This is an optimization exercise on Yosys and OpenROAD, whose aim is small area, a short achievable clock period and few clock cycles, not a production implementation. The RTL was checked by simulation tests, not by an equivalence proof against the original design. The series may have gaps, and a smaller design here may also do less where the tests do not look.

==> flow/design.v <==
module jam_cmp (
    input  [9:0] a,
    input  [9:0] b,
    output lt,
    output eq
);
    wire l0_0 = ~a[0] & b[0];
    wire e0_0 = ~(a[0] ^ b[0]);
    wire l0_1 = ~a[1] & b[1];
    wire e0_1 = ~(a[1] ^ b[1]);
    wire l0_2 = ~a[2] & b[2];
    wire e0_2 = ~(a[2] ^ b[2]);
    wire l0_3 = ~a[3] & b[3];
    wire e0_3 = ~(a[3] ^ b[3]);
    wire l0_4 = ~a[4] & b[4];
    wire e0_4 = ~(a[4] ^ b[4]);
    wire l0_5 = ~a[5] & b[5];
    wire e0_5 = ~(a[5] ^ b[5]);
    wire l0_6 = ~a[6] & b[6];
    wire e0_6 = ~(a[6] ^ b[6]);
    wire l0_7 = ~a[7] & b[7];
    wire e0_7 = ~(a[7] ^ b[7]);
    wire l0_8 = ~a[8] & b[8];
    wire e0_8 = ~(a[8] ^ b[8]);
    wire l0_9 = ~a[9] & b[9];
    wire e0_9 = ~(a[9] ^ b[9]);
    wire l1_0 = l0_1 | (e0_1 & l0_0);
    wire e1_0 = e0_1 & e0_0;
    wire l1_1 = l0_3 | (e0_3 & l0_2);
    wire e1_1 = e0_3 & e0_2;
    wire l1_2 = l0_5 | (e0_5 & l0_4);
    wire e1_2 = e0_5 & e0_4;
    wire l1_3 = l0_7 | (e0_7 & l0_6);
    wire e1_3 = e0_7 & e0_6;
    wire l1_4 = l0_9 | (e0_9 & l0_8);
    wire e1_4 = e0_9 & e0_8;
    wire l2_0 = l1_1 | (e1_1 & l1_0);
    wire e2_0 = e1_1 & e1_0;
    wire l2_1 = l1_3 | (e1_3 & l1_2);
    wire e2_1 = e1_3 & e1_2;
    wire l3_0 = l2_1 | (e2_1 & l2_0);
    wire e3_0 = e2_1 & e2_0;
    wire l4_0 = l1_4 | (e1_4 & l3_0);
    wire e4_0 = e1_4 & e3_0;
    assign lt = l4_0;
    assign eq = e4_0;
endmodule
module jam_cmb (
    input  [13:0] a,
    input  [13:0] b,
    output [13:0] y
);
    wire lt, eq;
    jam_cmp u_c (.a(a[9:0]), .b(b[9:0]), .lt(lt), .eq(eq));
    assign y[9:0] = lt ? a[9:0] : b[9:0];
    assign y[13:10] = eq ? a[13:10] + b[13:10] : (lt ? a[13:10] : b[13:10]);
endmodule
module jam_min3 (
    input  [13:0] a,
    input  [13:0] b,
    input  [13:0] c,
    output [13:0] y
);
    wire lab, eab, lac, eac, lbc, ebc;
    jam_cmp u_ab (.a(a[9:0]), .b(b[9:0]), .lt(lab), .eq(eab));
    jam_cmp u_ac (.a(a[9:0]), .b(c[9:0]), .lt(lac), .eq(eac));
    jam_cmp u_bc (.a(b[9:0]), .b(c[9:0]), .lt(lbc), .eq(ebc));
    wire am = (lab | eab) & (lac | eac);
    wire bm = ~lab & (lbc | ebc);
    wire cm = ~lac & ~lbc;
    assign y[9:0] = am ? a[9:0] : (bm ? b[9:0] : c[9:0]);
    wire [3:0] sab = a[13:10] + b[13:10];
    wire [3:0] sac = a[13:10] + c[13:10];
    wire [3:0] sbc = b[13:10] + c[13:10];
    wire [3:0] sabc = sab + c[13:10];
    assign y[13:10] = am ? (bm ? (cm ? sabc : sab) : (cm ? sac : a[13:10]))
                         : (bm ? (cm ? sbc : b[13:10]) : c[13:10]);
endmodule
module jam_cand2 (
    input  [13:0] a,
    input  [13:0] b,
    input  [6:0]  c,
    input         ok,
    output [13:0] y
);
    wire lt, eq;
    jam_cmp u_c (.a(a[9:0]), .b(b[9:0]), .lt(lt), .eq(eq));
    wire [13:0] sa, sb;
    jam_cand u_a (.v(a), .c(c), .ok(ok), .y(sa));
    jam_cand u_b (.v(b), .c(c), .ok(ok), .y(sb));
    assign y[9:0] = lt ? sa[9:0] : sb[9:0];
    assign y[13:10] = {4{ok}} & (eq ? a[13:10] + b[13:10] : (lt ? a[13:10] : b[13:10]));
endmodule
module jam_order (
    input  [5:0] k,
    output reg [5:0] a
);
    always @(*) begin
        case (k)
            6'd0: a = 6'd0;
            6'd1: a = 6'd1;
            6'd2: a = 6'd2;
            6'd3: a = 6'd6;
            6'd4: a = 6'd7;
            6'd5: a = 6'd8;
            6'd6: a = 6'd9;
            6'd7: a = 6'd10;
            6'd8: a = 6'd14;
            6'd9: a = 6'd15;
            6'd10: a = 6'd18;
            6'd11: a = 6'd22;
            6'd12: a = 6'd23;
            6'd13: a = 6'd3;
            6'd14: a = 6'd11;
            6'd15: a = 6'd16;
            6'd16: a = 6'd17;
            6'd17: a = 6'd19;
            6'd18: a = 6'd26;
            6'd19: a = 6'd30;
            6'd20: a = 6'd31;
            6'd21: a = 6'd24;
            6'd22: a = 6'd25;
            6'd23: a = 6'd27;
            6'd24: a = 6'd34;
            6'd25: a = 6'd38;
            6'd26: a = 6'd39;
            6'd27: a = 6'd4;
            6'd28: a = 6'd12;
            6'd29: a = 6'd32;
            6'd30: a = 6'd33;
            6'd31: a = 6'd20;
            6'd32: a = 6'd35;
            6'd33: a = 6'd28;
            6'd34: a = 6'd42;
            6'd35: a = 6'd43;
            6'd36: a = 6'd46;
            6'd37: a = 6'd47;
            6'd38: a = 6'd40;
            6'd39: a = 6'd41;
            6'd40: a = 6'd36;
            6'd41: a = 6'd44;
            6'd42: a = 6'd5;
            6'd43: a = 6'd13;
            6'd44: a = 6'd21;
            6'd45: a = 6'd29;
            6'd46: a = 6'd50;
            6'd47: a = 6'd51;
            6'd48: a = 6'd52;
            6'd49: a = 6'd54;
            6'd50: a = 6'd55;
            6'd51: a = 6'd48;
            6'd52: a = 6'd49;
            6'd53: a = 6'd37;
            6'd54: a = 6'd45;
            6'd55: a = 6'd53;
            6'd56: a = 6'd58;
            6'd57: a = 6'd59;
            6'd58: a = 6'd60;
            6'd59: a = 6'd61;
            6'd60: a = 6'd62;
            6'd61: a = 6'd63;
            6'd62: a = 6'd56;
            6'd63: a = 6'd57;
            default: a = 6'd0;
        endcase
    end
endmodule
module jam_cand (
    input  [13:0] v,
    input  [6:0]  c,
    input         ok,
    output [13:0] y
);
    wire g0_0 = v[0] & c[0];
    wire p0_0 = v[0] ^ c[0];
    wire g0_1 = v[1] & c[1];
    wire p0_1 = v[1] ^ c[1];
    wire g0_2 = v[2] & c[2];
    wire p0_2 = v[2] ^ c[2];
    wire g0_3 = v[3] & c[3];
    wire p0_3 = v[3] ^ c[3];
    wire g0_4 = v[4] & c[4];
    wire p0_4 = v[4] ^ c[4];
    wire g0_5 = v[5] & c[5];
    wire p0_5 = v[5] ^ c[5];
    wire g0_6 = v[6] & c[6];
    wire p0_6 = v[6] ^ c[6];
    wire g0_7 = 1'b0;
    wire p0_7 = v[7];
    wire g0_8 = 1'b0;
    wire p0_8 = v[8];
    wire g0_9 = 1'b0;
    wire p0_9 = v[9];
    wire g1_0 = g0_0;
    wire p1_0 = p0_0;
    wire g1_1 = g0_1 | (p0_1 & g0_0);
    wire p1_1 = p0_1 & p0_0;
    wire g1_2 = g0_2 | (p0_2 & g0_1);
    wire p1_2 = p0_2 & p0_1;
    wire g1_3 = g0_3 | (p0_3 & g0_2);
    wire p1_3 = p0_3 & p0_2;
    wire g1_4 = g0_4 | (p0_4 & g0_3);
    wire p1_4 = p0_4 & p0_3;
    wire g1_5 = g0_5 | (p0_5 & g0_4);
    wire p1_5 = p0_5 & p0_4;
    wire g1_6 = g0_6 | (p0_6 & g0_5);
    wire p1_6 = p0_6 & p0_5;
    wire g1_7 = g0_7 | (p0_7 & g0_6);
    wire p1_7 = p0_7 & p0_6;
    wire g1_8 = g0_8 | (p0_8 & g0_7);
    wire p1_8 = p0_8 & p0_7;
    wire g1_9 = g0_9 | (p0_9 & g0_8);
    wire p1_9 = p0_9 & p0_8;
    wire g2_0 = g1_0;
    wire p2_0 = p1_0;
    wire g2_1 = g1_1;
    wire p2_1 = p1_1;
    wire g2_2 = g1_2 | (p1_2 & g1_0);
    wire p2_2 = p1_2 & p1_0;
    wire g2_3 = g1_3 | (p1_3 & g1_1);
    wire p2_3 = p1_3 & p1_1;
    wire g2_4 = g1_4 | (p1_4 & g1_2);
    wire p2_4 = p1_4 & p1_2;
    wire g2_5 = g1_5 | (p1_5 & g1_3);
    wire p2_5 = p1_5 & p1_3;
    wire g2_6 = g1_6 | (p1_6 & g1_4);
    wire p2_6 = p1_6 & p1_4;
    wire g2_7 = g1_7 | (p1_7 & g1_5);
    wire p2_7 = p1_7 & p1_5;
    wire g2_8 = g1_8 | (p1_8 & g1_6);
    wire p2_8 = p1_8 & p1_6;
    wire g2_9 = g1_9 | (p1_9 & g1_7);
    wire p2_9 = p1_9 & p1_7;
    wire g3_0 = g2_0;
    wire p3_0 = p2_0;
    wire g3_1 = g2_1;
    wire p3_1 = p2_1;
    wire g3_2 = g2_2;
    wire p3_2 = p2_2;
    wire g3_3 = g2_3;
    wire p3_3 = p2_3;
    wire g3_4 = g2_4 | (p2_4 & g2_0);
    wire p3_4 = p2_4 & p2_0;
    wire g3_5 = g2_5 | (p2_5 & g2_1);
    wire p3_5 = p2_5 & p2_1;
    wire g3_6 = g2_6 | (p2_6 & g2_2);
    wire p3_6 = p2_6 & p2_2;
    wire g3_7 = g2_7 | (p2_7 & g2_3);
    wire p3_7 = p2_7 & p2_3;
    wire g3_8 = g2_8 | (p2_8 & g2_4);
    wire p3_8 = p2_8 & p2_4;
    wire g3_9 = g2_9 | (p2_9 & g2_5);
    wire p3_9 = p2_9 & p2_5;
    wire g4_0 = g3_0;
    wire p4_0 = p3_0;
    wire g4_1 = g3_1;
    wire p4_1 = p3_1;
    wire g4_2 = g3_2;
    wire p4_2 = p3_2;
    wire g4_3 = g3_3;
    wire p4_3 = p3_3;
    wire g4_4 = g3_4;
    wire p4_4 = p3_4;
    wire g4_5 = g3_5;
    wire p4_5 = p3_5;
    wire g4_6 = g3_6;
    wire p4_6 = p3_6;
    wire g4_7 = g3_7;
    wire p4_7 = p3_7;
    wire g4_8 = g3_8 | (p3_8 & g3_0);
    wire p4_8 = p3_8 & p3_0;
    wire g4_9 = g3_9 | (p3_9 & g3_1);
    wire p4_9 = p3_9 & p3_1;
    wire [9:0] s;
    assign s[0] = p0_0;
    assign s[1] = p0_1 ^ g4_0;
    assign s[2] = p0_2 ^ g4_1;
    assign s[3] = p0_3 ^ g4_2;
    assign s[4] = p0_4 ^ g4_3;
    assign s[5] = p0_5 ^ g4_4;
    assign s[6] = p0_6 ^ g4_5;
    assign s[7] = p0_7 ^ g4_6;
    assign s[8] = p0_8 ^ g4_7;
    assign s[9] = p0_9 ^ g4_8;
    assign y[9:0] = s | {10{~ok}};
    assign y[13:10] = v[13:10] & {4{ok}};
endmodule
module JAM (
    input CLK,
    input RST,
    output [2:0] W,
    output [2:0] J,
    input [6:0] Cost,
    output reg [3:0] MatchCount,
    output reg [9:0] MinCost,
    output reg Valid
);
    reg rst_q;   
    reg [5:0] rk;
    reg [5:0] wj;
    wire [5:0] rk_inc = (rk == 6'd63) ? 6'd63 : rk + 6'd1;
    wire [5:0] nxt_addr;
    jam_order u_ord (.k(rk_inc), .a(nxt_addr));
    assign W = wj[5:3];
    assign J = wj[2:0];
    reg [5:0] a1;
    always @(posedge CLK) begin
        rst_q <= RST;
        if (RST) rk <= 6'd0; else rk <= rk_inc;
        wj <= RST ? 6'd0 : nxt_addr;
        a1 <= wj;
    end
    reg [6:0] tab [0:63];
    integer ti;
    always @(posedge CLK) begin
        for (ti = 0; ti < 64; ti = ti + 1) if (a1 == ti) tab[ti] <= Cost;
    end
    reg [7:0] g0_um2;
    reg [5:0] g0_um1, g0_u0;
    reg [1:0] g0_u1, g0_u2;
    reg g0_zm1, g0_z0, g0_z1, g0_z2;       
    reg g0_lm1, g0_l0, g0_l1, g0_l2, g0_l3;   
    reg [2:0] g0_rm1, g0_r0, g0_r1, g0_r2;
    wire [2:0] g0_pc = {2'd0, g0_um2[0]} + {2'd0, g0_um2[1]} + {2'd0, g0_um2[2]} + {2'd0, g0_um2[3]} + {2'd0, g0_um2[4]} + {2'd0, g0_um2[5]} + 3'd7;
    always @(posedge CLK) begin
        if (rst_q) g0_um2 <= 8'd242; else g0_um2 <= g0_um2 + 8'd1;
        g0_um1 <= g0_um2[5:0]; g0_u0 <= g0_um1; g0_u1 <= g0_u0[1:0]; g0_u2 <= g0_u1;
        g0_zm1 <= (g0_um2 == 8'd0); g0_z0 <= g0_zm1; g0_z1 <= g0_z0; g0_z2 <= g0_z1;
        g0_lm1 <= (g0_um2 == 8'd63); g0_l0 <= g0_lm1; g0_l1 <= g0_l0; g0_l2 <= g0_l1; g0_l3 <= g0_l2;
        g0_rm1 <= g0_pc; g0_r0 <= g0_rm1; g0_r1 <= g0_r0; g0_r2 <= g0_r1;
    end
    reg [6:0] g0_c0;
    always @(posedge CLK) g0_c0 <= tab[{g0_r1, 3'd0}];
    reg [6:0] g0_c1;
    always @(posedge CLK) g0_c1 <= tab[{g0_r1, 3'd1}];
    reg [6:0] g0_c2;
    always @(posedge CLK) g0_c2 <= tab[{g0_rm1, 3'd2}];
    reg [6:0] g0_c3;
    always @(posedge CLK) g0_c3 <= tab[{g0_rm1, 3'd3}];
    reg [6:0] g0_c4;
    always @(posedge CLK) g0_c4 <= tab[{g0_rm1, 3'd4}];
    reg [6:0] g0_c5;
    always @(posedge CLK) g0_c5 <= tab[{g0_rm1, 3'd5}];
    reg [7:0] g1_um2;
    reg [5:0] g1_um1, g1_u0;
    reg [1:0] g1_u1, g1_u2;
    reg g1_zm1, g1_z0, g1_z1, g1_z2;       
    reg g1_lm1, g1_l0, g1_l1, g1_l2, g1_l3;   
    reg [2:0] g1_rm1, g1_r0, g1_r1, g1_r2;
    wire [2:0] g1_pc = {2'd0, g1_um2[0]} + {2'd0, g1_um2[1]} + {2'd0, g1_um2[2]} + {2'd0, g1_um2[3]} + {2'd0, g1_um2[4]} + {2'd0, g1_um2[5]} + 3'd0;
    always @(posedge CLK) begin
        if (rst_q) g1_um2 <= 8'd238; else g1_um2 <= g1_um2 + 8'd1;
        g1_um1 <= g1_um2[5:0]; g1_u0 <= g1_um1; g1_u1 <= g1_u0[1:0]; g1_u2 <= g1_u1;
        g1_zm1 <= (g1_um2 == 8'd0); g1_z0 <= g1_zm1; g1_z1 <= g1_z0; g1_z2 <= g1_z1;
        g1_lm1 <= (g1_um2 == 8'd63); g1_l0 <= g1_lm1; g1_l1 <= g1_l0; g1_l2 <= g1_l1; g1_l3 <= g1_l2;
        g1_rm1 <= g1_pc; g1_r0 <= g1_rm1; g1_r1 <= g1_r0; g1_r2 <= g1_r1;
    end
    reg [6:0] g1_c0;
    always @(posedge CLK) g1_c0 <= tab[{g1_r1, 3'd0}];
    reg [6:0] g1_c1;
    always @(posedge CLK) g1_c1 <= tab[{g1_r1, 3'd1}];
    reg [6:0] g1_c2;
    always @(posedge CLK) g1_c2 <= tab[{g1_rm1, 3'd2}];
    reg [6:0] g1_c3;
    always @(posedge CLK) g1_c3 <= tab[{g1_rm1, 3'd3}];
    reg [6:0] g1_c4;
    always @(posedge CLK) g1_c4 <= tab[{g1_rm1, 3'd4}];
    reg [6:0] g1_c5;
    always @(posedge CLK) g1_c5 <= tab[{g1_rm1, 3'd5}];
    reg [6:0] g1_c6;
    always @(posedge CLK) g1_c6 <= tab[{g1_rm1, 3'd6}];
    reg [6:0] g1_c7;
    always @(posedge CLK) g1_c7 <= tab[{g1_rm1, 3'd7}];
    reg [7:0] g2_um2;
    reg [5:0] g2_um1, g2_u0;
    reg [1:0] g2_u1, g2_u2;
    reg g2_zm1, g2_z0, g2_z1, g2_z2;       
    reg g2_lm1, g2_l0, g2_l1, g2_l2, g2_l3;   
    reg [2:0] g2_rm1, g2_r0, g2_r1, g2_r2;
    wire [2:0] g2_pc = {2'd0, g2_um2[0]} + {2'd0, g2_um2[1]} + {2'd0, g2_um2[2]} + {2'd0, g2_um2[3]} + {2'd0, g2_um2[4]} + {2'd0, g2_um2[5]} + 3'd1;
    always @(posedge CLK) begin
        if (rst_q) g2_um2 <= 8'd234; else g2_um2 <= g2_um2 + 8'd1;
        g2_um1 <= g2_um2[5:0]; g2_u0 <= g2_um1; g2_u1 <= g2_u0[1:0]; g2_u2 <= g2_u1;
        g2_zm1 <= (g2_um2 == 8'd0); g2_z0 <= g2_zm1; g2_z1 <= g2_z0; g2_z2 <= g2_z1;
        g2_lm1 <= (g2_um2 == 8'd63); g2_l0 <= g2_lm1; g2_l1 <= g2_l0; g2_l2 <= g2_l1; g2_l3 <= g2_l2;
        g2_rm1 <= g2_pc; g2_r0 <= g2_rm1; g2_r1 <= g2_r0; g2_r2 <= g2_r1;
    end
    reg [6:0] g2_c0;
    always @(posedge CLK) g2_c0 <= tab[{g2_r1, 3'd0}];
    reg [6:0] g2_c1;
    always @(posedge CLK) g2_c1 <= tab[{g2_r1, 3'd1}];
    reg [6:0] g2_c2;
    always @(posedge CLK) g2_c2 <= tab[{g2_rm1, 3'd2}];
    reg [6:0] g2_c3;
    always @(posedge CLK) g2_c3 <= tab[{g2_rm1, 3'd3}];
    reg [6:0] g2_c4;
    always @(posedge CLK) g2_c4 <= tab[{g2_rm1, 3'd4}];
    reg [6:0] g2_c5;
    always @(posedge CLK) g2_c5 <= tab[{g2_rm1, 3'd5}];
    reg [6:0] g2_c6;
    always @(posedge CLK) g2_c6 <= tab[{g2_rm1, 3'd6}];
    reg [6:0] g2_c7;
    always @(posedge CLK) g2_c7 <= tab[{g2_rm1, 3'd7}];
    reg [13:0] q0 [0:28];
    reg [13:0] l0_e [0:3];
    wire [13:0] l0_x0;
    jam_cand l0_cx0 (.v(q0[0]), .c(g0_c2), .ok(g0_u0[2]), .y(l0_x0));
    wire [13:0] l0_x1;
    jam_cand l0_cx1 (.v(q0[4]), .c(g0_c3), .ok(g0_u0[3]), .y(l0_x1));
    wire [13:0] l0_x2;
    jam_cand l0_cx2 (.v(q0[12]), .c(g0_c4), .ok(g0_u0[4]), .y(l0_x2));
    wire [13:0] l0_x3;
    jam_cand l0_cx3 (.v(q0[28]), .c(g0_c5), .ok(g0_u0[5]), .y(l0_x3));
    always @(posedge CLK) begin
        l0_e[0] <= l0_x0;
        l0_e[1] <= l0_x1;
        l0_e[2] <= l0_x2;
        l0_e[3] <= l0_x3;
    end
    wire [13:0] l0_g0;
    jam_min3 l0_cg0 (.a(l0_e[0]), .b(l0_e[1]), .c(l0_e[2]), .y(l0_g0));
    wire [13:0] l0_g1;
    assign l0_g1 = l0_e[3];
    reg [13:0] l0_a1, l0_b1;
    always @(posedge CLK) begin
        l0_a1 <= l0_g0;
        l0_b1 <= l0_g1;
    end
    reg [13:0] l0_pr, l0_t2, l0_t1;
    wire [13:0] l0_z2;
    jam_cmb l0_cz2 (.a(l0_a1), .b(l0_b1), .y(l0_z2));
    wire [13:0] l0_t2s, l0_t1s;
    jam_cand l0_ct2 (.v(q0[0]), .c(g0_c1), .ok(g0_u2[1]), .y(l0_t2s));
    jam_cand2 l0_ct1 (.a(l0_pr), .b(l0_t2), .c(g0_c0), .ok(g0_u2[0]), .y(l0_t1s));
    always @(posedge CLK) begin
        l0_pr <= (g0_z2 ? 14'h0400 : l0_z2);
        l0_t2 <= l0_t2s;
        l0_t1 <= l0_t1s;
    end
    wire [13:0] l0_r;
    jam_min3 l0_cr3 (.a(l0_t1), .b(l0_t2), .c(l0_pr), .y(l0_r));
    integer qi0;
    always @(posedge CLK) begin
        q0[0] <= l0_r;
        for (qi0 = 1; qi0 < 29; qi0 = qi0 + 1) q0[qi0] <= q0[qi0-1];
    end
    reg [13:0] q1 [0:28];
    reg [13:0] l1_e [0:4];
    wire [13:0] l1_x0;
    jam_cand l1_cx0 (.v(q1[0]), .c(g1_c2), .ok(g1_u0[2]), .y(l1_x0));
    wire [13:0] l1_x1;
    jam_cand l1_cx1 (.v(q1[4]), .c(g1_c3), .ok(g1_u0[3]), .y(l1_x1));
    wire [13:0] l1_x2;
    jam_cand l1_cx2 (.v(q1[12]), .c(g1_c4), .ok(g1_u0[4]), .y(l1_x2));
    wire [13:0] l1_x3;
    jam_cand l1_cx3 (.v(q1[28]), .c(g1_c5), .ok(g1_u0[5]), .y(l1_x3));
    wire [13:0] l1_x4;
    jam_cand l1_cx4 (.v(q0[0]), .c(g1_c6), .ok(1'b1), .y(l1_x4));
    always @(posedge CLK) begin
        l1_e[0] <= l1_x0;
        l1_e[1] <= l1_x1;
        l1_e[2] <= l1_x2;
        l1_e[3] <= l1_x3;
        l1_e[4] <= l1_x4;
    end
    wire [13:0] l1_g0;
    jam_min3 l1_cg0 (.a(l1_e[0]), .b(l1_e[1]), .c(l1_e[2]), .y(l1_g0));
    wire [13:0] l1_g1;
    jam_cmb l1_cg1 (.a(l1_e[3]), .b(l1_e[4]), .y(l1_g1));
    reg [13:0] l1_a1, l1_b1;
    always @(posedge CLK) begin
        l1_a1 <= l1_g0;
        l1_b1 <= l1_g1;
    end
    reg [13:0] l1_pr, l1_t2, l1_t1;
    wire [13:0] l1_z2;
    jam_cmb l1_cz2 (.a(l1_a1), .b(l1_b1), .y(l1_z2));
    wire [13:0] l1_t2s, l1_t1s;
    jam_cand l1_ct2 (.v(q1[0]), .c(g1_c1), .ok(g1_u2[1]), .y(l1_t2s));
    jam_cand2 l1_ct1 (.a(l1_pr), .b(l1_t2), .c(g1_c0), .ok(g1_u2[0]), .y(l1_t1s));
    always @(posedge CLK) begin
        l1_pr <= l1_z2;
        l1_t2 <= l1_t2s;
        l1_t1 <= l1_t1s;
    end
    wire [13:0] l1_r;
    jam_min3 l1_cr3 (.a(l1_t1), .b(l1_t2), .c(l1_pr), .y(l1_r));
    integer qi1;
    always @(posedge CLK) begin
        q1[0] <= l1_r;
        for (qi1 = 1; qi1 < 29; qi1 = qi1 + 1) q1[qi1] <= q1[qi1-1];
    end
    reg [13:0] q2 [0:28];
    reg [13:0] l2_e [0:4];
    wire [13:0] l2_x0;
    jam_cand l2_cx0 (.v(q2[0]), .c(g1_c2), .ok(g1_u0[2]), .y(l2_x0));
    wire [13:0] l2_x1;
    jam_cand l2_cx1 (.v(q2[4]), .c(g1_c3), .ok(g1_u0[3]), .y(l2_x1));
    wire [13:0] l2_x2;
    jam_cand l2_cx2 (.v(q2[12]), .c(g1_c4), .ok(g1_u0[4]), .y(l2_x2));
    wire [13:0] l2_x3;
    jam_cand l2_cx3 (.v(q2[28]), .c(g1_c5), .ok(g1_u0[5]), .y(l2_x3));
    wire [13:0] l2_x4;
    jam_cand l2_cx4 (.v(q0[0]), .c(g1_c7), .ok(1'b1), .y(l2_x4));
    always @(posedge CLK) begin
        l2_e[0] <= l2_x0;
        l2_e[1] <= l2_x1;
        l2_e[2] <= l2_x2;
        l2_e[3] <= l2_x3;
        l2_e[4] <= l2_x4;
    end
    wire [13:0] l2_g0;
    jam_min3 l2_cg0 (.a(l2_e[0]), .b(l2_e[1]), .c(l2_e[2]), .y(l2_g0));
    wire [13:0] l2_g1;
    jam_cmb l2_cg1 (.a(l2_e[3]), .b(l2_e[4]), .y(l2_g1));
    reg [13:0] l2_a1, l2_b1;
    always @(posedge CLK) begin
        l2_a1 <= l2_g0;
        l2_b1 <= l2_g1;
    end
    reg [13:0] l2_pr, l2_t2, l2_t1;
    wire [13:0] l2_z2;
    jam_cmb l2_cz2 (.a(l2_a1), .b(l2_b1), .y(l2_z2));
    wire [13:0] l2_t2s, l2_t1s;
    jam_cand l2_ct2 (.v(q2[0]), .c(g1_c1), .ok(g1_u2[1]), .y(l2_t2s));
    jam_cand2 l2_ct1 (.a(l2_pr), .b(l2_t2), .c(g1_c0), .ok(g1_u2[0]), .y(l2_t1s));
    always @(posedge CLK) begin
        l2_pr <= l2_z2;
        l2_t2 <= l2_t2s;
        l2_t1 <= l2_t1s;
    end
    wire [13:0] l2_r;
    jam_min3 l2_cr3 (.a(l2_t1), .b(l2_t2), .c(l2_pr), .y(l2_r));
    integer qi2;
    always @(posedge CLK) begin
        q2[0] <= l2_r;
        for (qi2 = 1; qi2 < 29; qi2 = qi2 + 1) q2[qi2] <= q2[qi2-1];
    end
    reg [13:0] q3 [0:28];
    reg [13:0] l3_e [0:5];
    wire [13:0] l3_x0;
    jam_cand l3_cx0 (.v(q3[0]), .c(g2_c2), .ok(g2_u0[2]), .y(l3_x0));
    wire [13:0] l3_x1;
    jam_cand l3_cx1 (.v(q3[4]), .c(g2_c3), .ok(g2_u0[3]), .y(l3_x1));
    wire [13:0] l3_x2;
    jam_cand l3_cx2 (.v(q3[12]), .c(g2_c4), .ok(g2_u0[4]), .y(l3_x2));
    wire [13:0] l3_x3;
    jam_cand l3_cx3 (.v(q3[28]), .c(g2_c5), .ok(g2_u0[5]), .y(l3_x3));
    wire [13:0] l3_x4;
    jam_cand l3_cx4 (.v(q2[0]), .c(g2_c6), .ok(1'b1), .y(l3_x4));
    wire [13:0] l3_x5;
    jam_cand l3_cx5 (.v(q1[0]), .c(g2_c7), .ok(1'b1), .y(l3_x5));
    always @(posedge CLK) begin
        l3_e[0] <= l3_x0;
        l3_e[1] <= l3_x1;
        l3_e[2] <= l3_x2;
        l3_e[3] <= l3_x3;
        l3_e[4] <= l3_x4;
        l3_e[5] <= l3_x5;
    end
    wire [13:0] l3_g0;
    jam_min3 l3_cg0 (.a(l3_e[0]), .b(l3_e[1]), .c(l3_e[2]), .y(l3_g0));
    wire [13:0] l3_g1;
    jam_min3 l3_cg1 (.a(l3_e[3]), .b(l3_e[4]), .c(l3_e[5]), .y(l3_g1));
    reg [13:0] l3_a1, l3_b1;
    always @(posedge CLK) begin
        l3_a1 <= l3_g0;
        l3_b1 <= l3_g1;
    end
    reg [13:0] l3_pr, l3_t2, l3_t1;
    wire [13:0] l3_z2;
    jam_cmb l3_cz2 (.a(l3_a1), .b(l3_b1), .y(l3_z2));
    wire [13:0] l3_t2s, l3_t1s;
    jam_cand l3_ct2 (.v(q3[0]), .c(g2_c1), .ok(g2_u2[1]), .y(l3_t2s));
    jam_cand2 l3_ct1 (.a(l3_pr), .b(l3_t2), .c(g2_c0), .ok(g2_u2[0]), .y(l3_t1s));
    always @(posedge CLK) begin
        l3_pr <= l3_z2;
        l3_t2 <= l3_t2s;
        l3_t1 <= l3_t1s;
    end
    wire [13:0] l3_r;
    jam_min3 l3_cr3 (.a(l3_t1), .b(l3_t2), .c(l3_pr), .y(l3_r));
    integer qi3;
    always @(posedge CLK) begin
        q3[0] <= l3_r;
        for (qi3 = 1; qi3 < 29; qi3 = qi3 + 1) q3[qi3] <= q3[qi3-1];
    end
    always @(posedge CLK) begin
        if (rst_q) Valid <= 1'b0;
        else if (g2_l3) Valid <= 1'b1;
    end
    always @(posedge CLK) begin
        MinCost <= l3_r[9:0];
        MatchCount <= l3_r[13:10];
    end
endmodule
==> flow/flow/run.sh <==
#!/bin/bash
# Standard layout with two changes: the port buffers use a normal buffer cell (buf_4)
# instead of the default pick, and clock tree synthesis builds its tree from clkbuf_8
# without dummy loads.
set -euo pipefail
export BUFFER_PORTS_ARGS="-buffer_cell sky130_fd_sc_hd__buf_4"
export CTS_ARGS="-sink_clustering_enable -repair_clock_nets -dont_use_dummy_load -buf_list sky130_fd_sc_hd__clkbuf_8"
bash standard.sh finish > standard_flow.log 2>&1
==> flow/standard.sh <==
#!/bin/bash
# synth_recipe.tcl (not shown) runs the flow's synth.tcl, then flattens the netlist and writes it again
# the make line also repeats each setting of config.mk as NAME=value (left out here)
make -C /OpenROAD-flow-scripts/flow DESIGN_CONFIG=/design/flow/config.mk WORK_HOME=/design/flow/orfs CLKGATE_MAP_FILE= SYNTH_SCRIPT=/design/flow/synth_recipe.tcl "${@:-finish}"
==> flow/config.mk <==
export PLATFORM = sky130hd
export DESIGN_NAME = JAM
export DESIGN_NICKNAME = JAM
export VERILOG_FILES = /design/flow/design.v
export SDC_FILE = /design/flow/constraint.sdc
export NUM_CORES = 4
export LEC_CHECK = 0
export CAP_MARGIN = 20
export CORE_MARGIN = 2
export CORE_UTILIZATION = 40
export SLEW_MARGIN = 20
==> flow/constraint.sdc <==
create_clock -name core_clock -period 10.0 [get_ports {CLK}]
set_input_delay 2.0000 -clock core_clock [delete_from_list [all_inputs] [get_ports {CLK}]]
set_output_delay 2.0000 -clock core_clock [all_outputs]
set_load 0.01 [all_outputs]
==> results.txt, run 1 <==
Clock Pin Slew Worst Setup and Hold Paths 0.05 ns; die area 264,000 um^2; Slew Viols, Final 0; initial antenna violation count 26; post-synth cell types between 80 and 90; drt total wl 266 mm; slowest CP cell dfxtp_1; sequential cell area 62,500 um^2; Crit path max-delay family flip-flops; Worst Path Buf+Inv 1; Mapped Nets 9,600; nets@finish ~10,000; Cell Area, Synth 104,000 um^2; M3 GR Usage 3.99%; CTS tree done; largest family of logic cells by synthesized area compound AO/OA/AOI/OAI gates; dominant synthesized flop cell dfxtp_1; Period minus WS final 3.84 ns; chip height between 500 and 600 um; mean post-synth cell area 11.9 um^2; Setup-failing EPs final 0; CTS Buf Count 453; setup total negative slack 0 ns; Post-synth EDFFs 448; CP Data Required Time 8.00 ns; cell chain of the critical path buf_4; post-CTS setup buffer count 0; Area Growth Syn to Fin 9.81%; GRT busiest layer met2; CP startpoint kind flop; element type at the critical path end output pin; Hold Path Class flop to flop; most common cell after layout, fill and taps aside dfxtp_1; Max clock buf depth 4; peak fanout along the critical path 6; Setup Skew between 0.1 and 0.15 ns; detailed placement HPWL 188 mm; status complete, no violations; Die Width 514 um; clk sink count 2,896; met2 usage a little under a third; IO Pins 30; synthesized-area fraction occupied by adder cells 10.4%; layout cells sized above 1 9.46%; area of the multi-input gates 38,400 um^2; H-tree Lvls 5; dpl cells roughly 12,000; Final Util 44.1%; synth warn 20
Testbench counts for the RTL of run 1, summed over its fixed seeds: cycles 1,656.
run 1: final cells by class:
cell class / count / share of cell area [%]
well taps: 3402 / 3.72
diodes: 16 / 0.0350
multi-input cells: 5028 / 33.6
inverters: 559 / 1.84
repair buffers: 101 / 0.663
flip-flops and latches: 2896 / 54.7
clock buffers: 453 / 5.45
run 1: path summary, 6_finish.rpt:
kind / cells after the start / end / startpoint / slack, ns
max reg2reg: 6 / g2_c3[0]$_DFF_P_ / g2_rm1[2]$_DFF_P_ / 6.66
min reg2reg: 0 / q1[10][7]$_DFF_P_ / q1[9][7]$_DFF_P_ / 0.24
min: 0 / q1[10][7]$_DFF_P_ / q1[9][7]$_DFF_P_ / 0.24
max: 1 / MinCost[1] / q3[0][1]$_DFF_P_ / 6.16
run 1: stage by stage:
stage	worst slack, ns	hold slack [ns]	area [um^2]
after floorplan	7.34	0.310	104000
after global placement	6.64	0.310	108000
after detailed placement	6.73	0.312	108000
after CTS	6.02	0.226	114000
after global routing	6.04	0.240	114000
final	6.16	0.241	114000
run 1: sequential cells by signal, indices dropped and copies added (netlist names), 56 cells and up:
signal,cells
l0_e,56
l1_e,66
l3_e,78
q0,405
l2_e,67
q1,405
q3,405
tab,448
q2,405
run 1: synthesized netlist by cell type, types with 83 or more instances:
| cell | instances | area share, % |
|---|---|---|
| nor2_1 | 560 | 2.0 |
| mux2i_1 | 221 | 2.1 |
| nand2_1 | 487 | 1.8 |
| edfxtp_1 | 448 | 13 |
| a21oi_1 | 578 | 2.8 |
| ha_1 | 733 | 8.8 |
| o21ai_0 | 392 | 1.9 |
| inv_1 | 554 | 2.0 |
| fa_1 | 83 | 1.6 |
| and2_1 | 95 | 0.57 |
| xnor2_1 | 188 | 1.6 |
| mux4_2 | 87 | 1.9 |
| o21bai_1 | 86 | 0.62 |
| a221oi_1 | 117 | 0.98 |
| a21o_1 | 139 | 1.0 |
| nand3_1 | 99 | 0.48 |
| mux2_2 | 130 | 1.4 |
| xor2_1 | 122 | 1.0 |
| clkbuf_1 | 202 | 0.73 |
| a211oi_1 | 120 | 0.87 |
| dfxtp_1 | 2448 | 47 |
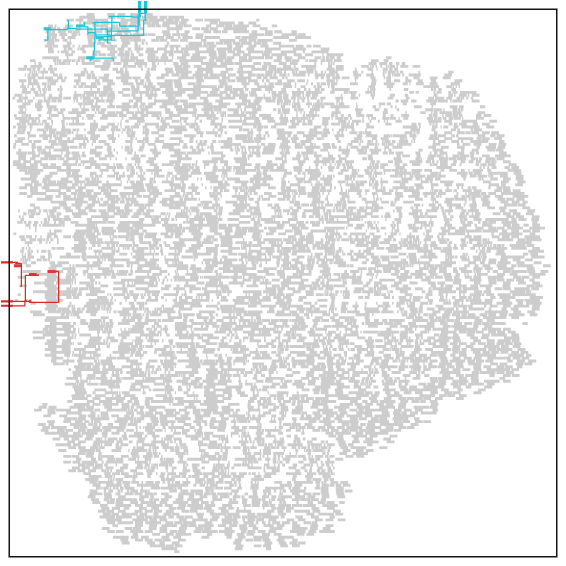
**Above:** run 1 (port wiring).
[cyan] MatchCount | direction: output | edge: top | end cells: 4 | buffers: 4 | wire: 447 um
[red] J | direction: output | edge: left | end cells: 3 | buffers: 3 | wire: 173 um

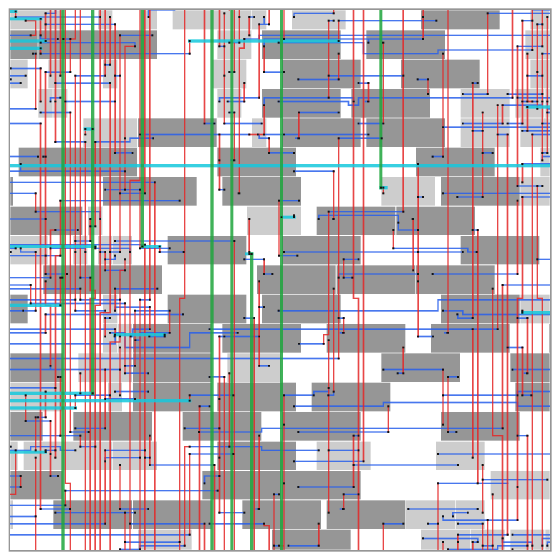
**Above:** run 1 (a small window of the routed layout).
Window x 232 to 282, y 232 to 282 um. Cells in grey, sequential cells in the stronger grey; small squares are vias.
[red] met2
[green] met4
[cyan] met3
[blue] met1
most frequent: dfxtp_1 (47), nor2_1 (13), clkbuf_8 (9)
cells with their middle in the window: 102
netlist names of flops here include: q1 (18), q2 (12), g1_c6 (5)
sequential cells in the window: 52

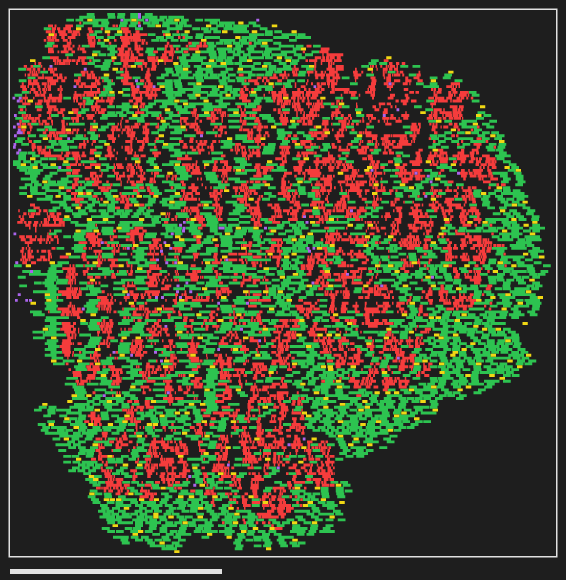
**Above:** run 1 (placement by cell class).
The bar under the picture is 200 um long.
[yellow] cells driving clock nets | cells: 453
[green] flops | cells: 2,896
[purple] other buffers and delay cells | cells: 101
[red] all other logic | cells: 5,587
finished layout cell area: 114,000 um^2
FP Rows: 187

==> run 2: a larger rewrite; changed files in full <==
==> flow/design.v <==
module jam_cmp (
    input  [9:0] a,
    input  [9:0] b,
    output lt,
    output eq
);
    wire l0_0 = ~a[0] & b[0];
    wire e0_0 = ~(a[0] ^ b[0]);
    wire l0_1 = ~a[1] & b[1];
    wire e0_1 = ~(a[1] ^ b[1]);
    wire l0_2 = ~a[2] & b[2];
    wire e0_2 = ~(a[2] ^ b[2]);
    wire l0_3 = ~a[3] & b[3];
    wire e0_3 = ~(a[3] ^ b[3]);
    wire l0_4 = ~a[4] & b[4];
    wire e0_4 = ~(a[4] ^ b[4]);
    wire l0_5 = ~a[5] & b[5];
    wire e0_5 = ~(a[5] ^ b[5]);
    wire l0_6 = ~a[6] & b[6];
    wire e0_6 = ~(a[6] ^ b[6]);
    wire l0_7 = ~a[7] & b[7];
    wire e0_7 = ~(a[7] ^ b[7]);
    wire l0_8 = ~a[8] & b[8];
    wire e0_8 = ~(a[8] ^ b[8]);
    wire l0_9 = ~a[9] & b[9];
    wire e0_9 = ~(a[9] ^ b[9]);
    wire l1_0 = l0_1 | (e0_1 & l0_0);
    wire e1_0 = e0_1 & e0_0;
    wire l1_1 = l0_3 | (e0_3 & l0_2);
    wire e1_1 = e0_3 & e0_2;
    wire l1_2 = l0_5 | (e0_5 & l0_4);
    wire e1_2 = e0_5 & e0_4;
    wire l1_3 = l0_7 | (e0_7 & l0_6);
    wire e1_3 = e0_7 & e0_6;
    wire l1_4 = l0_9 | (e0_9 & l0_8);
    wire e1_4 = e0_9 & e0_8;
    wire l2_0 = l1_1 | (e1_1 & l1_0);
    wire e2_0 = e1_1 & e1_0;
    wire l2_1 = l1_3 | (e1_3 & l1_2);
    wire e2_1 = e1_3 & e1_2;
    wire l3_0 = l2_1 | (e2_1 & l2_0);
    wire e3_0 = e2_1 & e2_0;
    wire l4_0 = l1_4 | (e1_4 & l3_0);
    wire e4_0 = e1_4 & e3_0;
    assign lt = l4_0;
    assign eq = e4_0;
endmodule
module jam_cmb (
    input  [13:0] a,
    input  [13:0] b,
    output [13:0] y
);
    wire lt, eq;
    jam_cmp u_c (.a(a[9:0]), .b(b[9:0]), .lt(lt), .eq(eq));
    assign y[9:0] = lt ? a[9:0] : b[9:0];
    assign y[13:10] = eq ? a[13:10] + b[13:10] : (lt ? a[13:10] : b[13:10]);
endmodule
module jam_min3 (
    input  [13:0] a,
    input  [13:0] b,
    input  [13:0] c,
    output [13:0] y
);
    wire lab, eab, lac, eac, lbc, ebc;
    jam_cmp u_ab (.a(a[9:0]), .b(b[9:0]), .lt(lab), .eq(eab));
    jam_cmp u_ac (.a(a[9:0]), .b(c[9:0]), .lt(lac), .eq(eac));
    jam_cmp u_bc (.a(b[9:0]), .b(c[9:0]), .lt(lbc), .eq(ebc));
    wire am = (lab | eab) & (lac | eac);
    wire bm = ~lab & (lbc | ebc);
    wire cm = ~lac & ~lbc;
    assign y[9:0] = am ? a[9:0] : (bm ? b[9:0] : c[9:0]);
    wire [3:0] sab = a[13:10] + b[13:10];
    wire [3:0] sac = a[13:10] + c[13:10];
    wire [3:0] sbc = b[13:10] + c[13:10];
    wire [3:0] sabc = sab + c[13:10];
    assign y[13:10] = am ? (bm ? (cm ? sabc : sab) : (cm ? sac : a[13:10]))
                         : (bm ? (cm ? sbc : b[13:10]) : c[13:10]);
endmodule
module jam_cand2 (
    input  [13:0] a,
    input  [13:0] b,
    input  [6:0]  c,
    input         ok,
    output [13:0] y
);
    wire lt, eq;
    jam_cmp u_c (.a(a[9:0]), .b(b[9:0]), .lt(lt), .eq(eq));
    wire [13:0] sa, sb;
    jam_cand u_a (.v(a), .c(c), .ok(ok), .y(sa));
    jam_cand u_b (.v(b), .c(c), .ok(ok), .y(sb));
    assign y[9:0] = lt ? sa[9:0] : sb[9:0];
    assign y[13:10] = {4{ok}} & (eq ? a[13:10] + b[13:10] : (lt ? a[13:10] : b[13:10]));
endmodule
module jam_order (
    input  [5:0] k,
    output reg [5:0] a
);
    always @(*) begin
        case (k)
            6'd0: a = 6'd0;
            6'd1: a = 6'd1;
            6'd2: a = 6'd2;
            6'd3: a = 6'd6;
            6'd4: a = 6'd7;
            6'd5: a = 6'd8;
            6'd6: a = 6'd9;
            6'd7: a = 6'd10;
            6'd8: a = 6'd14;
            6'd9: a = 6'd15;
            6'd10: a = 6'd18;
            6'd11: a = 6'd22;
            6'd12: a = 6'd23;
            6'd13: a = 6'd3;
            6'd14: a = 6'd11;
            6'd15: a = 6'd16;
            6'd16: a = 6'd17;
            6'd17: a = 6'd19;
            6'd18: a = 6'd26;
            6'd19: a = 6'd30;
            6'd20: a = 6'd31;
            6'd21: a = 6'd24;
            6'd22: a = 6'd25;
            6'd23: a = 6'd27;
            6'd24: a = 6'd34;
            6'd25: a = 6'd38;
            6'd26: a = 6'd39;
            6'd27: a = 6'd4;
            6'd28: a = 6'd12;
            6'd29: a = 6'd32;
            6'd30: a = 6'd33;
            6'd31: a = 6'd20;
            6'd32: a = 6'd35;
            6'd33: a = 6'd28;
            6'd34: a = 6'd42;
            6'd35: a = 6'd43;
            6'd36: a = 6'd46;
            6'd37: a = 6'd47;
            6'd38: a = 6'd40;
            6'd39: a = 6'd41;
            6'd40: a = 6'd36;
            6'd41: a = 6'd44;
            6'd42: a = 6'd5;
            6'd43: a = 6'd13;
            6'd44: a = 6'd21;
            6'd45: a = 6'd29;
            6'd46: a = 6'd50;
            6'd47: a = 6'd51;
            6'd48: a = 6'd52;
            6'd49: a = 6'd54;
            6'd50: a = 6'd55;
            6'd51: a = 6'd48;
            6'd52: a = 6'd49;
            6'd53: a = 6'd37;
            6'd54: a = 6'd45;
            6'd55: a = 6'd53;
            6'd56: a = 6'd58;
            6'd57: a = 6'd59;
            6'd58: a = 6'd60;
            6'd59: a = 6'd61;
            6'd60: a = 6'd62;
            6'd61: a = 6'd63;
            6'd62: a = 6'd56;
            6'd63: a = 6'd57;
            default: a = 6'd0;
        endcase
    end
endmodule
module jam_cand (
    input  [13:0] v,
    input  [6:0]  c,
    input         ok,
    output [13:0] y
);
    wire g0_0 = v[0] & c[0];
    wire p0_0 = v[0] ^ c[0];
    wire g0_1 = v[1] & c[1];
    wire p0_1 = v[1] ^ c[1];
    wire g0_2 = v[2] & c[2];
    wire p0_2 = v[2] ^ c[2];
    wire g0_3 = v[3] & c[3];
    wire p0_3 = v[3] ^ c[3];
    wire g0_4 = v[4] & c[4];
    wire p0_4 = v[4] ^ c[4];
    wire g0_5 = v[5] & c[5];
    wire p0_5 = v[5] ^ c[5];
    wire g0_6 = v[6] & c[6];
    wire p0_6 = v[6] ^ c[6];
    wire g0_7 = 1'b0;
    wire p0_7 = v[7];
    wire g0_8 = 1'b0;
    wire p0_8 = v[8];
    wire g0_9 = 1'b0;
    wire p0_9 = v[9];
    wire gx1 = g0_1 | (p0_1 & g0_0);
    wire px1 = p0_1 & p0_0;
    wire gx2 = g0_3 | (p0_3 & g0_2);
    wire px2 = p0_3 & p0_2;
    wire gx3 = g0_5 | (p0_5 & g0_4);
    wire px3 = p0_5 & p0_4;
    wire gx4 = g0_7 | (p0_7 & g0_6);
    wire px4 = p0_7 & p0_6;
    wire gx5 = g0_9 | (p0_9 & g0_8);
    wire px5 = p0_9 & p0_8;
    wire gx6 = gx2 | (px2 & gx1);
    wire px6 = px2 & px1;
    wire gx7 = gx4 | (px4 & gx3);
    wire px7 = px4 & px3;
    wire gx8 = gx7 | (px7 & gx6);
    wire px8 = px7 & px6;
    wire gx9 = gx3 | (px3 & gx6);
    wire gx10 = gx5 | (px5 & gx8);
    wire gx11 = g0_2 | (p0_2 & gx1);
    wire gx12 = g0_4 | (p0_4 & gx6);
    wire gx13 = g0_6 | (p0_6 & gx9);
    wire gx14 = g0_8 | (p0_8 & gx8);
    wire [9:0] s;
    assign s[0] = p0_0;
    assign s[1] = p0_1 ^ g0_0;
    assign s[2] = p0_2 ^ gx1;
    assign s[3] = p0_3 ^ gx11;
    assign s[4] = p0_4 ^ gx6;
    assign s[5] = p0_5 ^ gx12;
    assign s[6] = p0_6 ^ gx9;
    assign s[7] = p0_7 ^ gx13;
    assign s[8] = p0_8 ^ gx8;
    assign s[9] = p0_9 ^ gx14;
    assign y[9:0] = s | {10{~ok}};
    assign y[13:10] = v[13:10] & {4{ok}};
endmodule
module JAM (
    input CLK,
    input RST,
    output [2:0] W,
    output [2:0] J,
    input [6:0] Cost,
    output reg [3:0] MatchCount,
    output reg [9:0] MinCost,
    output reg Valid
);
    reg rst_q;   
    reg [5:0] rk;
    reg [5:0] wj;
    wire [5:0] rk_inc = (rk == 6'd63) ? 6'd63 : rk + 6'd1;
    wire [5:0] nxt_addr;
    jam_order u_ord (.k(rk_inc), .a(nxt_addr));
    assign W = wj[5:3];
    assign J = wj[2:0];
    reg [5:0] a1;
    always @(posedge CLK) begin
        rst_q <= RST;
        if (RST) rk <= 6'd0; else rk <= rk_inc;
        wj <= RST ? 6'd0 : nxt_addr;
        a1 <= wj;
    end
    reg [6:0] tab [0:63];
    integer ti;
    always @(posedge CLK) begin
        for (ti = 0; ti < 64; ti = ti + 1) if (a1 == ti) tab[ti] <= Cost;
    end
    reg [7:0] g0_um2;
    reg [5:0] g0_um1, g0_u0;
    reg [1:0] g0_u1, g0_u2;
    reg g0_zm1, g0_z0, g0_z1, g0_z2;       
    reg g0_lm1, g0_l0, g0_l1, g0_l2, g0_l3;   
    reg [2:0] g0_rm1, g0_r0;
    reg [7:0] g0_ohm1, g0_oh1;   
    wire [2:0] g0_pc = {2'd0, g0_um2[0]} + {2'd0, g0_um2[1]} + {2'd0, g0_um2[2]} + {2'd0, g0_um2[3]} + {2'd0, g0_um2[4]} + {2'd0, g0_um2[5]} + 3'd7;
    always @(posedge CLK) begin
        if (rst_q) g0_um2 <= 8'd242; else g0_um2 <= g0_um2 + 8'd1;
        g0_um1 <= g0_um2[5:0]; g0_u0 <= g0_um1; g0_u1 <= g0_u0[1:0]; g0_u2 <= g0_u1;
        g0_zm1 <= (g0_um2 == 8'd0); g0_z0 <= g0_zm1; g0_z1 <= g0_z0; g0_z2 <= g0_z1;
        g0_lm1 <= (g0_um2 == 8'd63); g0_l0 <= g0_lm1; g0_l1 <= g0_l0; g0_l2 <= g0_l1; g0_l3 <= g0_l2;
        g0_rm1 <= g0_pc; g0_r0 <= g0_rm1;
        g0_ohm1 <= 8'd1 << g0_pc; g0_oh1 <= 8'd1 << g0_r0;
    end
    reg [6:0] g0_c0;
    always @(posedge CLK) g0_c0 <= ({7{g0_oh1[0]}} & tab[0]) | ({7{g0_oh1[1]}} & tab[8]) | ({7{g0_oh1[2]}} & tab[16]) | ({7{g0_oh1[3]}} & tab[24]) | ({7{g0_oh1[4]}} & tab[32]) | ({7{g0_oh1[5]}} & tab[40]);
    reg [6:0] g0_c1;
    always @(posedge CLK) g0_c1 <= ({7{g0_oh1[0]}} & tab[1]) | ({7{g0_oh1[1]}} & tab[9]) | ({7{g0_oh1[2]}} & tab[17]) | ({7{g0_oh1[3]}} & tab[25]) | ({7{g0_oh1[4]}} & tab[33]) | ({7{g0_oh1[5]}} & tab[41]);
    reg [6:0] g0_c2;
    always @(posedge CLK) g0_c2 <= ({7{g0_ohm1[0]}} & tab[2]) | ({7{g0_ohm1[1]}} & tab[10]) | ({7{g0_ohm1[2]}} & tab[18]) | ({7{g0_ohm1[3]}} & tab[26]) | ({7{g0_ohm1[4]}} & tab[34]) | ({7{g0_ohm1[5]}} & tab[42]);
    reg [6:0] g0_c3;
    always @(posedge CLK) g0_c3 <= ({7{g0_ohm1[0]}} & tab[3]) | ({7{g0_ohm1[1]}} & tab[11]) | ({7{g0_ohm1[2]}} & tab[19]) | ({7{g0_ohm1[3]}} & tab[27]) | ({7{g0_ohm1[4]}} & tab[35]) | ({7{g0_ohm1[5]}} & tab[43]);
    reg [6:0] g0_c4;
    always @(posedge CLK) g0_c4 <= ({7{g0_ohm1[0]}} & tab[4]) | ({7{g0_ohm1[1]}} & tab[12]) | ({7{g0_ohm1[2]}} & tab[20]) | ({7{g0_ohm1[3]}} & tab[28]) | ({7{g0_ohm1[4]}} & tab[36]) | ({7{g0_ohm1[5]}} & tab[44]);
    reg [6:0] g0_c5;
    always @(posedge CLK) g0_c5 <= ({7{g0_ohm1[0]}} & tab[5]) | ({7{g0_ohm1[1]}} & tab[13]) | ({7{g0_ohm1[2]}} & tab[21]) | ({7{g0_ohm1[3]}} & tab[29]) | ({7{g0_ohm1[4]}} & tab[37]) | ({7{g0_ohm1[5]}} & tab[45]);
    reg [7:0] g1_um2;
    reg [5:0] g1_um1, g1_u0;
    reg [1:0] g1_u1, g1_u2;
    reg g1_zm1, g1_z0, g1_z1, g1_z2;       
    reg g1_lm1, g1_l0, g1_l1, g1_l2, g1_l3;   
    reg [2:0] g1_rm1, g1_r0;
    reg [7:0] g1_ohm1, g1_oh1;   
    wire [2:0] g1_pc = {2'd0, g1_um2[0]} + {2'd0, g1_um2[1]} + {2'd0, g1_um2[2]} + {2'd0, g1_um2[3]} + {2'd0, g1_um2[4]} + {2'd0, g1_um2[5]} + 3'd0;
    always @(posedge CLK) begin
        if (rst_q) g1_um2 <= 8'd238; else g1_um2 <= g1_um2 + 8'd1;
        g1_um1 <= g1_um2[5:0]; g1_u0 <= g1_um1; g1_u1 <= g1_u0[1:0]; g1_u2 <= g1_u1;
        g1_zm1 <= (g1_um2 == 8'd0); g1_z0 <= g1_zm1; g1_z1 <= g1_z0; g1_z2 <= g1_z1;
        g1_lm1 <= (g1_um2 == 8'd63); g1_l0 <= g1_lm1; g1_l1 <= g1_l0; g1_l2 <= g1_l1; g1_l3 <= g1_l2;
        g1_rm1 <= g1_pc; g1_r0 <= g1_rm1;
        g1_ohm1 <= 8'd1 << g1_pc; g1_oh1 <= 8'd1 << g1_r0;
    end
    reg [6:0] g1_c0;
    always @(posedge CLK) g1_c0 <= ({7{g1_oh1[1]}} & tab[8]) | ({7{g1_oh1[2]}} & tab[16]) | ({7{g1_oh1[3]}} & tab[24]) | ({7{g1_oh1[4]}} & tab[32]) | ({7{g1_oh1[5]}} & tab[40]) | ({7{g1_oh1[6]}} & tab[48]);
    reg [6:0] g1_c1;
    always @(posedge CLK) g1_c1 <= ({7{g1_oh1[1]}} & tab[9]) | ({7{g1_oh1[2]}} & tab[17]) | ({7{g1_oh1[3]}} & tab[25]) | ({7{g1_oh1[4]}} & tab[33]) | ({7{g1_oh1[5]}} & tab[41]) | ({7{g1_oh1[6]}} & tab[49]);
    reg [6:0] g1_c2;
    always @(posedge CLK) g1_c2 <= ({7{g1_ohm1[1]}} & tab[10]) | ({7{g1_ohm1[2]}} & tab[18]) | ({7{g1_ohm1[3]}} & tab[26]) | ({7{g1_ohm1[4]}} & tab[34]) | ({7{g1_ohm1[5]}} & tab[42]) | ({7{g1_ohm1[6]}} & tab[50]);
    reg [6:0] g1_c3;
    always @(posedge CLK) g1_c3 <= ({7{g1_ohm1[1]}} & tab[11]) | ({7{g1_ohm1[2]}} & tab[19]) | ({7{g1_ohm1[3]}} & tab[27]) | ({7{g1_ohm1[4]}} & tab[35]) | ({7{g1_ohm1[5]}} & tab[43]) | ({7{g1_ohm1[6]}} & tab[51]);
    reg [6:0] g1_c4;
    always @(posedge CLK) g1_c4 <= ({7{g1_ohm1[1]}} & tab[12]) | ({7{g1_ohm1[2]}} & tab[20]) | ({7{g1_ohm1[3]}} & tab[28]) | ({7{g1_ohm1[4]}} & tab[36]) | ({7{g1_ohm1[5]}} & tab[44]) | ({7{g1_ohm1[6]}} & tab[52]);
    reg [6:0] g1_c5;
    always @(posedge CLK) g1_c5 <= ({7{g1_ohm1[1]}} & tab[13]) | ({7{g1_ohm1[2]}} & tab[21]) | ({7{g1_ohm1[3]}} & tab[29]) | ({7{g1_ohm1[4]}} & tab[37]) | ({7{g1_ohm1[5]}} & tab[45]) | ({7{g1_ohm1[6]}} & tab[53]);
    reg [6:0] g1_c6;
    always @(posedge CLK) g1_c6 <= ({7{g1_ohm1[0]}} & tab[6]) | ({7{g1_ohm1[1]}} & tab[14]) | ({7{g1_ohm1[2]}} & tab[22]) | ({7{g1_ohm1[3]}} & tab[30]) | ({7{g1_ohm1[4]}} & tab[38]) | ({7{g1_ohm1[5]}} & tab[46]) | ({7{g1_ohm1[6]}} & tab[54]);
    reg [6:0] g1_c7;
    always @(posedge CLK) g1_c7 <= ({7{g1_ohm1[0]}} & tab[7]) | ({7{g1_ohm1[1]}} & tab[15]) | ({7{g1_ohm1[2]}} & tab[23]) | ({7{g1_ohm1[3]}} & tab[31]) | ({7{g1_ohm1[4]}} & tab[39]) | ({7{g1_ohm1[5]}} & tab[47]) | ({7{g1_ohm1[6]}} & tab[55]);
    reg [7:0] g2_um2;
    reg [5:0] g2_um1, g2_u0;
    reg [1:0] g2_u1, g2_u2;
    reg g2_zm1, g2_z0, g2_z1, g2_z2;       
    reg g2_lm1, g2_l0, g2_l1, g2_l2, g2_l3;   
    reg [2:0] g2_rm1, g2_r0;
    reg [7:0] g2_ohm1, g2_oh1;   
    wire [2:0] g2_pc = {2'd0, g2_um2[0]} + {2'd0, g2_um2[1]} + {2'd0, g2_um2[2]} + {2'd0, g2_um2[3]} + {2'd0, g2_um2[4]} + {2'd0, g2_um2[5]} + 3'd1;
    always @(posedge CLK) begin
        if (rst_q) g2_um2 <= 8'd234; else g2_um2 <= g2_um2 + 8'd1;
        g2_um1 <= g2_um2[5:0]; g2_u0 <= g2_um1; g2_u1 <= g2_u0[1:0]; g2_u2 <= g2_u1;
        g2_zm1 <= (g2_um2 == 8'd0); g2_z0 <= g2_zm1; g2_z1 <= g2_z0; g2_z2 <= g2_z1;
        g2_lm1 <= (g2_um2 == 8'd63); g2_l0 <= g2_lm1; g2_l1 <= g2_l0; g2_l2 <= g2_l1; g2_l3 <= g2_l2;
        g2_rm1 <= g2_pc; g2_r0 <= g2_rm1;
        g2_ohm1 <= 8'd1 << g2_pc; g2_oh1 <= 8'd1 << g2_r0;
    end
    reg [6:0] g2_c0;
    always @(posedge CLK) g2_c0 <= ({7{g2_oh1[2]}} & tab[16]) | ({7{g2_oh1[3]}} & tab[24]) | ({7{g2_oh1[4]}} & tab[32]) | ({7{g2_oh1[5]}} & tab[40]) | ({7{g2_oh1[6]}} & tab[48]) | ({7{g2_oh1[7]}} & tab[56]);
    reg [6:0] g2_c1;
    always @(posedge CLK) g2_c1 <= ({7{g2_oh1[2]}} & tab[17]) | ({7{g2_oh1[3]}} & tab[25]) | ({7{g2_oh1[4]}} & tab[33]) | ({7{g2_oh1[5]}} & tab[41]) | ({7{g2_oh1[6]}} & tab[49]) | ({7{g2_oh1[7]}} & tab[57]);
    reg [6:0] g2_c2;
    always @(posedge CLK) g2_c2 <= ({7{g2_ohm1[2]}} & tab[18]) | ({7{g2_ohm1[3]}} & tab[26]) | ({7{g2_ohm1[4]}} & tab[34]) | ({7{g2_ohm1[5]}} & tab[42]) | ({7{g2_ohm1[6]}} & tab[50]) | ({7{g2_ohm1[7]}} & tab[58]);
    reg [6:0] g2_c3;
    always @(posedge CLK) g2_c3 <= ({7{g2_ohm1[2]}} & tab[19]) | ({7{g2_ohm1[3]}} & tab[27]) | ({7{g2_ohm1[4]}} & tab[35]) | ({7{g2_ohm1[5]}} & tab[43]) | ({7{g2_ohm1[6]}} & tab[51]) | ({7{g2_ohm1[7]}} & tab[59]);
    reg [6:0] g2_c4;
    always @(posedge CLK) g2_c4 <= ({7{g2_ohm1[2]}} & tab[20]) | ({7{g2_ohm1[3]}} & tab[28]) | ({7{g2_ohm1[4]}} & tab[36]) | ({7{g2_ohm1[5]}} & tab[44]) | ({7{g2_ohm1[6]}} & tab[52]) | ({7{g2_ohm1[7]}} & tab[60]);
    reg [6:0] g2_c5;
    always @(posedge CLK) g2_c5 <= ({7{g2_ohm1[2]}} & tab[21]) | ({7{g2_ohm1[3]}} & tab[29]) | ({7{g2_ohm1[4]}} & tab[37]) | ({7{g2_ohm1[5]}} & tab[45]) | ({7{g2_ohm1[6]}} & tab[53]) | ({7{g2_ohm1[7]}} & tab[61]);
    reg [6:0] g2_c6;
    always @(posedge CLK) g2_c6 <= ({7{g2_ohm1[1]}} & tab[14]) | ({7{g2_ohm1[2]}} & tab[22]) | ({7{g2_ohm1[3]}} & tab[30]) | ({7{g2_ohm1[4]}} & tab[38]) | ({7{g2_ohm1[5]}} & tab[46]) | ({7{g2_ohm1[6]}} & tab[54]) | ({7{g2_ohm1[7]}} & tab[62]);
    reg [6:0] g2_c7;
    always @(posedge CLK) g2_c7 <= ({7{g2_ohm1[1]}} & tab[15]) | ({7{g2_ohm1[2]}} & tab[23]) | ({7{g2_ohm1[3]}} & tab[31]) | ({7{g2_ohm1[4]}} & tab[39]) | ({7{g2_ohm1[5]}} & tab[47]) | ({7{g2_ohm1[6]}} & tab[55]) | ({7{g2_ohm1[7]}} & tab[63]);
    reg [13:0] q0 [0:28];
    reg [13:0] l0_e [0:3];
    wire [13:0] l0_x0;
    jam_cand l0_cx0 (.v(q0[0]), .c(g0_c2), .ok(g0_u0[2]), .y(l0_x0));
    wire [13:0] l0_x1;
    jam_cand l0_cx1 (.v(q0[4]), .c(g0_c3), .ok(g0_u0[3]), .y(l0_x1));
    wire [13:0] l0_x2;
    jam_cand l0_cx2 (.v(q0[12]), .c(g0_c4), .ok(g0_u0[4]), .y(l0_x2));
    wire [13:0] l0_x3;
    jam_cand l0_cx3 (.v(q0[28]), .c(g0_c5), .ok(g0_u0[5]), .y(l0_x3));
    always @(posedge CLK) begin
        l0_e[0] <= l0_x0;
        l0_e[1] <= l0_x1;
        l0_e[2] <= l0_x2;
        l0_e[3] <= l0_x3;
    end
    wire [13:0] l0_g0;
    jam_min3 l0_cg0 (.a(l0_e[0]), .b(l0_e[1]), .c(l0_e[2]), .y(l0_g0));
    wire [13:0] l0_g1;
    assign l0_g1 = l0_e[3];
    reg [13:0] l0_a1, l0_b1;
    always @(posedge CLK) begin
        l0_a1 <= l0_g0;
        l0_b1 <= l0_g1;
    end
    reg [13:0] l0_pr, l0_t2, l0_t1;
    wire [13:0] l0_z2;
    jam_cmb l0_cz2 (.a(l0_a1), .b(l0_b1), .y(l0_z2));
    wire [13:0] l0_t2s, l0_t1s;
    jam_cand l0_ct2 (.v(q0[0]), .c(g0_c1), .ok(g0_u2[1]), .y(l0_t2s));
    jam_cand2 l0_ct1 (.a(l0_pr), .b(l0_t2), .c(g0_c0), .ok(g0_u2[0]), .y(l0_t1s));
    always @(posedge CLK) begin
        l0_pr <= (g0_z2 ? 14'h0400 : l0_z2);
        l0_t2 <= l0_t2s;
        l0_t1 <= l0_t1s;
    end
    wire [13:0] l0_r;
    jam_min3 l0_cr3 (.a(l0_t1), .b(l0_t2), .c(l0_pr), .y(l0_r));
    integer qi0;
    always @(posedge CLK) begin
        q0[0] <= l0_r;
        for (qi0 = 1; qi0 < 29; qi0 = qi0 + 1) q0[qi0] <= q0[qi0-1];
    end
    reg [13:0] q1 [0:28];
    reg [13:0] l1_e [0:4];
    wire [13:0] l1_x0;
    jam_cand l1_cx0 (.v(q1[0]), .c(g1_c2), .ok(g1_u0[2]), .y(l1_x0));
    wire [13:0] l1_x1;
    jam_cand l1_cx1 (.v(q1[4]), .c(g1_c3), .ok(g1_u0[3]), .y(l1_x1));
    wire [13:0] l1_x2;
    jam_cand l1_cx2 (.v(q1[12]), .c(g1_c4), .ok(g1_u0[4]), .y(l1_x2));
    wire [13:0] l1_x3;
    jam_cand l1_cx3 (.v(q1[28]), .c(g1_c5), .ok(g1_u0[5]), .y(l1_x3));
    wire [13:0] l1_x4;
    jam_cand l1_cx4 (.v(q0[0]), .c(g1_c6), .ok(1'b1), .y(l1_x4));
    always @(posedge CLK) begin
        l1_e[0] <= l1_x0;
        l1_e[1] <= l1_x1;
        l1_e[2] <= l1_x2;
        l1_e[3] <= l1_x3;
        l1_e[4] <= l1_x4;
    end
    wire [13:0] l1_g0;
    jam_min3 l1_cg0 (.a(l1_e[0]), .b(l1_e[1]), .c(l1_e[2]), .y(l1_g0));
    wire [13:0] l1_g1;
    jam_cmb l1_cg1 (.a(l1_e[3]), .b(l1_e[4]), .y(l1_g1));
    reg [13:0] l1_a1, l1_b1;
    always @(posedge CLK) begin
        l1_a1 <= l1_g0;
        l1_b1 <= l1_g1;
    end
    reg [13:0] l1_pr, l1_t2, l1_t1;
    wire [13:0] l1_z2;
    jam_cmb l1_cz2 (.a(l1_a1), .b(l1_b1), .y(l1_z2));
    wire [13:0] l1_t2s, l1_t1s;
    jam_cand l1_ct2 (.v(q1[0]), .c(g1_c1), .ok(g1_u2[1]), .y(l1_t2s));
    jam_cand2 l1_ct1 (.a(l1_pr), .b(l1_t2), .c(g1_c0), .ok(g1_u2[0]), .y(l1_t1s));
    always @(posedge CLK) begin
        l1_pr <= l1_z2;
        l1_t2 <= l1_t2s;
        l1_t1 <= l1_t1s;
    end
    wire [13:0] l1_r;
    jam_min3 l1_cr3 (.a(l1_t1), .b(l1_t2), .c(l1_pr), .y(l1_r));
    integer qi1;
    always @(posedge CLK) begin
        q1[0] <= l1_r;
        for (qi1 = 1; qi1 < 29; qi1 = qi1 + 1) q1[qi1] <= q1[qi1-1];
    end
    reg [13:0] q2 [0:28];
    reg [13:0] l2_e [0:4];
    wire [13:0] l2_x0;
    jam_cand l2_cx0 (.v(q2[0]), .c(g1_c2), .ok(g1_u0[2]), .y(l2_x0));
    wire [13:0] l2_x1;
    jam_cand l2_cx1 (.v(q2[4]), .c(g1_c3), .ok(g1_u0[3]), .y(l2_x1));
    wire [13:0] l2_x2;
    jam_cand l2_cx2 (.v(q2[12]), .c(g1_c4), .ok(g1_u0[4]), .y(l2_x2));
    wire [13:0] l2_x3;
    jam_cand l2_cx3 (.v(q2[28]), .c(g1_c5), .ok(g1_u0[5]), .y(l2_x3));
    wire [13:0] l2_x4;
    jam_cand l2_cx4 (.v(q0[0]), .c(g1_c7), .ok(1'b1), .y(l2_x4));
    always @(posedge CLK) begin
        l2_e[0] <= l2_x0;
        l2_e[1] <= l2_x1;
        l2_e[2] <= l2_x2;
        l2_e[3] <= l2_x3;
        l2_e[4] <= l2_x4;
    end
    wire [13:0] l2_g0;
    jam_min3 l2_cg0 (.a(l2_e[0]), .b(l2_e[1]), .c(l2_e[2]), .y(l2_g0));
    wire [13:0] l2_g1;
    jam_cmb l2_cg1 (.a(l2_e[3]), .b(l2_e[4]), .y(l2_g1));
    reg [13:0] l2_a1, l2_b1;
    always @(posedge CLK) begin
        l2_a1 <= l2_g0;
        l2_b1 <= l2_g1;
    end
    reg [13:0] l2_pr, l2_t2, l2_t1;
    wire [13:0] l2_z2;
    jam_cmb l2_cz2 (.a(l2_a1), .b(l2_b1), .y(l2_z2));
    wire [13:0] l2_t2s, l2_t1s;
    jam_cand l2_ct2 (.v(q2[0]), .c(g1_c1), .ok(g1_u2[1]), .y(l2_t2s));
    jam_cand2 l2_ct1 (.a(l2_pr), .b(l2_t2), .c(g1_c0), .ok(g1_u2[0]), .y(l2_t1s));
    always @(posedge CLK) begin
        l2_pr <= l2_z2;
        l2_t2 <= l2_t2s;
        l2_t1 <= l2_t1s;
    end
    wire [13:0] l2_r;
    jam_min3 l2_cr3 (.a(l2_t1), .b(l2_t2), .c(l2_pr), .y(l2_r));
    integer qi2;
    always @(posedge CLK) begin
        q2[0] <= l2_r;
        for (qi2 = 1; qi2 < 29; qi2 = qi2 + 1) q2[qi2] <= q2[qi2-1];
    end
    reg [13:0] q3 [0:28];
    reg [13:0] l3_e [0:5];
    wire [13:0] l3_x0;
    jam_cand l3_cx0 (.v(q3[0]), .c(g2_c2), .ok(g2_u0[2]), .y(l3_x0));
    wire [13:0] l3_x1;
    jam_cand l3_cx1 (.v(q3[4]), .c(g2_c3), .ok(g2_u0[3]), .y(l3_x1));
    wire [13:0] l3_x2;
    jam_cand l3_cx2 (.v(q3[12]), .c(g2_c4), .ok(g2_u0[4]), .y(l3_x2));
    wire [13:0] l3_x3;
    jam_cand l3_cx3 (.v(q3[28]), .c(g2_c5), .ok(g2_u0[5]), .y(l3_x3));
    wire [13:0] l3_x4;
    jam_cand l3_cx4 (.v(q2[0]), .c(g2_c6), .ok(1'b1), .y(l3_x4));
    wire [13:0] l3_x5;
    jam_cand l3_cx5 (.v(q1[0]), .c(g2_c7), .ok(1'b1), .y(l3_x5));
    always @(posedge CLK) begin
        l3_e[0] <= l3_x0;
        l3_e[1] <= l3_x1;
        l3_e[2] <= l3_x2;
        l3_e[3] <= l3_x3;
        l3_e[4] <= l3_x4;
        l3_e[5] <= l3_x5;
    end
    wire [13:0] l3_g0;
    jam_min3 l3_cg0 (.a(l3_e[0]), .b(l3_e[1]), .c(l3_e[2]), .y(l3_g0));
    wire [13:0] l3_g1;
    jam_min3 l3_cg1 (.a(l3_e[3]), .b(l3_e[4]), .c(l3_e[5]), .y(l3_g1));
    reg [13:0] l3_a1, l3_b1;
    always @(posedge CLK) begin
        l3_a1 <= l3_g0;
        l3_b1 <= l3_g1;
    end
    reg [13:0] l3_pr, l3_t2, l3_t1;
    wire [13:0] l3_z2;
    jam_cmb l3_cz2 (.a(l3_a1), .b(l3_b1), .y(l3_z2));
    wire [13:0] l3_t2s, l3_t1s;
    jam_cand l3_ct2 (.v(q3[0]), .c(g2_c1), .ok(g2_u2[1]), .y(l3_t2s));
    jam_cand2 l3_ct1 (.a(l3_pr), .b(l3_t2), .c(g2_c0), .ok(g2_u2[0]), .y(l3_t1s));
    always @(posedge CLK) begin
        l3_pr <= l3_z2;
        l3_t2 <= l3_t2s;
        l3_t1 <= l3_t1s;
    end
    wire [13:0] l3_r;
    jam_min3 l3_cr3 (.a(l3_t1), .b(l3_t2), .c(l3_pr), .y(l3_r));
    integer qi3;
    always @(posedge CLK) begin
        q3[0] <= l3_r;
        for (qi3 = 1; qi3 < 29; qi3 = qi3 + 1) q3[qi3] <= q3[qi3-1];
    end
    always @(posedge CLK) begin
        if (rst_q) Valid <= 1'b0;
        else if (g2_l3) Valid <= 1'b1;
    end
    always @(posedge CLK) begin
        MinCost <= l3_r[9:0] & {10{g2_l3}};
        MatchCount <= l3_r[13:10] & {4{g2_l3}};
    end
endmodule
==> flow/flow/run.sh <==
#!/bin/bash
# Standard layout with two changes: the port buffers use a normal buffer cell (buf_4)
# instead of the default pick, and clock tree synthesis builds its tree from clkbuf_16,
# without dummy loads, in clusters of up to 20 flip-flops.
set -euo pipefail
export BUFFER_PORTS_ARGS="-buffer_cell sky130_fd_sc_hd__buf_4"
export CTS_ARGS="-sink_clustering_enable -repair_clock_nets -dont_use_dummy_load -buf_list sky130_fd_sc_hd__clkbuf_16 -sink_clustering_size 20 -sink_clustering_max_diameter 150"
bash standard.sh finish > standard_flow.log 2>&1
==> flow/config.mk <==
export PLATFORM = sky130hd
export DESIGN_NAME = JAM
export DESIGN_NICKNAME = JAM
export VERILOG_FILES = /design/flow/design.v
export SDC_FILE = /design/flow/constraint.sdc
export NUM_CORES = 4
export LEC_CHECK = 0
export CAP_MARGIN = 50
export CORE_MARGIN = 2
export CORE_UTILIZATION = 40
export SLEW_MARGIN = 60
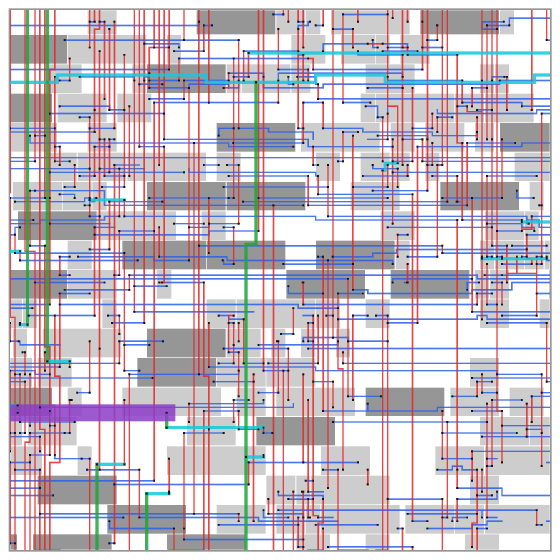
**Above:** run 2 (a small window of the routed layout).
Window x 227 to 277, y 227 to 277 um. Cells in grey, sequential cells in the stronger grey; small squares are vias.
[green] met4
[purple] met5
[red] met2
[blue] met1
[cyan] met3
cells with their middle in the window: 134
sequential cells in the window: 26
most frequent: dfxtp_1 (25), ha_1 (21), inv_1 (17)
netlist names of flops here include: g1_c2 (6), g1_c0 (5), l2_t2 (5)

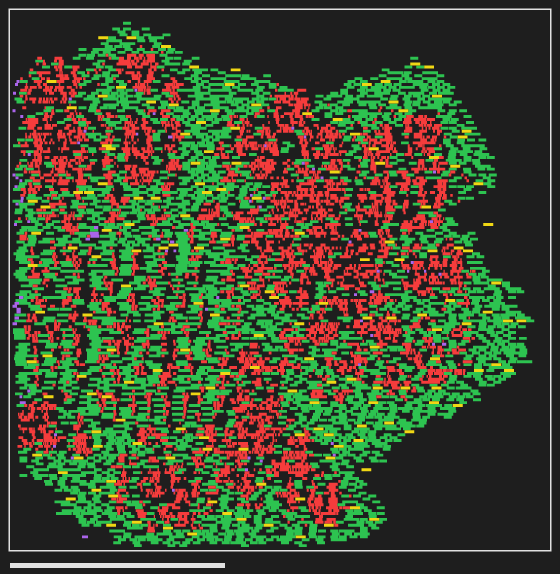
**Above:** run 2 (placement by cell class).
The bar under the picture is 200 um long.
[purple] other buffers and delay cells | cells: 83
[red] all other logic | cells: 4,697
[green] flops | cells: 2,939
[yellow] cells driving clock nets | cells: 165
finished layout cell area: 108,000 um^2
CORE AREA: 248,000 um^2
Final Util: 43.7%
FP Rows: 183
Seq area share: 58.5%

==> run 2 against run 1 <==
Effect of this change: area after synthesis down 4.2%; flip-flop and latch count up 43; core utilization down 0.42 points; hold slack better by 0.048 ns; worst setup slack better by 0.29 ns; fmax up 8.0%; critical endpoint is now MatchCount[3]$_DFF_P_; largest cell class unchanged.
==> results.txt, run 2 <==
Period minus WS final between 3 and 4 ns; slowest CP cell dfxtp_1; Crit path max-delay family compound AO/OA/AOI/OAI gates; element type at the critical path end flop; Mapped Nets 8,788; Synth top area share 50.0%; post-CTS setup buffer count 0; IO Pins 30; drt total wl 230 mm; FF-to-FF Start l3_pr[7]$_DFF_P_; Setup Skew 0.0854 ns; r2r setup slk approximately 6.4 ns; WP depth 11; Hold Startpoint q0[25][9]$_DFF_P_; most common cell after layout, fill and taps aside dfxtp_1; Most flops, register tab; H-tree Lvls 4; Cell Area, Synth ~100,000 um^2; status complete, no violations; Clock Pin Slew Worst Setup and Hold Paths about 0.09 ns; largest area contributor in the netlist dfxtp_1; initial antenna violation count 29; biggest regs tab: 448 flops, q3: 406 flops; max FFs per register 448; r2r endpoint MatchCount[3]$_DFF_P_; Post-synth EDFFs 448; top post-synthesis cells by count dfxtp_1 (2,491), ha_1 (730), inv_1 (532), edfxtp_1 (448), a22oi_1 (441); Die Width 503 um; synth warn 20; Synth area leaders dfxtp_1 (50%), edfxtp_1 (13%), ha_1 (9.2%); cell chain of the critical path inv_1 > ha_1 > a2111oi_0 > o21ai_0 > a22oi_1 > a21o_1 > buf_4 > nor2_1 > o21ai_0 > nor4bb_1 > nor4b_1; post-synth cell types 71; Fin Hold WS 0.289 ns; Setup-failing EPs final 0; Hold Path Stages 0; CP startpoint kind flop; dominant synthesized flop cell dfxtp_1; Worst Path Buf+Inv 2; synthesized-area fraction occupied by adder cells about an eighth; setup total negative slack 0 ns; layout cells sized above 1 6.67%; Max clock buf depth 3; hold worst-path end q0[26][9]$_DFF_P_; largest family of logic cells by synthesized area adder cells; Slew Viols, Final 0; nets@finish 8,804; Hold Path Class flop to flop; worst reg-to-reg path cell count 11; die area 253,000 um^2; mean post-synth cell area 12.7 um^2; CTS Buf Count 165
Testbench counts for the RTL of run 2, summed over its fixed seeds: cycles 1,656.
## run 2: kinds of logic (layout without fill, tap and decap cells)
family | count (synthesis) | after routing
simple gates | 1384 | 1384
flops | 2939 | 2939
compound gates | 1448 | 1448
mux | 206 | 206
other cells | 0 | 6
buf+inv | 766 | 780
fa+ha+maj | 909 | 909
xor+xnor | 218 | 218
## run 2: worst max-delay path by stage
stage                     startpoint               endpoint
floorplan           l3_pr[7]$_DFF_P_  MatchCount[2]$_DFF_P_
global placement    l3_pr[7]$_DFF_P_      q3[0][13]$_DFF_P_
detailed placement  l3_pr[7]$_DFF_P_      q3[0][13]$_DFF_P_
CTS                 l3_pr[7]$_DFF_P_  MatchCount[3]$_DFF_P_
global route        l3_pr[7]$_DFF_P_  MatchCount[3]$_DFF_P_
finish              l3_pr[7]$_DFF_P_  MatchCount[3]$_DFF_P_
## run 2: cell type report
type                    instances  area [um^2]  share of cell area [%]
repair buffers                 83          678                   0.626
well taps                    3330         4170                    3.84
diodes                          6         15.0                  0.0139
flip-flops and latches       2939        63400                    58.5
inverters                     532         2000                    1.84
clock buffers                 165         4130                    3.81
multi-input cells            4165        34000                    31.4
## run 2: per-layer routing
metal	part of all wire [%]	vias up	GRT usage [%]
met5	0.016	-	0
met2	45	1712	28.4
met1	46	27572	24.8
met4	3.7	6	6.61
met3	5.8	405	2.78
li1	-	27174	-
## run 2: per-stage QoR
step	instances	util (%)	cell area (um^2)	setup slack (ns)
6_report	11220	43.7	108000	6.44
2_1_floorplan	7870	-	99700	7.29
5_1_grt	11216	43.7	108000	6.01
3_5_place_dp	11048	42.0	104000	6.40
3_3_place_gp	11040	41.7	104000	6.34
4_1_cts	11213	43.6	108000	6.37
**Run 2: port wiring**

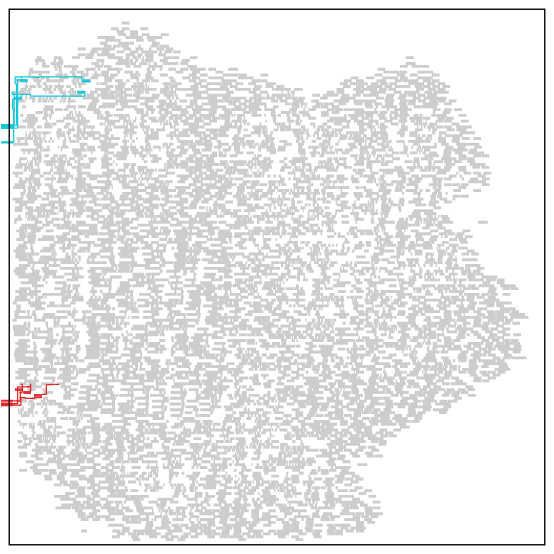

==> inputs of run 3 (changes only) <==
--- a/flow/config.mk
+++ b/flow/config.mk
@@ -5,7 +5,7 @@
 export SDC_FILE = /design/flow/constraint.sdc
 export NUM_CORES = 4
 export LEC_CHECK = 0
-export CAP_MARGIN = 50
+export CAP_MARGIN = 20
 export CORE_MARGIN = 2
 export CORE_UTILIZATION = 40
-export SLEW_MARGIN = 60
+export SLEW_MARGIN = 20
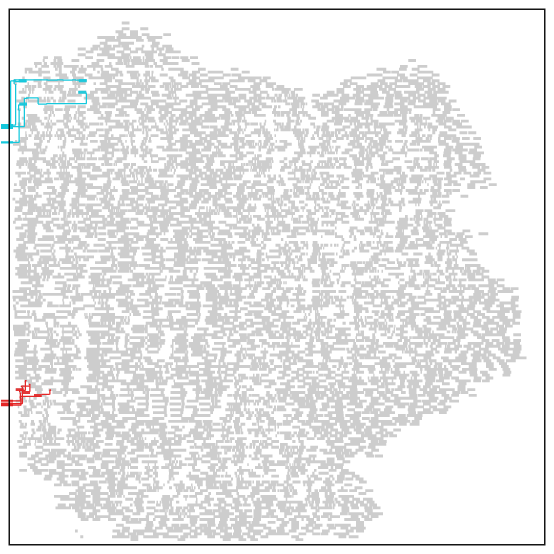
**Above:** run 3 (port wiring).
[cyan] MatchCount | direction: output | edge: left | end cells: 4 | buffers: 4 | wire: 347 um
[red] J | direction: output | edge: left | end cells: 3 | buffers: 3 | wire: 127 um
IO buf count: 29
IO Pins: 30

==> run 3 against run 2 <==
Effect of this change: still clean on timing, DRC and antenna; critical path depth is the same; hold slack lost 0.058 ns; final cell count is essentially flat; first-iteration DRC count grew 5.3%; via count shrank 0.36%; critical endpoint unchanged.
==> results.txt, run 3 <==
CORE AREA 248,000 um^2; FP Rows about 180; Final Util a little over two fifths; dominant synthesized flop cell dfxtp_1; Fin Hold WS 0.231 ns; die area 253,000 um^2; finished layout cell area 108,000 um^2; mean post-synth cell area 12.7 um^2; hold worst-path end q1[27][10]$_DFF_P_; Hold Path Class flop to flop; clk sink count between 2,000 and 3,000; initial antenna violation count 28; post-synth cell types 71; detailed placement HPWL 162 mm; final worst slack 6.44 ns; Synth area leaders dfxtp_1 (50%), edfxtp_1 (13%), ha_1 (9.2%); dpl cell area 104,000 um^2; largest area contributor in the netlist dfxtp_1; Cell Area, Synth approximately 100,000 um^2; setup total negative slack 0 ns; Crit. Startpoint l3_pr[7]$_DFF_P_; peak fanout along the critical path 27; r2r endpoint MatchCount[3]$_DFF_P_; CP startpoint kind flop; Setup Skew about 0.095 ns; Post-synth EDFFs 448; max FFs per register between 400 and 500; Synth top area share roughly 50%; DP Worst Slack 6.46 ns; Hold Path Stages 0; worst reg-to-reg path cell count 11; Slew Viols, Final 0; top post-synthesis cells by count dfxtp_1 (2,491), ha_1 (730), inv_1 (532), edfxtp_1 (448), a22oi_1 (441); Max clock buf depth 3; most common cell in the netlist dfxtp_1; status complete, no violations; H-tree Lvls 4; synth warn 20; cell chain of the critical path inv_1 > ha_1 > a2111oi_0 > o21ai_0 > a22oi_1 > a21o_1 > buf_4 > nor2_1 > o21ai_0 > nor4bb_1 > nor4b_1; CTS Buf Count 165
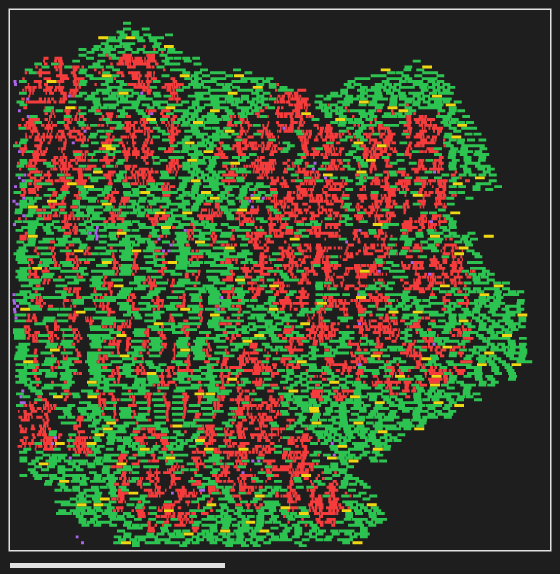
**Above:** run 3 (placement by cell class).
The bar under the picture is 200 um long.
[red] all other logic | cells: 4,697
[purple] other buffers and delay cells | cells: 75
[green] flops | cells: 2,939
[yellow] cells driving clock nets | cells: 165

==> run 3: cell counts after synthesis <==
Identical to the previous run, type by type.
==> run 3: logic make-up after synthesis <==
family	after synthesis	synth area share, %
compound gates	1448	9.92
xor+xnor	218	1.92
fa+ha+maj	909	12.8
buf+inv	766	2.90
flops	2939	63.5
mux	206	2.26
simple gates	1384	6.74
==> run 3: worst max-delay path by stage <==
stage | to | slack (ns) | cells past startpoint
2_1_floorplan | MatchCount[2]$_DFF_P_ | 7.29 | 11
3_3_place_gp | q3[0][13]$_DFF_P_ | 6.34 | 11
3_5_place_dp | MatchCount[3]$_DFF_P_ | 6.46 | 11
4_1_cts | W[1] | 6.38 | 1
5_1_grt | MatchCount[3]$_DFF_P_ | 6.06 | 11
6_report | MatchCount[3]$_DFF_P_ | 6.44 | 11
==> run 3: cell type report <==
| cell class | count | area (um^2) | area share (%) |
|---|---|---|---|
| antenna | 4 | 10.0 | 0.00929 |
| clock buffer | 165 | 4130 | 3.83 |
| inverter | 532 | 2000 | 1.85 |
| multi-input combinational | 4165 | 33500 | 31.1 |
| sequential | 2939 | 63300 | 58.8 |
| tap | 3330 | 4170 | 3.87 |
| timing repair buffer | 75 | 571 | 0.529 |
==> run 3: layer usage <==
| metal | wire length, um | global-route usage, % | up-vias | share of wire (%) |
|---|---|---|---|---|
| li1 | - | - | 27174 | - |
| met1 | 104000 | 24.5 | 27339 | 45 |
| met2 | 102000 | 28.4 | 1717 | 45 |
| met3 | 14300 | 3.28 | 425 | 6.2 |
| met4 | 8940 | 6.90 | 10 | 3.9 |
| met5 | 71 | 0 | - | 0.031 |
**Run 3: a small window of the routed layout**

Window x 227 to 277, y 227 to 277 um. Cells in grey, sequential cells in the stronger grey; small squares are vias.
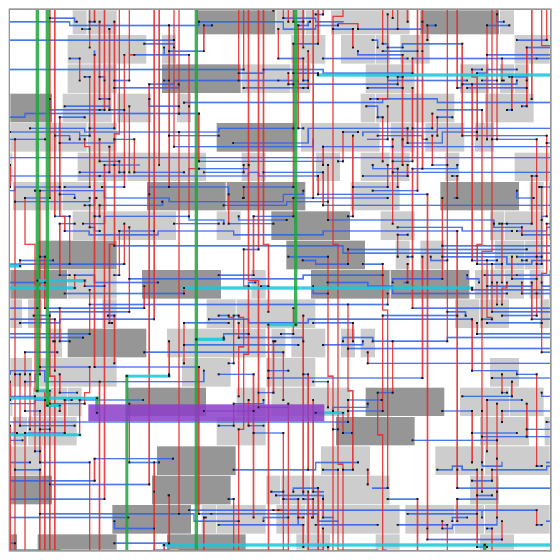

==> inputs of run 4 (changes only) <==
--- a/flow/design.v
+++ b/flow/design.v
@@ -89,7 +89,7 @@
     jam_cand u_a (.v(a), .c(c), .ok(ok), .y(sa));
     jam_cand u_b (.v(b), .c(c), .ok(ok), .y(sb));
     assign y[9:0] = lt ? sa[9:0] : sb[9:0];
-    assign y[13:10] = {4{ok}} & (eq ? a[13:10] + b[13:10] : (lt ? a[13:10] : b[13:10]));
+    assign y[13:10] = eq ? a[13:10] + b[13:10] : (lt ? a[13:10] : b[13:10]);
 endmodule
 module jam_order (
     input  [5:0] k,
@@ -225,7 +225,7 @@
     assign s[8] = p0_8 ^ gx8;
     assign s[9] = p0_9 ^ gx14;
     assign y[9:0] = s | {10{~ok}};
-    assign y[13:10] = v[13:10] & {4{ok}};
+    assign y[13:10] = v[13:10];
 endmodule
 module JAM (
     input CLK,
@@ -269,7 +269,8 @@
         if (rst_q) g0_um2 <= 8'd242; else g0_um2 <= g0_um2 + 8'd1;
         g0_um1 <= g0_um2[5:0]; g0_u0 <= g0_um1; g0_u1 <= g0_u0[1:0]; g0_u2 <= g0_u1;
         g0_zm1 <= (g0_um2 == 8'd0); g0_z0 <= g0_zm1; g0_z1 <= g0_z0; g0_z2 <= g0_z1;
-        g0_lm1 <= (g0_um2 == 8'd63); g0_l0 <= g0_lm1; g0_l1 <= g0_l0; g0_l2 <= g0_l1; g0_l3 <= g0_l2;
+        if (rst_q) begin g0_lm1 <= 1'b0; g0_l0 <= 1'b0; g0_l1 <= 1'b0; g0_l2 <= 1'b0; g0_l3 <= 1'b0; end
+        else begin g0_lm1 <= (g0_um2 == 8'd63); g0_l0 <= g0_lm1; g0_l1 <= g0_l0; g0_l2 <= g0_l1; g0_l3 <= g0_l2; end
         g0_rm1 <= g0_pc; g0_r0 <= g0_rm1;
         g0_ohm1 <= 8'd1 << g0_pc; g0_oh1 <= 8'd1 << g0_r0;
     end
@@ -297,7 +298,8 @@
         if (rst_q) g1_um2 <= 8'd238; else g1_um2 <= g1_um2 + 8'd1;
         g1_um1 <= g1_um2[5:0]; g1_u0 <= g1_um1; g1_u1 <= g1_u0[1:0]; g1_u2 <= g1_u1;
         g1_zm1 <= (g1_um2 == 8'd0); g1_z0 <= g1_zm1; g1_z1 <= g1_z0; g1_z2 <= g1_z1;
-        g1_lm1 <= (g1_um2 == 8'd63); g1_l0 <= g1_lm1; g1_l1 <= g1_l0; g1_l2 <= g1_l1; g1_l3 <= g1_l2;
+        if (rst_q) begin g1_lm1 <= 1'b0; g1_l0 <= 1'b0; g1_l1 <= 1'b0; g1_l2 <= 1'b0; g1_l3 <= 1'b0; end
+        else begin g1_lm1 <= (g1_um2 == 8'd63); g1_l0 <= g1_lm1; g1_l1 <= g1_l0; g1_l2 <= g1_l1; g1_l3 <= g1_l2; end
         g1_rm1 <= g1_pc; g1_r0 <= g1_rm1;
         g1_ohm1 <= 8'd1 << g1_pc; g1_oh1 <= 8'd1 << g1_r0;
     end
@@ -329,7 +331,8 @@
         if (rst_q) g2_um2 <= 8'd234; else g2_um2 <= g2_um2 + 8'd1;
         g2_um1 <= g2_um2[5:0]; g2_u0 <= g2_um1; g2_u1 <= g2_u0[1:0]; g2_u2 <= g2_u1;
         g2_zm1 <= (g2_um2 == 8'd0); g2_z0 <= g2_zm1; g2_z1 <= g2_z0; g2_z2 <= g2_z1;
-        g2_lm1 <= (g2_um2 == 8'd63); g2_l0 <= g2_lm1; g2_l1 <= g2_l0; g2_l2 <= g2_l1; g2_l3 <= g2_l2;
+        if (rst_q) begin g2_lm1 <= 1'b0; g2_l0 <= 1'b0; g2_l1 <= 1'b0; g2_l2 <= 1'b0; g2_l3 <= 1'b0; end
+        else begin g2_lm1 <= (g2_um2 == 8'd63); g2_l0 <= g2_lm1; g2_l1 <= g2_l0; g2_l2 <= g2_l1; g2_l3 <= g2_l2; end
         g2_rm1 <= g2_pc; g2_r0 <= g2_rm1;
         g2_ohm1 <= 8'd1 << g2_pc; g2_oh1 <= 8'd1 << g2_r0;
     end
@@ -349,8 +352,8 @@
     always @(posedge CLK) g2_c6 <= ({7{g2_ohm1[1]}} & tab[14]) | ({7{g2_ohm1[2]}} & tab[22]) | ({7{g2_ohm1[3]}} & tab[30]) | ({7{g2_ohm1[4]}} & tab[38]) | ({7{g2_ohm1[5]}} & tab[46]) | ({7{g2_ohm1[6]}} & tab[54]) | ({7{g2_ohm1[7]}} & tab[62]);
     reg [6:0] g2_c7;
     always @(posedge CLK) g2_c7 <= ({7{g2_ohm1[1]}} & tab[15]) | ({7{g2_ohm1[2]}} & tab[23]) | ({7{g2_ohm1[3]}} & tab[31]) | ({7{g2_ohm1[4]}} & tab[39]) | ({7{g2_ohm1[5]}} & tab[47]) | ({7{g2_ohm1[6]}} & tab[55]) | ({7{g2_ohm1[7]}} & tab[63]);
-    reg [13:0] q0 [0:28];
-    reg [13:0] l0_e [0:3];
+    reg [13:0] q0 [0:29];
+    reg [9:0] l0_e [0:3];
     wire [13:0] l0_x0;
     jam_cand l0_cx0 (.v(q0[0]), .c(g0_c2), .ok(g0_u0[2]), .y(l0_x0));
     wire [13:0] l0_x1;
@@ -360,21 +363,27 @@
     wire [13:0] l0_x3;
     jam_cand l0_cx3 (.v(q0[28]), .c(g0_c5), .ok(g0_u0[5]), .y(l0_x3));
     always @(posedge CLK) begin
-        l0_e[0] <= l0_x0;
-        l0_e[1] <= l0_x1;
-        l0_e[2] <= l0_x2;
-        l0_e[3] <= l0_x3;
-    end
+        l0_e[0] <= l0_x0[9:0];
+        l0_e[1] <= l0_x1[9:0];
+        l0_e[2] <= l0_x2[9:0];
+        l0_e[3] <= l0_x3[9:0];
+    end
+    wire [13:0] l0_f0 = {q0[1][13:10], l0_e[0]};
+    wire [13:0] l0_f1 = {q0[5][13:10], l0_e[1]};
+    wire [13:0] l0_f2 = {q0[13][13:10], l0_e[2]};
+    wire [13:0] l0_f3 = {q0[29][13:10], l0_e[3]};
     wire [13:0] l0_g0;
-    jam_min3 l0_cg0 (.a(l0_e[0]), .b(l0_e[1]), .c(l0_e[2]), .y(l0_g0));
+    jam_min3 l0_cg0 (.a(l0_f0), .b(l0_f1), .c(l0_f2), .y(l0_g0));
     wire [13:0] l0_g1;
-    assign l0_g1 = l0_e[3];
+    assign l0_g1 = l0_f3;
     reg [13:0] l0_a1, l0_b1;
     always @(posedge CLK) begin
         l0_a1 <= l0_g0;
         l0_b1 <= l0_g1;
     end
-    reg [13:0] l0_pr, l0_t2, l0_t1;
+    reg [13:0] l0_pr, l0_t1;
+    reg [9:0] l0_t2c;
+    wire [13:0] l0_t2 = {q0[1][13:10], l0_t2c};   
     wire [13:0] l0_z2;
     jam_cmb l0_cz2 (.a(l0_a1), .b(l0_b1), .y(l0_z2));
     wire [13:0] l0_t2s, l0_t1s;
@@ -382,7 +391,7 @@
     jam_cand2 l0_ct1 (.a(l0_pr), .b(l0_t2), .c(g0_c0), .ok(g0_u2[0]), .y(l0_t1s));
     always @(posedge CLK) begin
         l0_pr <= (g0_z2 ? 14'h0400 : l0_z2);
-        l0_t2 <= l0_t2s;
+        l0_t2c <= l0_t2s[9:0];
         l0_t1 <= l0_t1s;
     end
     wire [13:0] l0_r;
@@ -390,10 +399,10 @@
     integer qi0;
     always @(posedge CLK) begin
         q0[0] <= l0_r;
-        for (qi0 = 1; qi0 < 29; qi0 = qi0 + 1) q0[qi0] <= q0[qi0-1];
+        for (qi0 = 1; qi0 < 30; qi0 = qi0 + 1) q0[qi0] <= q0[qi0-1];
     end
-    reg [13:0] q1 [0:28];
-    reg [13:0] l1_e [0:4];
+    reg [13:0] q1 [0:29];
+    reg [9:0] l1_e [0:4];
     wire [13:0] l1_x0;
     jam_cand l1_cx0 (.v(q1[0]), .c(g1_c2), .ok(g1_u0[2]), .y(l1_x0));
     wire [13:0] l1_x1;
@@ -405,22 +414,29 @@
     wire [13:0] l1_x4;
     jam_cand l1_cx4 (.v(q0[0]), .c(g1_c6), .ok(1'b1), .y(l1_x4));
     always @(posedge CLK) begin
-        l1_e[0] <= l1_x0;
-        l1_e[1] <= l1_x1;
-        l1_e[2] <= l1_x2;
-        l1_e[3] <= l1_x3;
-        l1_e[4] <= l1_x4;
-    end
+        l1_e[0] <= l1_x0[9:0];
+        l1_e[1] <= l1_x1[9:0];
+        l1_e[2] <= l1_x2[9:0];
+        l1_e[3] <= l1_x3[9:0];
+        l1_e[4] <= l1_x4[9:0];
+    end
+    wire [13:0] l1_f0 = {q1[1][13:10], l1_e[0]};
+    wire [13:0] l1_f1 = {q1[5][13:10], l1_e[1]};
+    wire [13:0] l1_f2 = {q1[13][13:10], l1_e[2]};
+    wire [13:0] l1_f3 = {q1[29][13:10], l1_e[3]};
+    wire [13:0] l1_f4 = {q0[1][13:10], l1_e[4]};
     wire [13:0] l1_g0;
-    jam_min3 l1_cg0 (.a(l1_e[0]), .b(l1_e[1]), .c(l1_e[2]), .y(l1_g0));
+    jam_min3 l1_cg0 (.a(l1_f0), .b(l1_f1), .c(l1_f2), .y(l1_g0));
     wire [13:0] l1_g1;
-    jam_cmb l1_cg1 (.a(l1_e[3]), .b(l1_e[4]), .y(l1_g1));
+    jam_cmb l1_cg1 (.a(l1_f3), .b(l1_f4), .y(l1_g1));
     reg [13:0] l1_a1, l1_b1;
     always @(posedge CLK) begin
         l1_a1 <= l1_g0;
         l1_b1 <= l1_g1;
     end
-    reg [13:0] l1_pr, l1_t2, l1_t1;
+    reg [13:0] l1_pr, l1_t1;
+    reg [9:0] l1_t2c;
+    wire [13:0] l1_t2 = {q1[1][13:10], l1_t2c};   
     wire [13:0] l1_z2;
     jam_cmb l1_cz2 (.a(l1_a1), .b(l1_b1), .y(l1_z2));
     wire [13:0] l1_t2s, l1_t1s;
@@ -428,7 +444,7 @@
     jam_cand2 l1_ct1 (.a(l1_pr), .b(l1_t2), .c(g1_c0), .ok(g1_u2[0]), .y(l1_t1s));
     always @(posedge CLK) begin
         l1_pr <= l1_z2;
-        l1_t2 <= l1_t2s;
+        l1_t2c <= l1_t2s[9:0];
         l1_t1 <= l1_t1s;
     end
     wire [13:0] l1_r;
@@ -436,10 +452,10 @@
     integer qi1;
     always @(posedge CLK) begin
         q1[0] <= l1_r;
-        for (qi1 = 1; qi1 < 29; qi1 = qi1 + 1) q1[qi1] <= q1[qi1-1];
+        for (qi1 = 1; qi1 < 30; qi1 = qi1 + 1) q1[qi1] <= q1[qi1-1];
     end
-    reg [13:0] q2 [0:28];
-    reg [13:0] l2_e [0:4];
+    reg [13:0] q2 [0:29];
+    reg [9:0] l2_e [0:4];
     wire [13:0] l2_x0;
     jam_cand l2_cx0 (.v(q2[0]), .c(g1_c2), .ok(g1_u0[2]), .y(l2_x0));
     wire [13:0] l2_x1;
@@ -451,22 +467,29 @@
     wire [13:0] l2_x4;
     jam_cand l2_cx4 (.v(q0[0]), .c(g1_c7), .ok(1'b1), .y(l2_x4));
     always @(posedge CLK) begin
-        l2_e[0] <= l2_x0;
-        l2_e[1] <= l2_x1;
-        l2_e[2] <= l2_x2;
-        l2_e[3] <= l2_x3;
-        l2_e[4] <= l2_x4;
-    end
+        l2_e[0] <= l2_x0[9:0];
+        l2_e[1] <= l2_x1[9:0];
+        l2_e[2] <= l2_x2[9:0];
+        l2_e[3] <= l2_x3[9:0];
+        l2_e[4] <= l2_x4[9:0];
+    end
+    wire [13:0] l2_f0 = {q2[1][13:10], l2_e[0]};
+    wire [13:0] l2_f1 = {q2[5][13:10], l2_e[1]};
+    wire [13:0] l2_f2 = {q2[13][13:10], l2_e[2]};
+    wire [13:0] l2_f3 = {q2[29][13:10], l2_e[3]};
+    wire [13:0] l2_f4 = {q0[1][13:10], l2_e[4]};
     wire [13:0] l2_g0;
-    jam_min3 l2_cg0 (.a(l2_e[0]), .b(l2_e[1]), .c(l2_e[2]), .y(l2_g0));
+    jam_min3 l2_cg0 (.a(l2_f0), .b(l2_f1), .c(l2_f2), .y(l2_g0));
     wire [13:0] l2_g1;
-    jam_cmb l2_cg1 (.a(l2_e[3]), .b(l2_e[4]), .y(l2_g1));
+    jam_cmb l2_cg1 (.a(l2_f3), .b(l2_f4), .y(l2_g1));
     reg [13:0] l2_a1, l2_b1;
     always @(posedge CLK) begin
         l2_a1 <= l2_g0;
         l2_b1 <= l2_g1;
     end
-    reg [13:0] l2_pr, l2_t2, l2_t1;
+    reg [13:0] l2_pr, l2_t1;
+    reg [9:0] l2_t2c;
+    wire [13:0] l2_t2 = {q2[1][13:10], l2_t2c};   
     wire [13:0] l2_z2;
     jam_cmb l2_cz2 (.a(l2_a1), .b(l2_b1), .y(l2_z2));
     wire [13:0] l2_t2s, l2_t1s;
@@ -474,7 +497,7 @@
     jam_cand2 l2_ct1 (.a(l2_pr), .b(l2_t2), .c(g1_c0), .ok(g1_u2[0]), .y(l2_t1s));
     always @(posedge CLK) begin
         l2_pr <= l2_z2;
-        l2_t2 <= l2_t2s;
+        l2_t2c <= l2_t2s[9:0];
         l2_t1 <= l2_t1s;
     end
     wire [13:0] l2_r;
@@ -482,10 +505,10 @@
     integer qi2;
     always @(posedge CLK) begin
         q2[0] <= l2_r;
-        for (qi2 = 1; qi2 < 29; qi2 = qi2 + 1) q2[qi2] <= q2[qi2-1];
+        for (qi2 = 1; qi2 < 30; qi2 = qi2 + 1) q2[qi2] <= q2[qi2-1];
     end
-    reg [13:0] q3 [0:28];
-    reg [13:0] l3_e [0:5];
+    reg [13:0] q3 [0:29];
+    reg [9:0] l3_e [0:5];
     wire [13:0] l3_x0;
     jam_cand l3_cx0 (.v(q3[0]), .c(g2_c2), .ok(g2_u0[2]), .y(l3_x0));
     wire [13:0] l3_x1;
@@ -499,23 +522,31 @@
     wire [13:0] l3_x5;
     jam_cand l3_cx5 (.v(q1[0]), .c(g2_c7), .ok(1'b1), .y(l3_x5));
     always @(posedge CLK) begin
-        l3_e[0] <= l3_x0;
-        l3_e[1] <= l3_x1;
-        l3_e[2] <= l3_x2;
-        l3_e[3] <= l3_x3;
-        l3_e[4] <= l3_x4;
-        l3_e[5] <= l3_x5;
-    end
+        l3_e[0] <= l3_x0[9:0];
+        l3_e[1] <= l3_x1[9:0];
+        l3_e[2] <= l3_x2[9:0];
+        l3_e[3] <= l3_x3[9:0];
+        l3_e[4] <= l3_x4[9:0];
+        l3_e[5] <= l3_x5[9:0];
+    end
+    wire [13:0] l3_f0 = {q3[1][13:10], l3_e[0]};
+    wire [13:0] l3_f1 = {q3[5][13:10], l3_e[1]};
+    wire [13:0] l3_f2 = {q3[13][13:10], l3_e[2]};
+    wire [13:0] l3_f3 = {q3[29][13:10], l3_e[3]};
+    wire [13:0] l3_f4 = {q2[1][13:10], l3_e[4]};
+    wire [13:0] l3_f5 = {q1[1][13:10], l3_e[5]};
     wire [13:0] l3_g0;
-    jam_min3 l3_cg0 (.a(l3_e[0]), .b(l3_e[1]), .c(l3_e[2]), .y(l3_g0));
+    jam_min3 l3_cg0 (.a(l3_f0), .b(l3_f1), .c(l3_f2), .y(l3_g0));
     wire [13:0] l3_g1;
-    jam_min3 l3_cg1 (.a(l3_e[3]), .b(l3_e[4]), .c(l3_e[5]), .y(l3_g1));
+    jam_min3 l3_cg1 (.a(l3_f3), .b(l3_f4), .c(l3_f5), .y(l3_g1));
     reg [13:0] l3_a1, l3_b1;
     always @(posedge CLK) begin
         l3_a1 <= l3_g0;
         l3_b1 <= l3_g1;
     end
-    reg [13:0] l3_pr, l3_t2, l3_t1;
+    reg [13:0] l3_pr, l3_t1;
+    reg [9:0] l3_t2c;
+    wire [13:0] l3_t2 = {q3[1][13:10], l3_t2c};   
     wire [13:0] l3_z2;
     jam_cmb l3_cz2 (.a(l3_a1), .b(l3_b1), .y(l3_z2));
     wire [13:0] l3_t2s, l3_t1s;
@@ -523,7 +554,7 @@
     jam_cand2 l3_ct1 (.a(l3_pr), .b(l3_t2), .c(g2_c0), .ok(g2_u2[0]), .y(l3_t1s));
     always @(posedge CLK) begin
         l3_pr <= l3_z2;
-        l3_t2 <= l3_t2s;
+        l3_t2c <= l3_t2s[9:0];
         l3_t1 <= l3_t1s;
     end
     wire [13:0] l3_r;
@@ -531,7 +562,7 @@
     integer qi3;
     always @(posedge CLK) begin
         q3[0] <= l3_r;
-        for (qi3 = 1; qi3 < 29; qi3 = qi3 + 1) q3[qi3] <= q3[qi3-1];
+        for (qi3 = 1; qi3 < 30; qi3 = qi3 + 1) q3[qi3] <= q3[qi3-1];
     end
     always @(posedge CLK) begin
         if (rst_q) Valid <= 1'b0;
==> flow/flow/run.sh (replaced) <==
#!/bin/bash
# Standard layout with three changes: the port buffers use a normal buffer cell (buf_4)
# instead of the default pick; clock tree synthesis builds its tree from clkbuf_8,
# without dummy loads, in clusters of up to 15 flip-flops; and timing repair aims for a
# setup slack of 6.9 ns on the 10 ns clock, so it sizes up the slowest paths. The
# constraints (constraint.sdc) are not changed.
set -euo pipefail
export BUFFER_PORTS_ARGS="-buffer_cell sky130_fd_sc_hd__buf_4"
export CTS_ARGS="-sink_clustering_enable -repair_clock_nets -dont_use_dummy_load -buf_list sky130_fd_sc_hd__clkbuf_8 -sink_clustering_size 15 -sink_clustering_max_diameter 100"
export SETUP_SLACK_MARGIN=6.9
bash standard.sh finish > standard_flow.log 2>&1
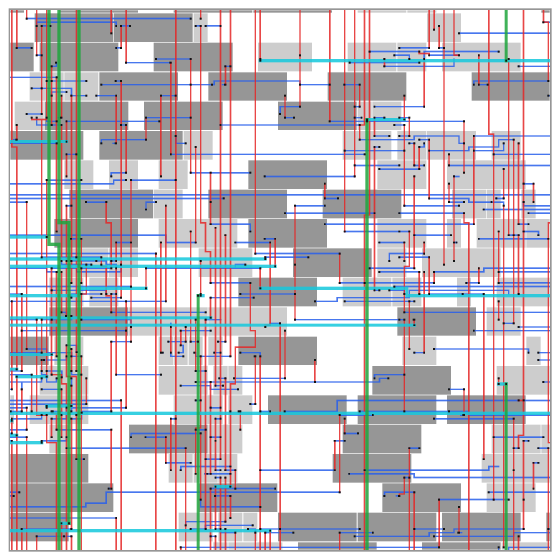
**Above:** run 4 (a small window of the routed layout).
Window x 225 to 275, y 225 to 275 um. Cells in grey, sequential cells in the stronger grey; small squares are vias.
[red] met2
[cyan] met3
[blue] met1
[green] met4
netlist names of flops here include: q1 (12), g1_c2 (7), g1_ohm1 (7)
sequential cells in the window: 38
cells with their middle in the window: 111
most frequent: dfxtp_1 (31), inv_1 (11), ha_1 (11)

==> run 4 against run 3 <==
Effect of this change: core utilization shrank 0.099 points; final cell count fell by 1.4%; critical path type is now flop to output pin.
==> results.txt, run 4 <==
status complete, no violations; post-synth cell types 90; Cell Area, Synth 98,100 um^2; Max clock buf depth 3; synthesized-area fraction occupied by adder cells roughly 13%; top post-synthesis cells by count dfxtp_1 (2,427), ha_1 (730), inv_1 (534), edfxtp_1 (448), a22oi_1 (444); cell chain of the critical path buf_6; Setup Skew 0.143 ns; IO Pins 30; Crit path max-delay family flip-flops; peak fanout along the critical path 1; dominant synthesized flop cell dfxtp_1; compound-cell area share of the yosys netlist 9.94%; synth warn 20; mean post-synth cell area 12.7 um^2; Synth area leaders dfxtp_1 (50%), edfxtp_1 (14%), ha_1 (9.3%); max FFs per register 448; H-tree Lvls 4; die area 249,000 um^2; Synth top area share 49.5%; Area Growth Syn to Fin 7.55%; Mapped Nets between 8,000 and 9,000; CTS tree done; Period minus WS final 3.55 ns; area of the multi-input gates 33,500 um^2; Most flops, register tab; chip height between 400 and 500 um
Testbench counts for the RTL of run 4, summed over its fixed seeds: cycles 1,656.
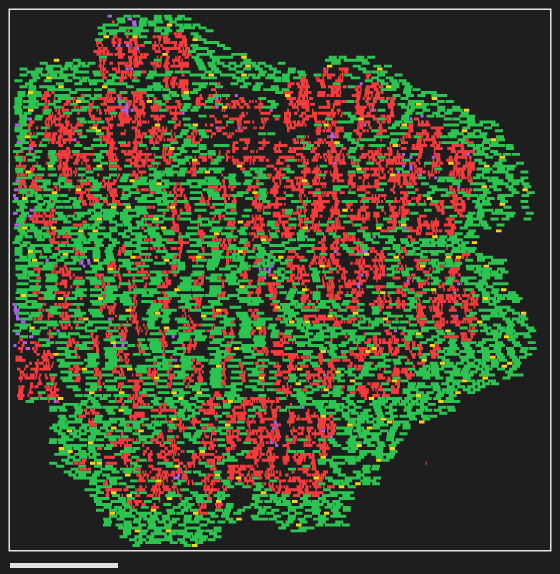
**Above:** run 4 (placement by cell class).
The bar under the picture is 100 um long.
[yellow] cells driving clock nets | cells: 210
[purple] other buffers and delay cells | cells: 113
[red] all other logic | cells: 4,650
[green] flops | cells: 2,875
FP Rows: 181
Seq area share: 58.9%

## run 4: layer usage
| layer | part of all wire [%] | up-vias | global-route usage, % |
|---|---|---|---|
| met5 | 0.030 | - | 0 |
| met4 | 3.2 | 10 | 6.18 |
| met3 | 6.5 | 381 | 3.49 |
| met2 | 45 | 1689 | 28.6 |
| met1 | 45 | 27116 | 24.6 |
| li1 | - | 26940 | - |
## run 4: metrics by stage
stage | instances | setup WS, ns | cell area (um^2)
floorplan | 7750 | 7.18 | 98100
global placement | 10799 | 6.53 | 102000
detailed placement | 10801 | 6.51 | 102000
CTS | 11029 | 6.33 | 105000
global route | 11051 | 6.37 | 106000
finish | 11053 | 6.45 | 106000
## run 4: cell families (layout without fill, tap and decap cells)
logic type	after synthesis	after routing
multiplexers	219	219
other	0	3
AND/OR/NAND/NOR	1339	1339
adder cells (fa/ha/maj)	909	909
flip-flops	2875	2875
AO/OA/AOI/OAI	1423	1426
buffers and inverters	765	860
XOR/XNOR	220	220
## run 4: path summary, 6_finish.rpt
| check | startpoint | to | slack (ns) | cells past startpoint |
|---|---|---|---|---|
| setup / recovery | MinCost[3]$_DFF_P_ | MinCost[3] | 6.45 | 1 |
| hold / removal | q2[25][1]$_DFF_P_ | q2[26][1]$_DFF_P_ | 0.24 | 0 |
| setup reg to reg | l2_e[0][6]$_DFF_P_ | l2_a1[12]$_DFF_P_ | 7.00 | 10 |
| hold reg to reg | q2[25][1]$_DFF_P_ | q2[26][1]$_DFF_P_ | 0.24 | 0 |
## run 4: area by class of cell
cell class	count	area share (%)
inverters	537	1.91
clock buffers	210	2.74
multi-input cells	4113	31.8
well taps	3202	3.80
diodes	3	0.00711
flip-flops and latches	2875	58.9
repair buffers	113	0.912
## run 4: what timing repair did
item / in CTS / in global routing
pin swaps: 7 / 8
gates cloned: 3 / 0
hold endpoints to repair: 0 / 0
endpoints found under the setup margin: 105 / 121
gates resized for setup: 75 / 55
setup buffers: 15 / 21
**Run 4: port wiring**

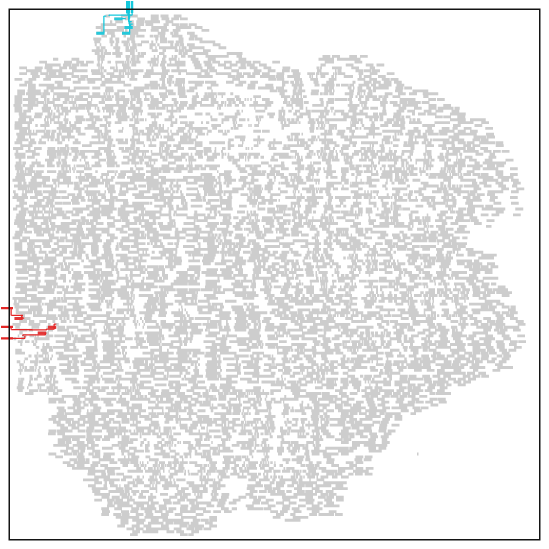

==> inputs of run 5 (changes only) <==
==> flow/flow/run.sh (replaced) <==
#!/bin/bash
# Standard layout with three changes: the port buffers use a normal buffer cell (buf_4)
# instead of the default pick; clock tree synthesis builds its tree from clkbuf_16,
# without dummy loads, in clusters of up to 20 flip-flops; and timing repair aims for a
# setup slack of 6.9 ns on the 10 ns clock, so it sizes up the slowest paths. The
# constraints (constraint.sdc) are not changed.
set -euo pipefail
export BUFFER_PORTS_ARGS="-buffer_cell sky130_fd_sc_hd__buf_4"
export CTS_ARGS="-sink_clustering_enable -repair_clock_nets -dont_use_dummy_load -buf_list sky130_fd_sc_hd__clkbuf_16 -sink_clustering_size 20 -sink_clustering_max_diameter 150"
export SETUP_SLACK_MARGIN=6.9
bash standard.sh finish > standard_flow.log 2>&1
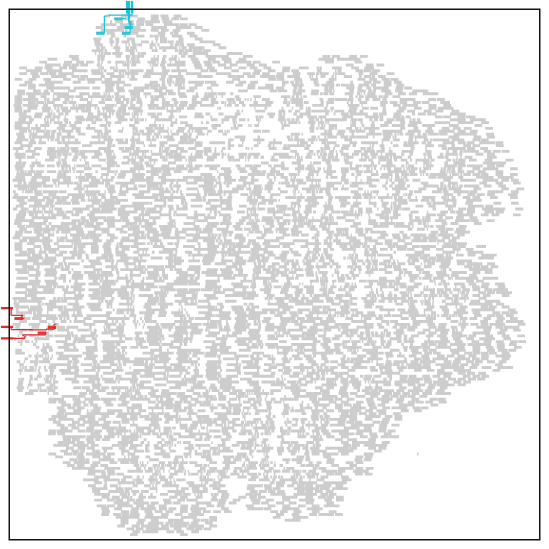
**Above:** run 5 (port wiring).
[red] J | direction: output | edge: left | end cells: 3 | buffers: 3 | wire: 119 um
[cyan] MatchCount | direction: output | edge: top | end cells: 4 | buffers: 4 | wire: 104 um

==> run 5 against run 4 <==
Effect of this change: still clean; wire length decreased by 0.53%; synthesized cell count unchanged; worst setup slack improved by 0.21 ns; via count decreased by 0.48%; flip-flop and latch count unchanged; area after synthesis unchanged; hold slack got worse by 0.0026 ns; critical path type unchanged.
==> results.txt, run 5 <==
Max clock buf depth 3; Mapped Nets 8,668; dominant synthesized flop cell dfxtp_1; IO Pins 30; CTS Buf Count 161; Non-Filler Instances about 11,000; Hold Path Class flop to flop; finished layout cell area 107,000 um^2; FP Rows 181; dpl cells 10,801; Worst Path Buf+Inv 1; Setup Skew 0.0946 ns; mean post-synth cell area between 10 and 15 um^2; synth warn 20; Final Util 43.8%; peak fanout along the critical path 1; status complete, no violations; Setup-failing EPs final 0; drt total wl 226 mm; die area 249,000 um^2; CORE AREA 244,000 um^2; Clock Pin Slew Worst Setup and Hold Paths 0.09 ns; initial antenna violation count 17; CP startpoint kind flop; CTS tree done; Slew Viols, Final 0; layout cells sized above 1 6.32%; Post-synth EDFFs approximately 450; dpl cell area 102,000 um^2; top post-synthesis cells by count dfxtp_1 (2,427), ha_1 (730), inv_1 (534), edfxtp_1 (448), a22oi_1 (444); slowest CP cell dfxtp_4
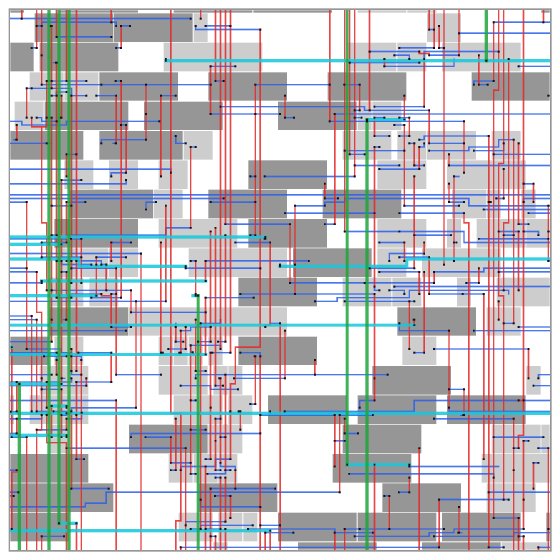
**Above:** run 5 (a small window of the routed layout).
Window x 225 to 275, y 225 to 275 um. Cells in grey, sequential cells in the stronger grey; small squares are vias.
[cyan] met3
[blue] met1
[red] met2
[green] met4
most frequent: dfxtp_1 (30), inv_1 (11), ha_1 (11)
cells with their middle in the window: 109
netlist names of flops here include: q1 (11), g1_c2 (7), g1_ohm1 (7)
sequential cells in the window: 37

## run 5: cell counts after synthesis
Identical to the previous run, type by type.
## run 5: stage by stage
| step | hold WS (ns) | worst slack, ns |
|---|---|---|
| detailed placement | 0.312 | 6.51 |
| CTS | 0.235 | 6.59 |
| global placement | 0.310 | 6.53 |
| floorplan | 0.310 | 7.18 |
| global route | 0.244 | 6.59 |
| finish | 0.237 | 6.66 |
## run 5: timing repair
| action | 4_1_cts | 5_1_grt |
|---|---|---|
| buffers inserted | 9 | 28 |
| setup endpoints to repair | 107 | 110 |
| gates resized for setup | 79 | 49 |
| cloned | 3 | 0 |
| pin swaps | 7 | 9 |
## run 5: final cells by class
cell class / instances / area (um^2) / share of cell area, %
Antenna cell: 7 / 17.5 / 0.0164
Timing Repair Buffer: 114 / 986 / 0.924
Clock buffer: 161 / 4030 / 3.77
Tap cell: 3202 / 4010 / 3.75
Sequential cell: 2875 / 62100 / 58.2
Multi-Input combinational cell: 4113 / 33600 / 31.4
Inverter: 537 / 2020 / 1.89
## run 5: final timing paths
path / start / endpoint / slack (ns) / cells after the start
max: MinCost[4]$_DFF_P_ / MinCost[4] / 6.66 / 1
min: q2[20][2]$_DFF_P_ / q2[21][2]$_DFF_P_ / 0.24 / 0
max reg2reg: l2_e[0][6]$_DFF_P_ / l2_a1[12]$_DFF_P_ / 7.02 / 9
min reg2reg: q2[20][2]$_DFF_P_ / q2[21][2]$_DFF_P_ / 0.24 / 0
## run 5: layer usage
layer  track usage (%)  vias to the layer above  part of all wire (%)
met5                 0                        -                 0.018
met2              28.3                     1566                    45
li1                  -                    26885                     -
met1              24.7                    27070                    46
met3              3.18                      341                   6.2
met4              6.33                        6                   3.5
## run 5: logic make-up (layout without fill, tap and decap cells)
kind of cell	after synthesis	in the layout	share of synthesized area, %
fa+ha+maj	909	909	13.0
flops	2875	2875	63.2
mux	219	219	2.43
xor+xnor	220	220	1.96
compound gates	1423	1426	9.94
other cells	0	7	0
buf+inv	765	812	2.99
simple gates	1339	1339	6.51
**Run 5: placement by cell class**

The bar under the picture is 100 um long.
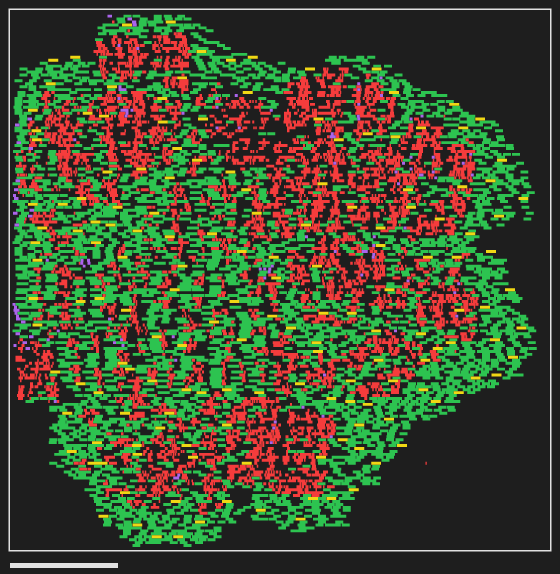

==> inputs of run 6 (changes only) <==
--- a/flow/config.mk
+++ b/flow/config.mk
@@ -7,5 +7,5 @@
 export LEC_CHECK = 0
 export CAP_MARGIN = 20
 export CORE_MARGIN = 2
-export CORE_UTILIZATION = 40
+export CORE_UTILIZATION = 60
 export SLEW_MARGIN = 20
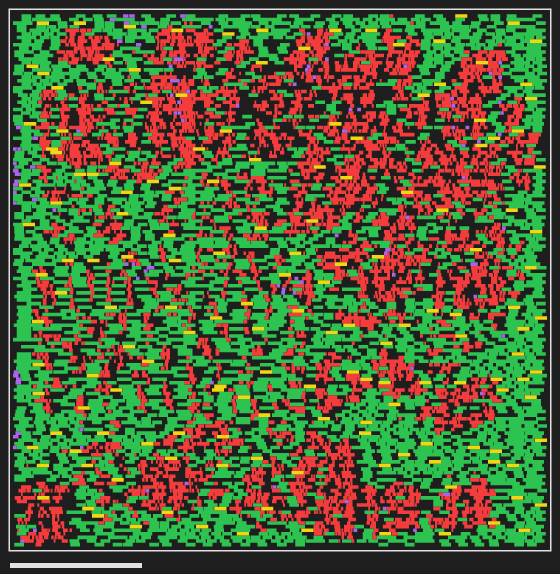
**Above:** run 6 (placement by cell class).
The bar under the picture is 100 um long.
[yellow] cells driving clock nets | cells: 161
[purple] other buffers and delay cells | cells: 102
[red] all other logic | cells: 4,649
[green] flops | cells: 2,875

==> run 6 against run 5 <==
Effect of this change: still clean; critical path depth did not move; global-route usage rose by 8.4 points; first-iteration DRC count rose by 5.8%; die area fell by 33%; critical endpoint is now MinCost[5].
==> results.txt, run 6 <==
status complete, no violations; H-tree Lvls 4; synthesized-area fraction occupied by adder cells between 10 and 15%; DP Worst Slack roughly 6.6 ns; compound-cell area share of the yosys netlist 9.94%; setup total negative slack 0 ns; r2r endpoint q2[0][13]$_DFF_P_; final worst slack 6.70 ns; post-synth cell types 90; Max clock buf depth 3; Die Width 408 um; dominant synthesized flop cell dfxtp_1; Hold Path Stages 0; top post-synthesis cells by count dfxtp_1 (2,427), ha_1 (730), inv_1 (534), edfxtp_1 (448), a22oi_1 (444); cell chain of the critical path buf_6; layout cells sized above 1 between 6 and 7%; Final Util 64.7%; dpl cells approximately 9,800; finished layout cell area 105,000 um^2; Hold Path Class flop to flop; detailed placement HPWL 155 mm; Non-Filler Instances 9,966; CP Data Required Time roughly 8.0 ns; largest family of logic cells by synthesized area adder cells; FF-to-FF Start l2_t1[7]$_DFF_P_; Area Growth Syn to Fin 7.22%; Post-Synth Simple-Gate Area 6.51%; slowest CP cell dfxtp_4; CTS tree done; worst reg-to-reg path cell count 11; most common cell after layout, fill and taps aside dfxtp_1; post-synthesis mux area share 2.43%; IO buf count 29; Most flops, register tab; mean post-synth cell area 12.7 um^2; Post-synth EDFFs 448
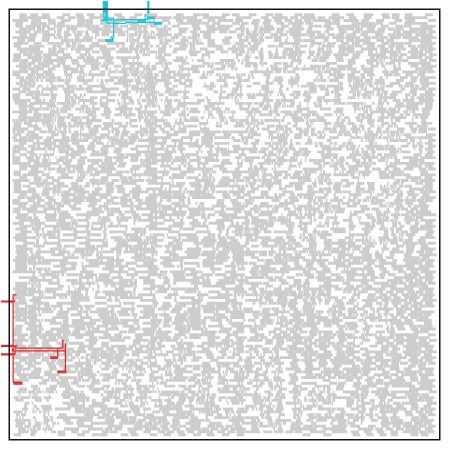
**Above:** run 6 (port wiring).
[cyan] MatchCount | direction: output | edge: top | end cells: 4 | buffers: 4 | wire: 180 um
[red] J | direction: output | edge: left | end cells: 3 | buffers: 3 | wire: 257 um

-- run 6: changes by cell type in the layout (fill, tap and decap cells not counted), moves of 2 or more --
cell and change:
buf_8 -2, o21ai_1 -3, nand2_4 -2, nand2_2 +3, dfxtp_1 +4, dfxtp_2 -4, buf_4 -11, nor3_2 +5
nor3_4 -2, diode_2 -3, nor3_1 -3, o21ai_2 +2, a221oi_4 -2
-- run 6: area by class of cell --
cell class | instances | area (um^2)
tap | 2175 | 2720
multi-input combinational | 4112 | 33500
antenna | 4 | 10.0
clock buffer | 161 | 4030
timing repair buffer | 102 | 885
sequential | 2875 | 62100
fill | 12448 | 57400
inverter | 537 | 2020
-- run 6: per-layer routing --
metal / routed length (um) / vias up / GRT usage, %
met4: 7500 / 8 / 8.59
met3: 16500 / 364 / 4.86
li1: - / 26833 / -
met1: 99200 / 26944 / 37.5
met2: 97800 / 1968 / 40.6
met5: 60 / - / 0
-- run 6: how the worst max path moves through the flow --
stage	from	end	slack, ns	cells past startpoint
4_1_cts	MinCost[1]$_DFF_P_	MinCost[1]	6.64	1
2_1_floorplan	q2[1][10]$_DFF_P_	l3_b1[13]$_DFF_P_	7.18	11
6_report	MinCost[5]$_DFF_P_	MinCost[5]	6.70	1
5_1_grt	Valid$_SDFFE_PP0P_	Valid	6.65	1
3_3_place_gp	l3_pr[9]$_DFF_P_	q3[0][13]$_DFF_P_	6.66	10
3_5_place_dp	l2_pr[6]$_DFF_P_	q2[0][13]$_DFF_P_	6.56	10
-- run 6: timing repair --
action	in CTS	in global routing
endpoints found under the setup margin	70	126
gates cloned	2	0
resized for setup	72	32
buffers inserted	14	13
pin swaps	6	4
-- run 6: cells by family (layout without fill, tap and decap cells) --
family / Yosys count / count (layout)
and+or+nand+nor: 1339 / 1339
muxes: 219 / 219
xor gates and xnor gates: 220 / 220
other: 0 / 4
AOI/OAI and AO/OA: 1423 / 1425
DFF: 2875 / 2875
adders and majority gates: 909 / 909
buffers and inverters: 765 / 800
**Run 6: a small window of the routed layout**

Window x 179 to 229, y 179 to 229 um. Cells in grey, sequential cells in the stronger grey; small squares are vias.
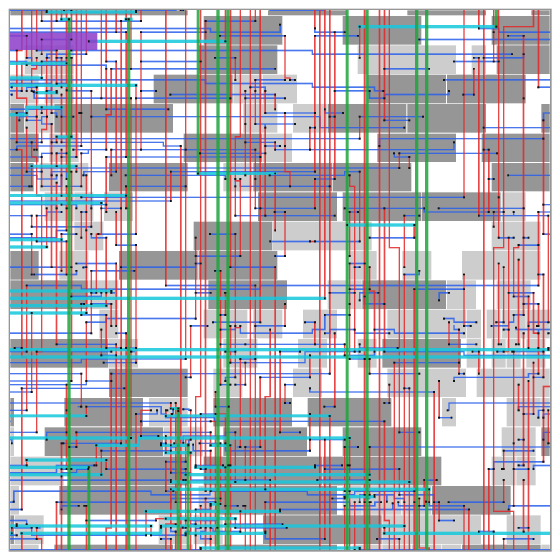

==> inputs of run 7 (changes only) <==
==> flow/flow/run.sh (replaced) <==
#!/bin/bash
# Standard layout with three changes: the port buffers use a normal buffer cell (buf_4)
# instead of the default pick; clock tree synthesis builds its tree from clkbuf_16,
# without dummy loads, in clusters of up to 20 flip-flops; and timing repair aims for a
# setup slack of 7.4 ns on the 10 ns clock, so it sizes up the slowest paths. The
# constraints (constraint.sdc) are not changed.
set -euo pipefail
export BUFFER_PORTS_ARGS="-buffer_cell sky130_fd_sc_hd__buf_4"
export CTS_ARGS="-sink_clustering_enable -repair_clock_nets -dont_use_dummy_load -buf_list sky130_fd_sc_hd__clkbuf_16 -sink_clustering_size 20 -sink_clustering_max_diameter 150"
export SETUP_SLACK_MARGIN=7.4
bash standard.sh finish > standard_flow.log 2>&1
--- a/flow/config.mk
+++ b/flow/config.mk
@@ -7,5 +7,5 @@
 export LEC_CHECK = 0
 export CAP_MARGIN = 20
 export CORE_MARGIN = 2
-export CORE_UTILIZATION = 60
+export CORE_UTILIZATION = 40
 export SLEW_MARGIN = 20
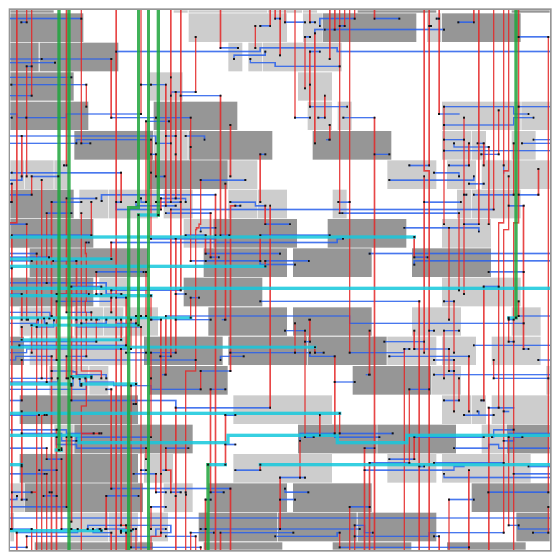
**Above:** run 7 (a small window of the routed layout).
Window x 225 to 275, y 225 to 275 um. Cells in grey, sequential cells in the stronger grey; small squares are vias.
[blue] met1
[green] met4
[red] met2
[cyan] met3
sequential cells in the window: 41
netlist names of flops here include: q1 (10), g1_c2 (7), tab (7)
cells with their middle in the window: 103
most frequent: dfxtp_1 (29), inv_1 (8)

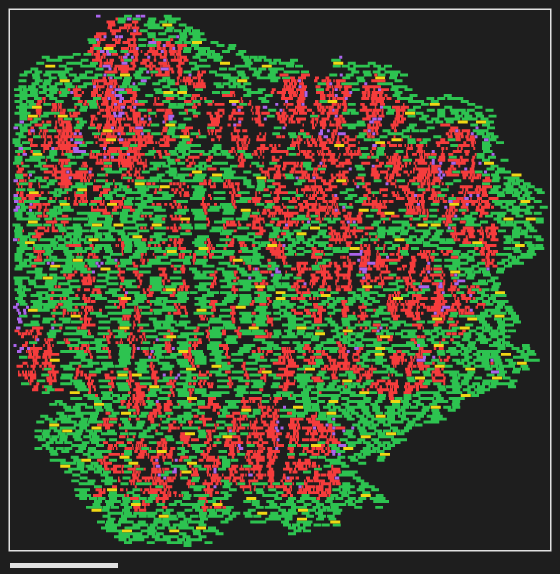
**Above:** run 7 (placement by cell class).
The bar under the picture is 100 um long.
[red] all other logic | cells: 4,657
[green] flops | cells: 2,875
[purple] other buffers and delay cells | cells: 283
[yellow] cells driving clock nets | cells: 161

==> run 7 against run 6 <==
Effect of this change: synthesized cell count unchanged; worst setup slack got worse by 0.050 ns; register-to-register slack improved by 0.25 ns; first-iteration DRC count decreased by 13%; critical endpoint is now MinCost[2]; sequential share of layout area decreased by 2.7 points; via count increased by 1.7%; final cell count increased by 12%; fmax decreased by 1.5%; hold slack improved by 0.0028 ns; wire length increased by 6.1%.
==> results.txt, run 7 <==
dominant synthesized flop cell dfxtp_1; largest family of logic cells by synthesized area adder cells; CORE AREA about 240,000 um^2; die area between 200,000 and 250,000 um^2; CTS tree done; most common cell in the netlist dfxtp_1; clk sink count approximately 2,900; worst reg-to-reg path cell count 13; Post-synth EDFFs ~450; detailed placement HPWL ~160 mm; Period minus WS final 3.35 ns; IO Pins 30; max FFs per register 448; Crit path max-delay family flip-flops; Post-Synth Simple-Gate Area 6.51%; Setup Skew roughly 0.086 ns; Die Width ~500 um; number of global-route vias before repair between 50,000 and 60,000; sequential fraction of the synthesis area 63.2%; IO buf count 29; H-tree Lvls 4; status complete, no violations; Most flops, register tab; post-synth cell types 90; Hold Path Class flop to flop; CP Data Required Time 8.00 ns; element type at the critical path end output pin; Setup-failing EPs final 0; CP startpoint kind flop; peak fanout along the critical path 1; slowest CP cell dfxtp_4; hold worst-path end q1[14][5]$_DFF_P_; drt total wl 234 mm; Worst Path Buf+Inv 1; Clock Pin Slew Worst Setup and Hold Paths 0.08 ns; Slew Viols, Final 0; Hold Startpoint q1[13][5]$_DFF_P_; most common cell after layout, fill and taps aside dfxtp_1; CTS Buf Count 161; FF-to-FF Start l3_e[0][1]$_DFF_P_; Synth area leaders dfxtp_1 (50%), edfxtp_1 (14%), ha_1 (9.3%); r2r setup slk 7.18 ns; synthesized-area fraction occupied by adder cells 13.0%; top post-synthesis cells by count dfxtp_1 (2,427), ha_1 (730), inv_1 (534), edfxtp_1 (448), a22oi_1 (444); FP Rows 181; Cell Area, Synth 98,100 um^2; r2r endpoint l3_a1[13]$_DFF_P_; Hold Path Stages 0; nets@finish 8,896; chip height 499 um; cell chain of the critical path buf_6
==> run 7: layer usage <==
layer,global-route usage [%],wire (um)
met5,0,106
met3,3.47,15300
met4,6.42,8140
met2,29.0,105000
met1,25.2,106000
==> run 7: worst max-delay path by stage <==
stage / start / to / slack (ns) / depth (start not counted)
global route: MinCost[2]$_DFF_P_ / MinCost[2] / 6.59 / 1
detailed placement: l3_pr[4]$_DFF_P_ / q3[0][13]$_DFF_P_ / 6.50 / 10
CTS: MinCost[2]$_DFF_P_ / MinCost[2] / 6.57 / 1
global placement: l0_e[1][1]$_DFF_P_ / l0_a1[11]$_DFF_P_ / 6.55 / 10
floorplan: q2[1][10]$_DFF_P_ / l3_b1[13]$_DFF_P_ / 7.35 / 11
finish: MinCost[2]$_DFF_P_ / MinCost[2] / 6.65 / 1
==> run 7: cell type report <==
class	count	area (um^2)
fill	21798	133000
timing repair buffer	283	2580
tap	3202	4010
multi-input combinational	4120	35600
antenna	6	15.0
sequential	2875	62300
inverter	537	2040
clock buffer	161	4030
==> run 7: metrics by stage <==
stage                     cells  setup WS (ns)  area (um^2)  utilization [%]
after global placement    10801           6.55       102000             41.8
after floorplan            7750           7.35        98200                -
after CTS                 11104           6.57       109000             44.7
after detailed placement  10801           6.50       102000             41.8
after global routing      11181           6.59       111000             45.4
final                     11184           6.65       111000             45.4
==> run 7: logic make-up (layout without fill, tap and decap cells) <==
logic type,count (synthesis),in the layout
AND/OR/NAND/NOR,1339,1344
flip-flops,2875,2875
other,0,6
adder cells (fa/ha/maj),909,909
AO/OA/AOI/OAI,1423,1427
multiplexers,219,220
buffers and inverters,765,981
XOR/XNOR,220,220
==> run 7: repair_timing <==
item	4_1_cts	5_1_grt
endpoints found under the hold margin	0	0
endpoints found under the setup margin	297	271
buffers inserted	133	66
pin swaps	130	161
gates cloned	9	8
hold buffers	0	0
gates resized for setup	413	320

re-timing with driven ports:
The flow's constraints put no driver on any port. The routed layouts listed below were extracted and timed again, unchanged, in two steps.
Step 1 (the two cells are an assumption about what drives the block):
set clk [get_ports {CLK}]
set_driving_cell -lib_cell sky130_fd_sc_hd__clkbuf_16 $clk
set_driving_cell -lib_cell sky130_fd_sc_hd__buf_2 [delete_from_list [all_inputs] $clk]
Step 2 also shifts input and output timing later by t, the mid clock arrival at the registers, as if the neighbouring blocks saw the same clock.
a / b / c = ideal ports / drivers / drivers and shift; a / b = the first two.
| run | t (ns) | setup WS [ns] | clock arrival spread, ns | slew at the worst register clock pin (ns) | worst data-port slew with drivers (ns) |
|---|---|---|---|---|---|
| run 1 | 1.044 | 6.158 / 6.072 / 6.656 | 0.161 / 0.161 | 0.07 / 0.07 | 0.08 |
| run 2 | 0.879 | 6.444 / 6.435 / 6.444 | 0.089 / 0.090 | 0.10 / 0.10 | 0.09 |
| run 3 | 0.875 | 6.442 / 6.430 / 6.442 | 0.134 / 0.133 | 0.09 / 0.09 | 0.09 |
| run 4 | 1.065 | 6.453 / 6.369 / 6.998 | 0.165 / 0.165 | 0.11 / 0.11 | 0.03 |
| run 5 | 0.887 | 6.658 / 6.572 / 7.017 | 0.102 / 0.102 | 0.09 / 0.09 | 0.03 |
| run 6 | 0.873 | 6.698 / 6.614 / 6.933 | 0.096 / 0.095 | 0.10 / 0.10 | 0.05 |
| run 7 | 0.891 | 6.648 / 6.564 / 6.984 | 0.099 / 0.100 | 0.09 / 0.09 | 0.04 |
After both steps setup and hold are still met in every run listed.
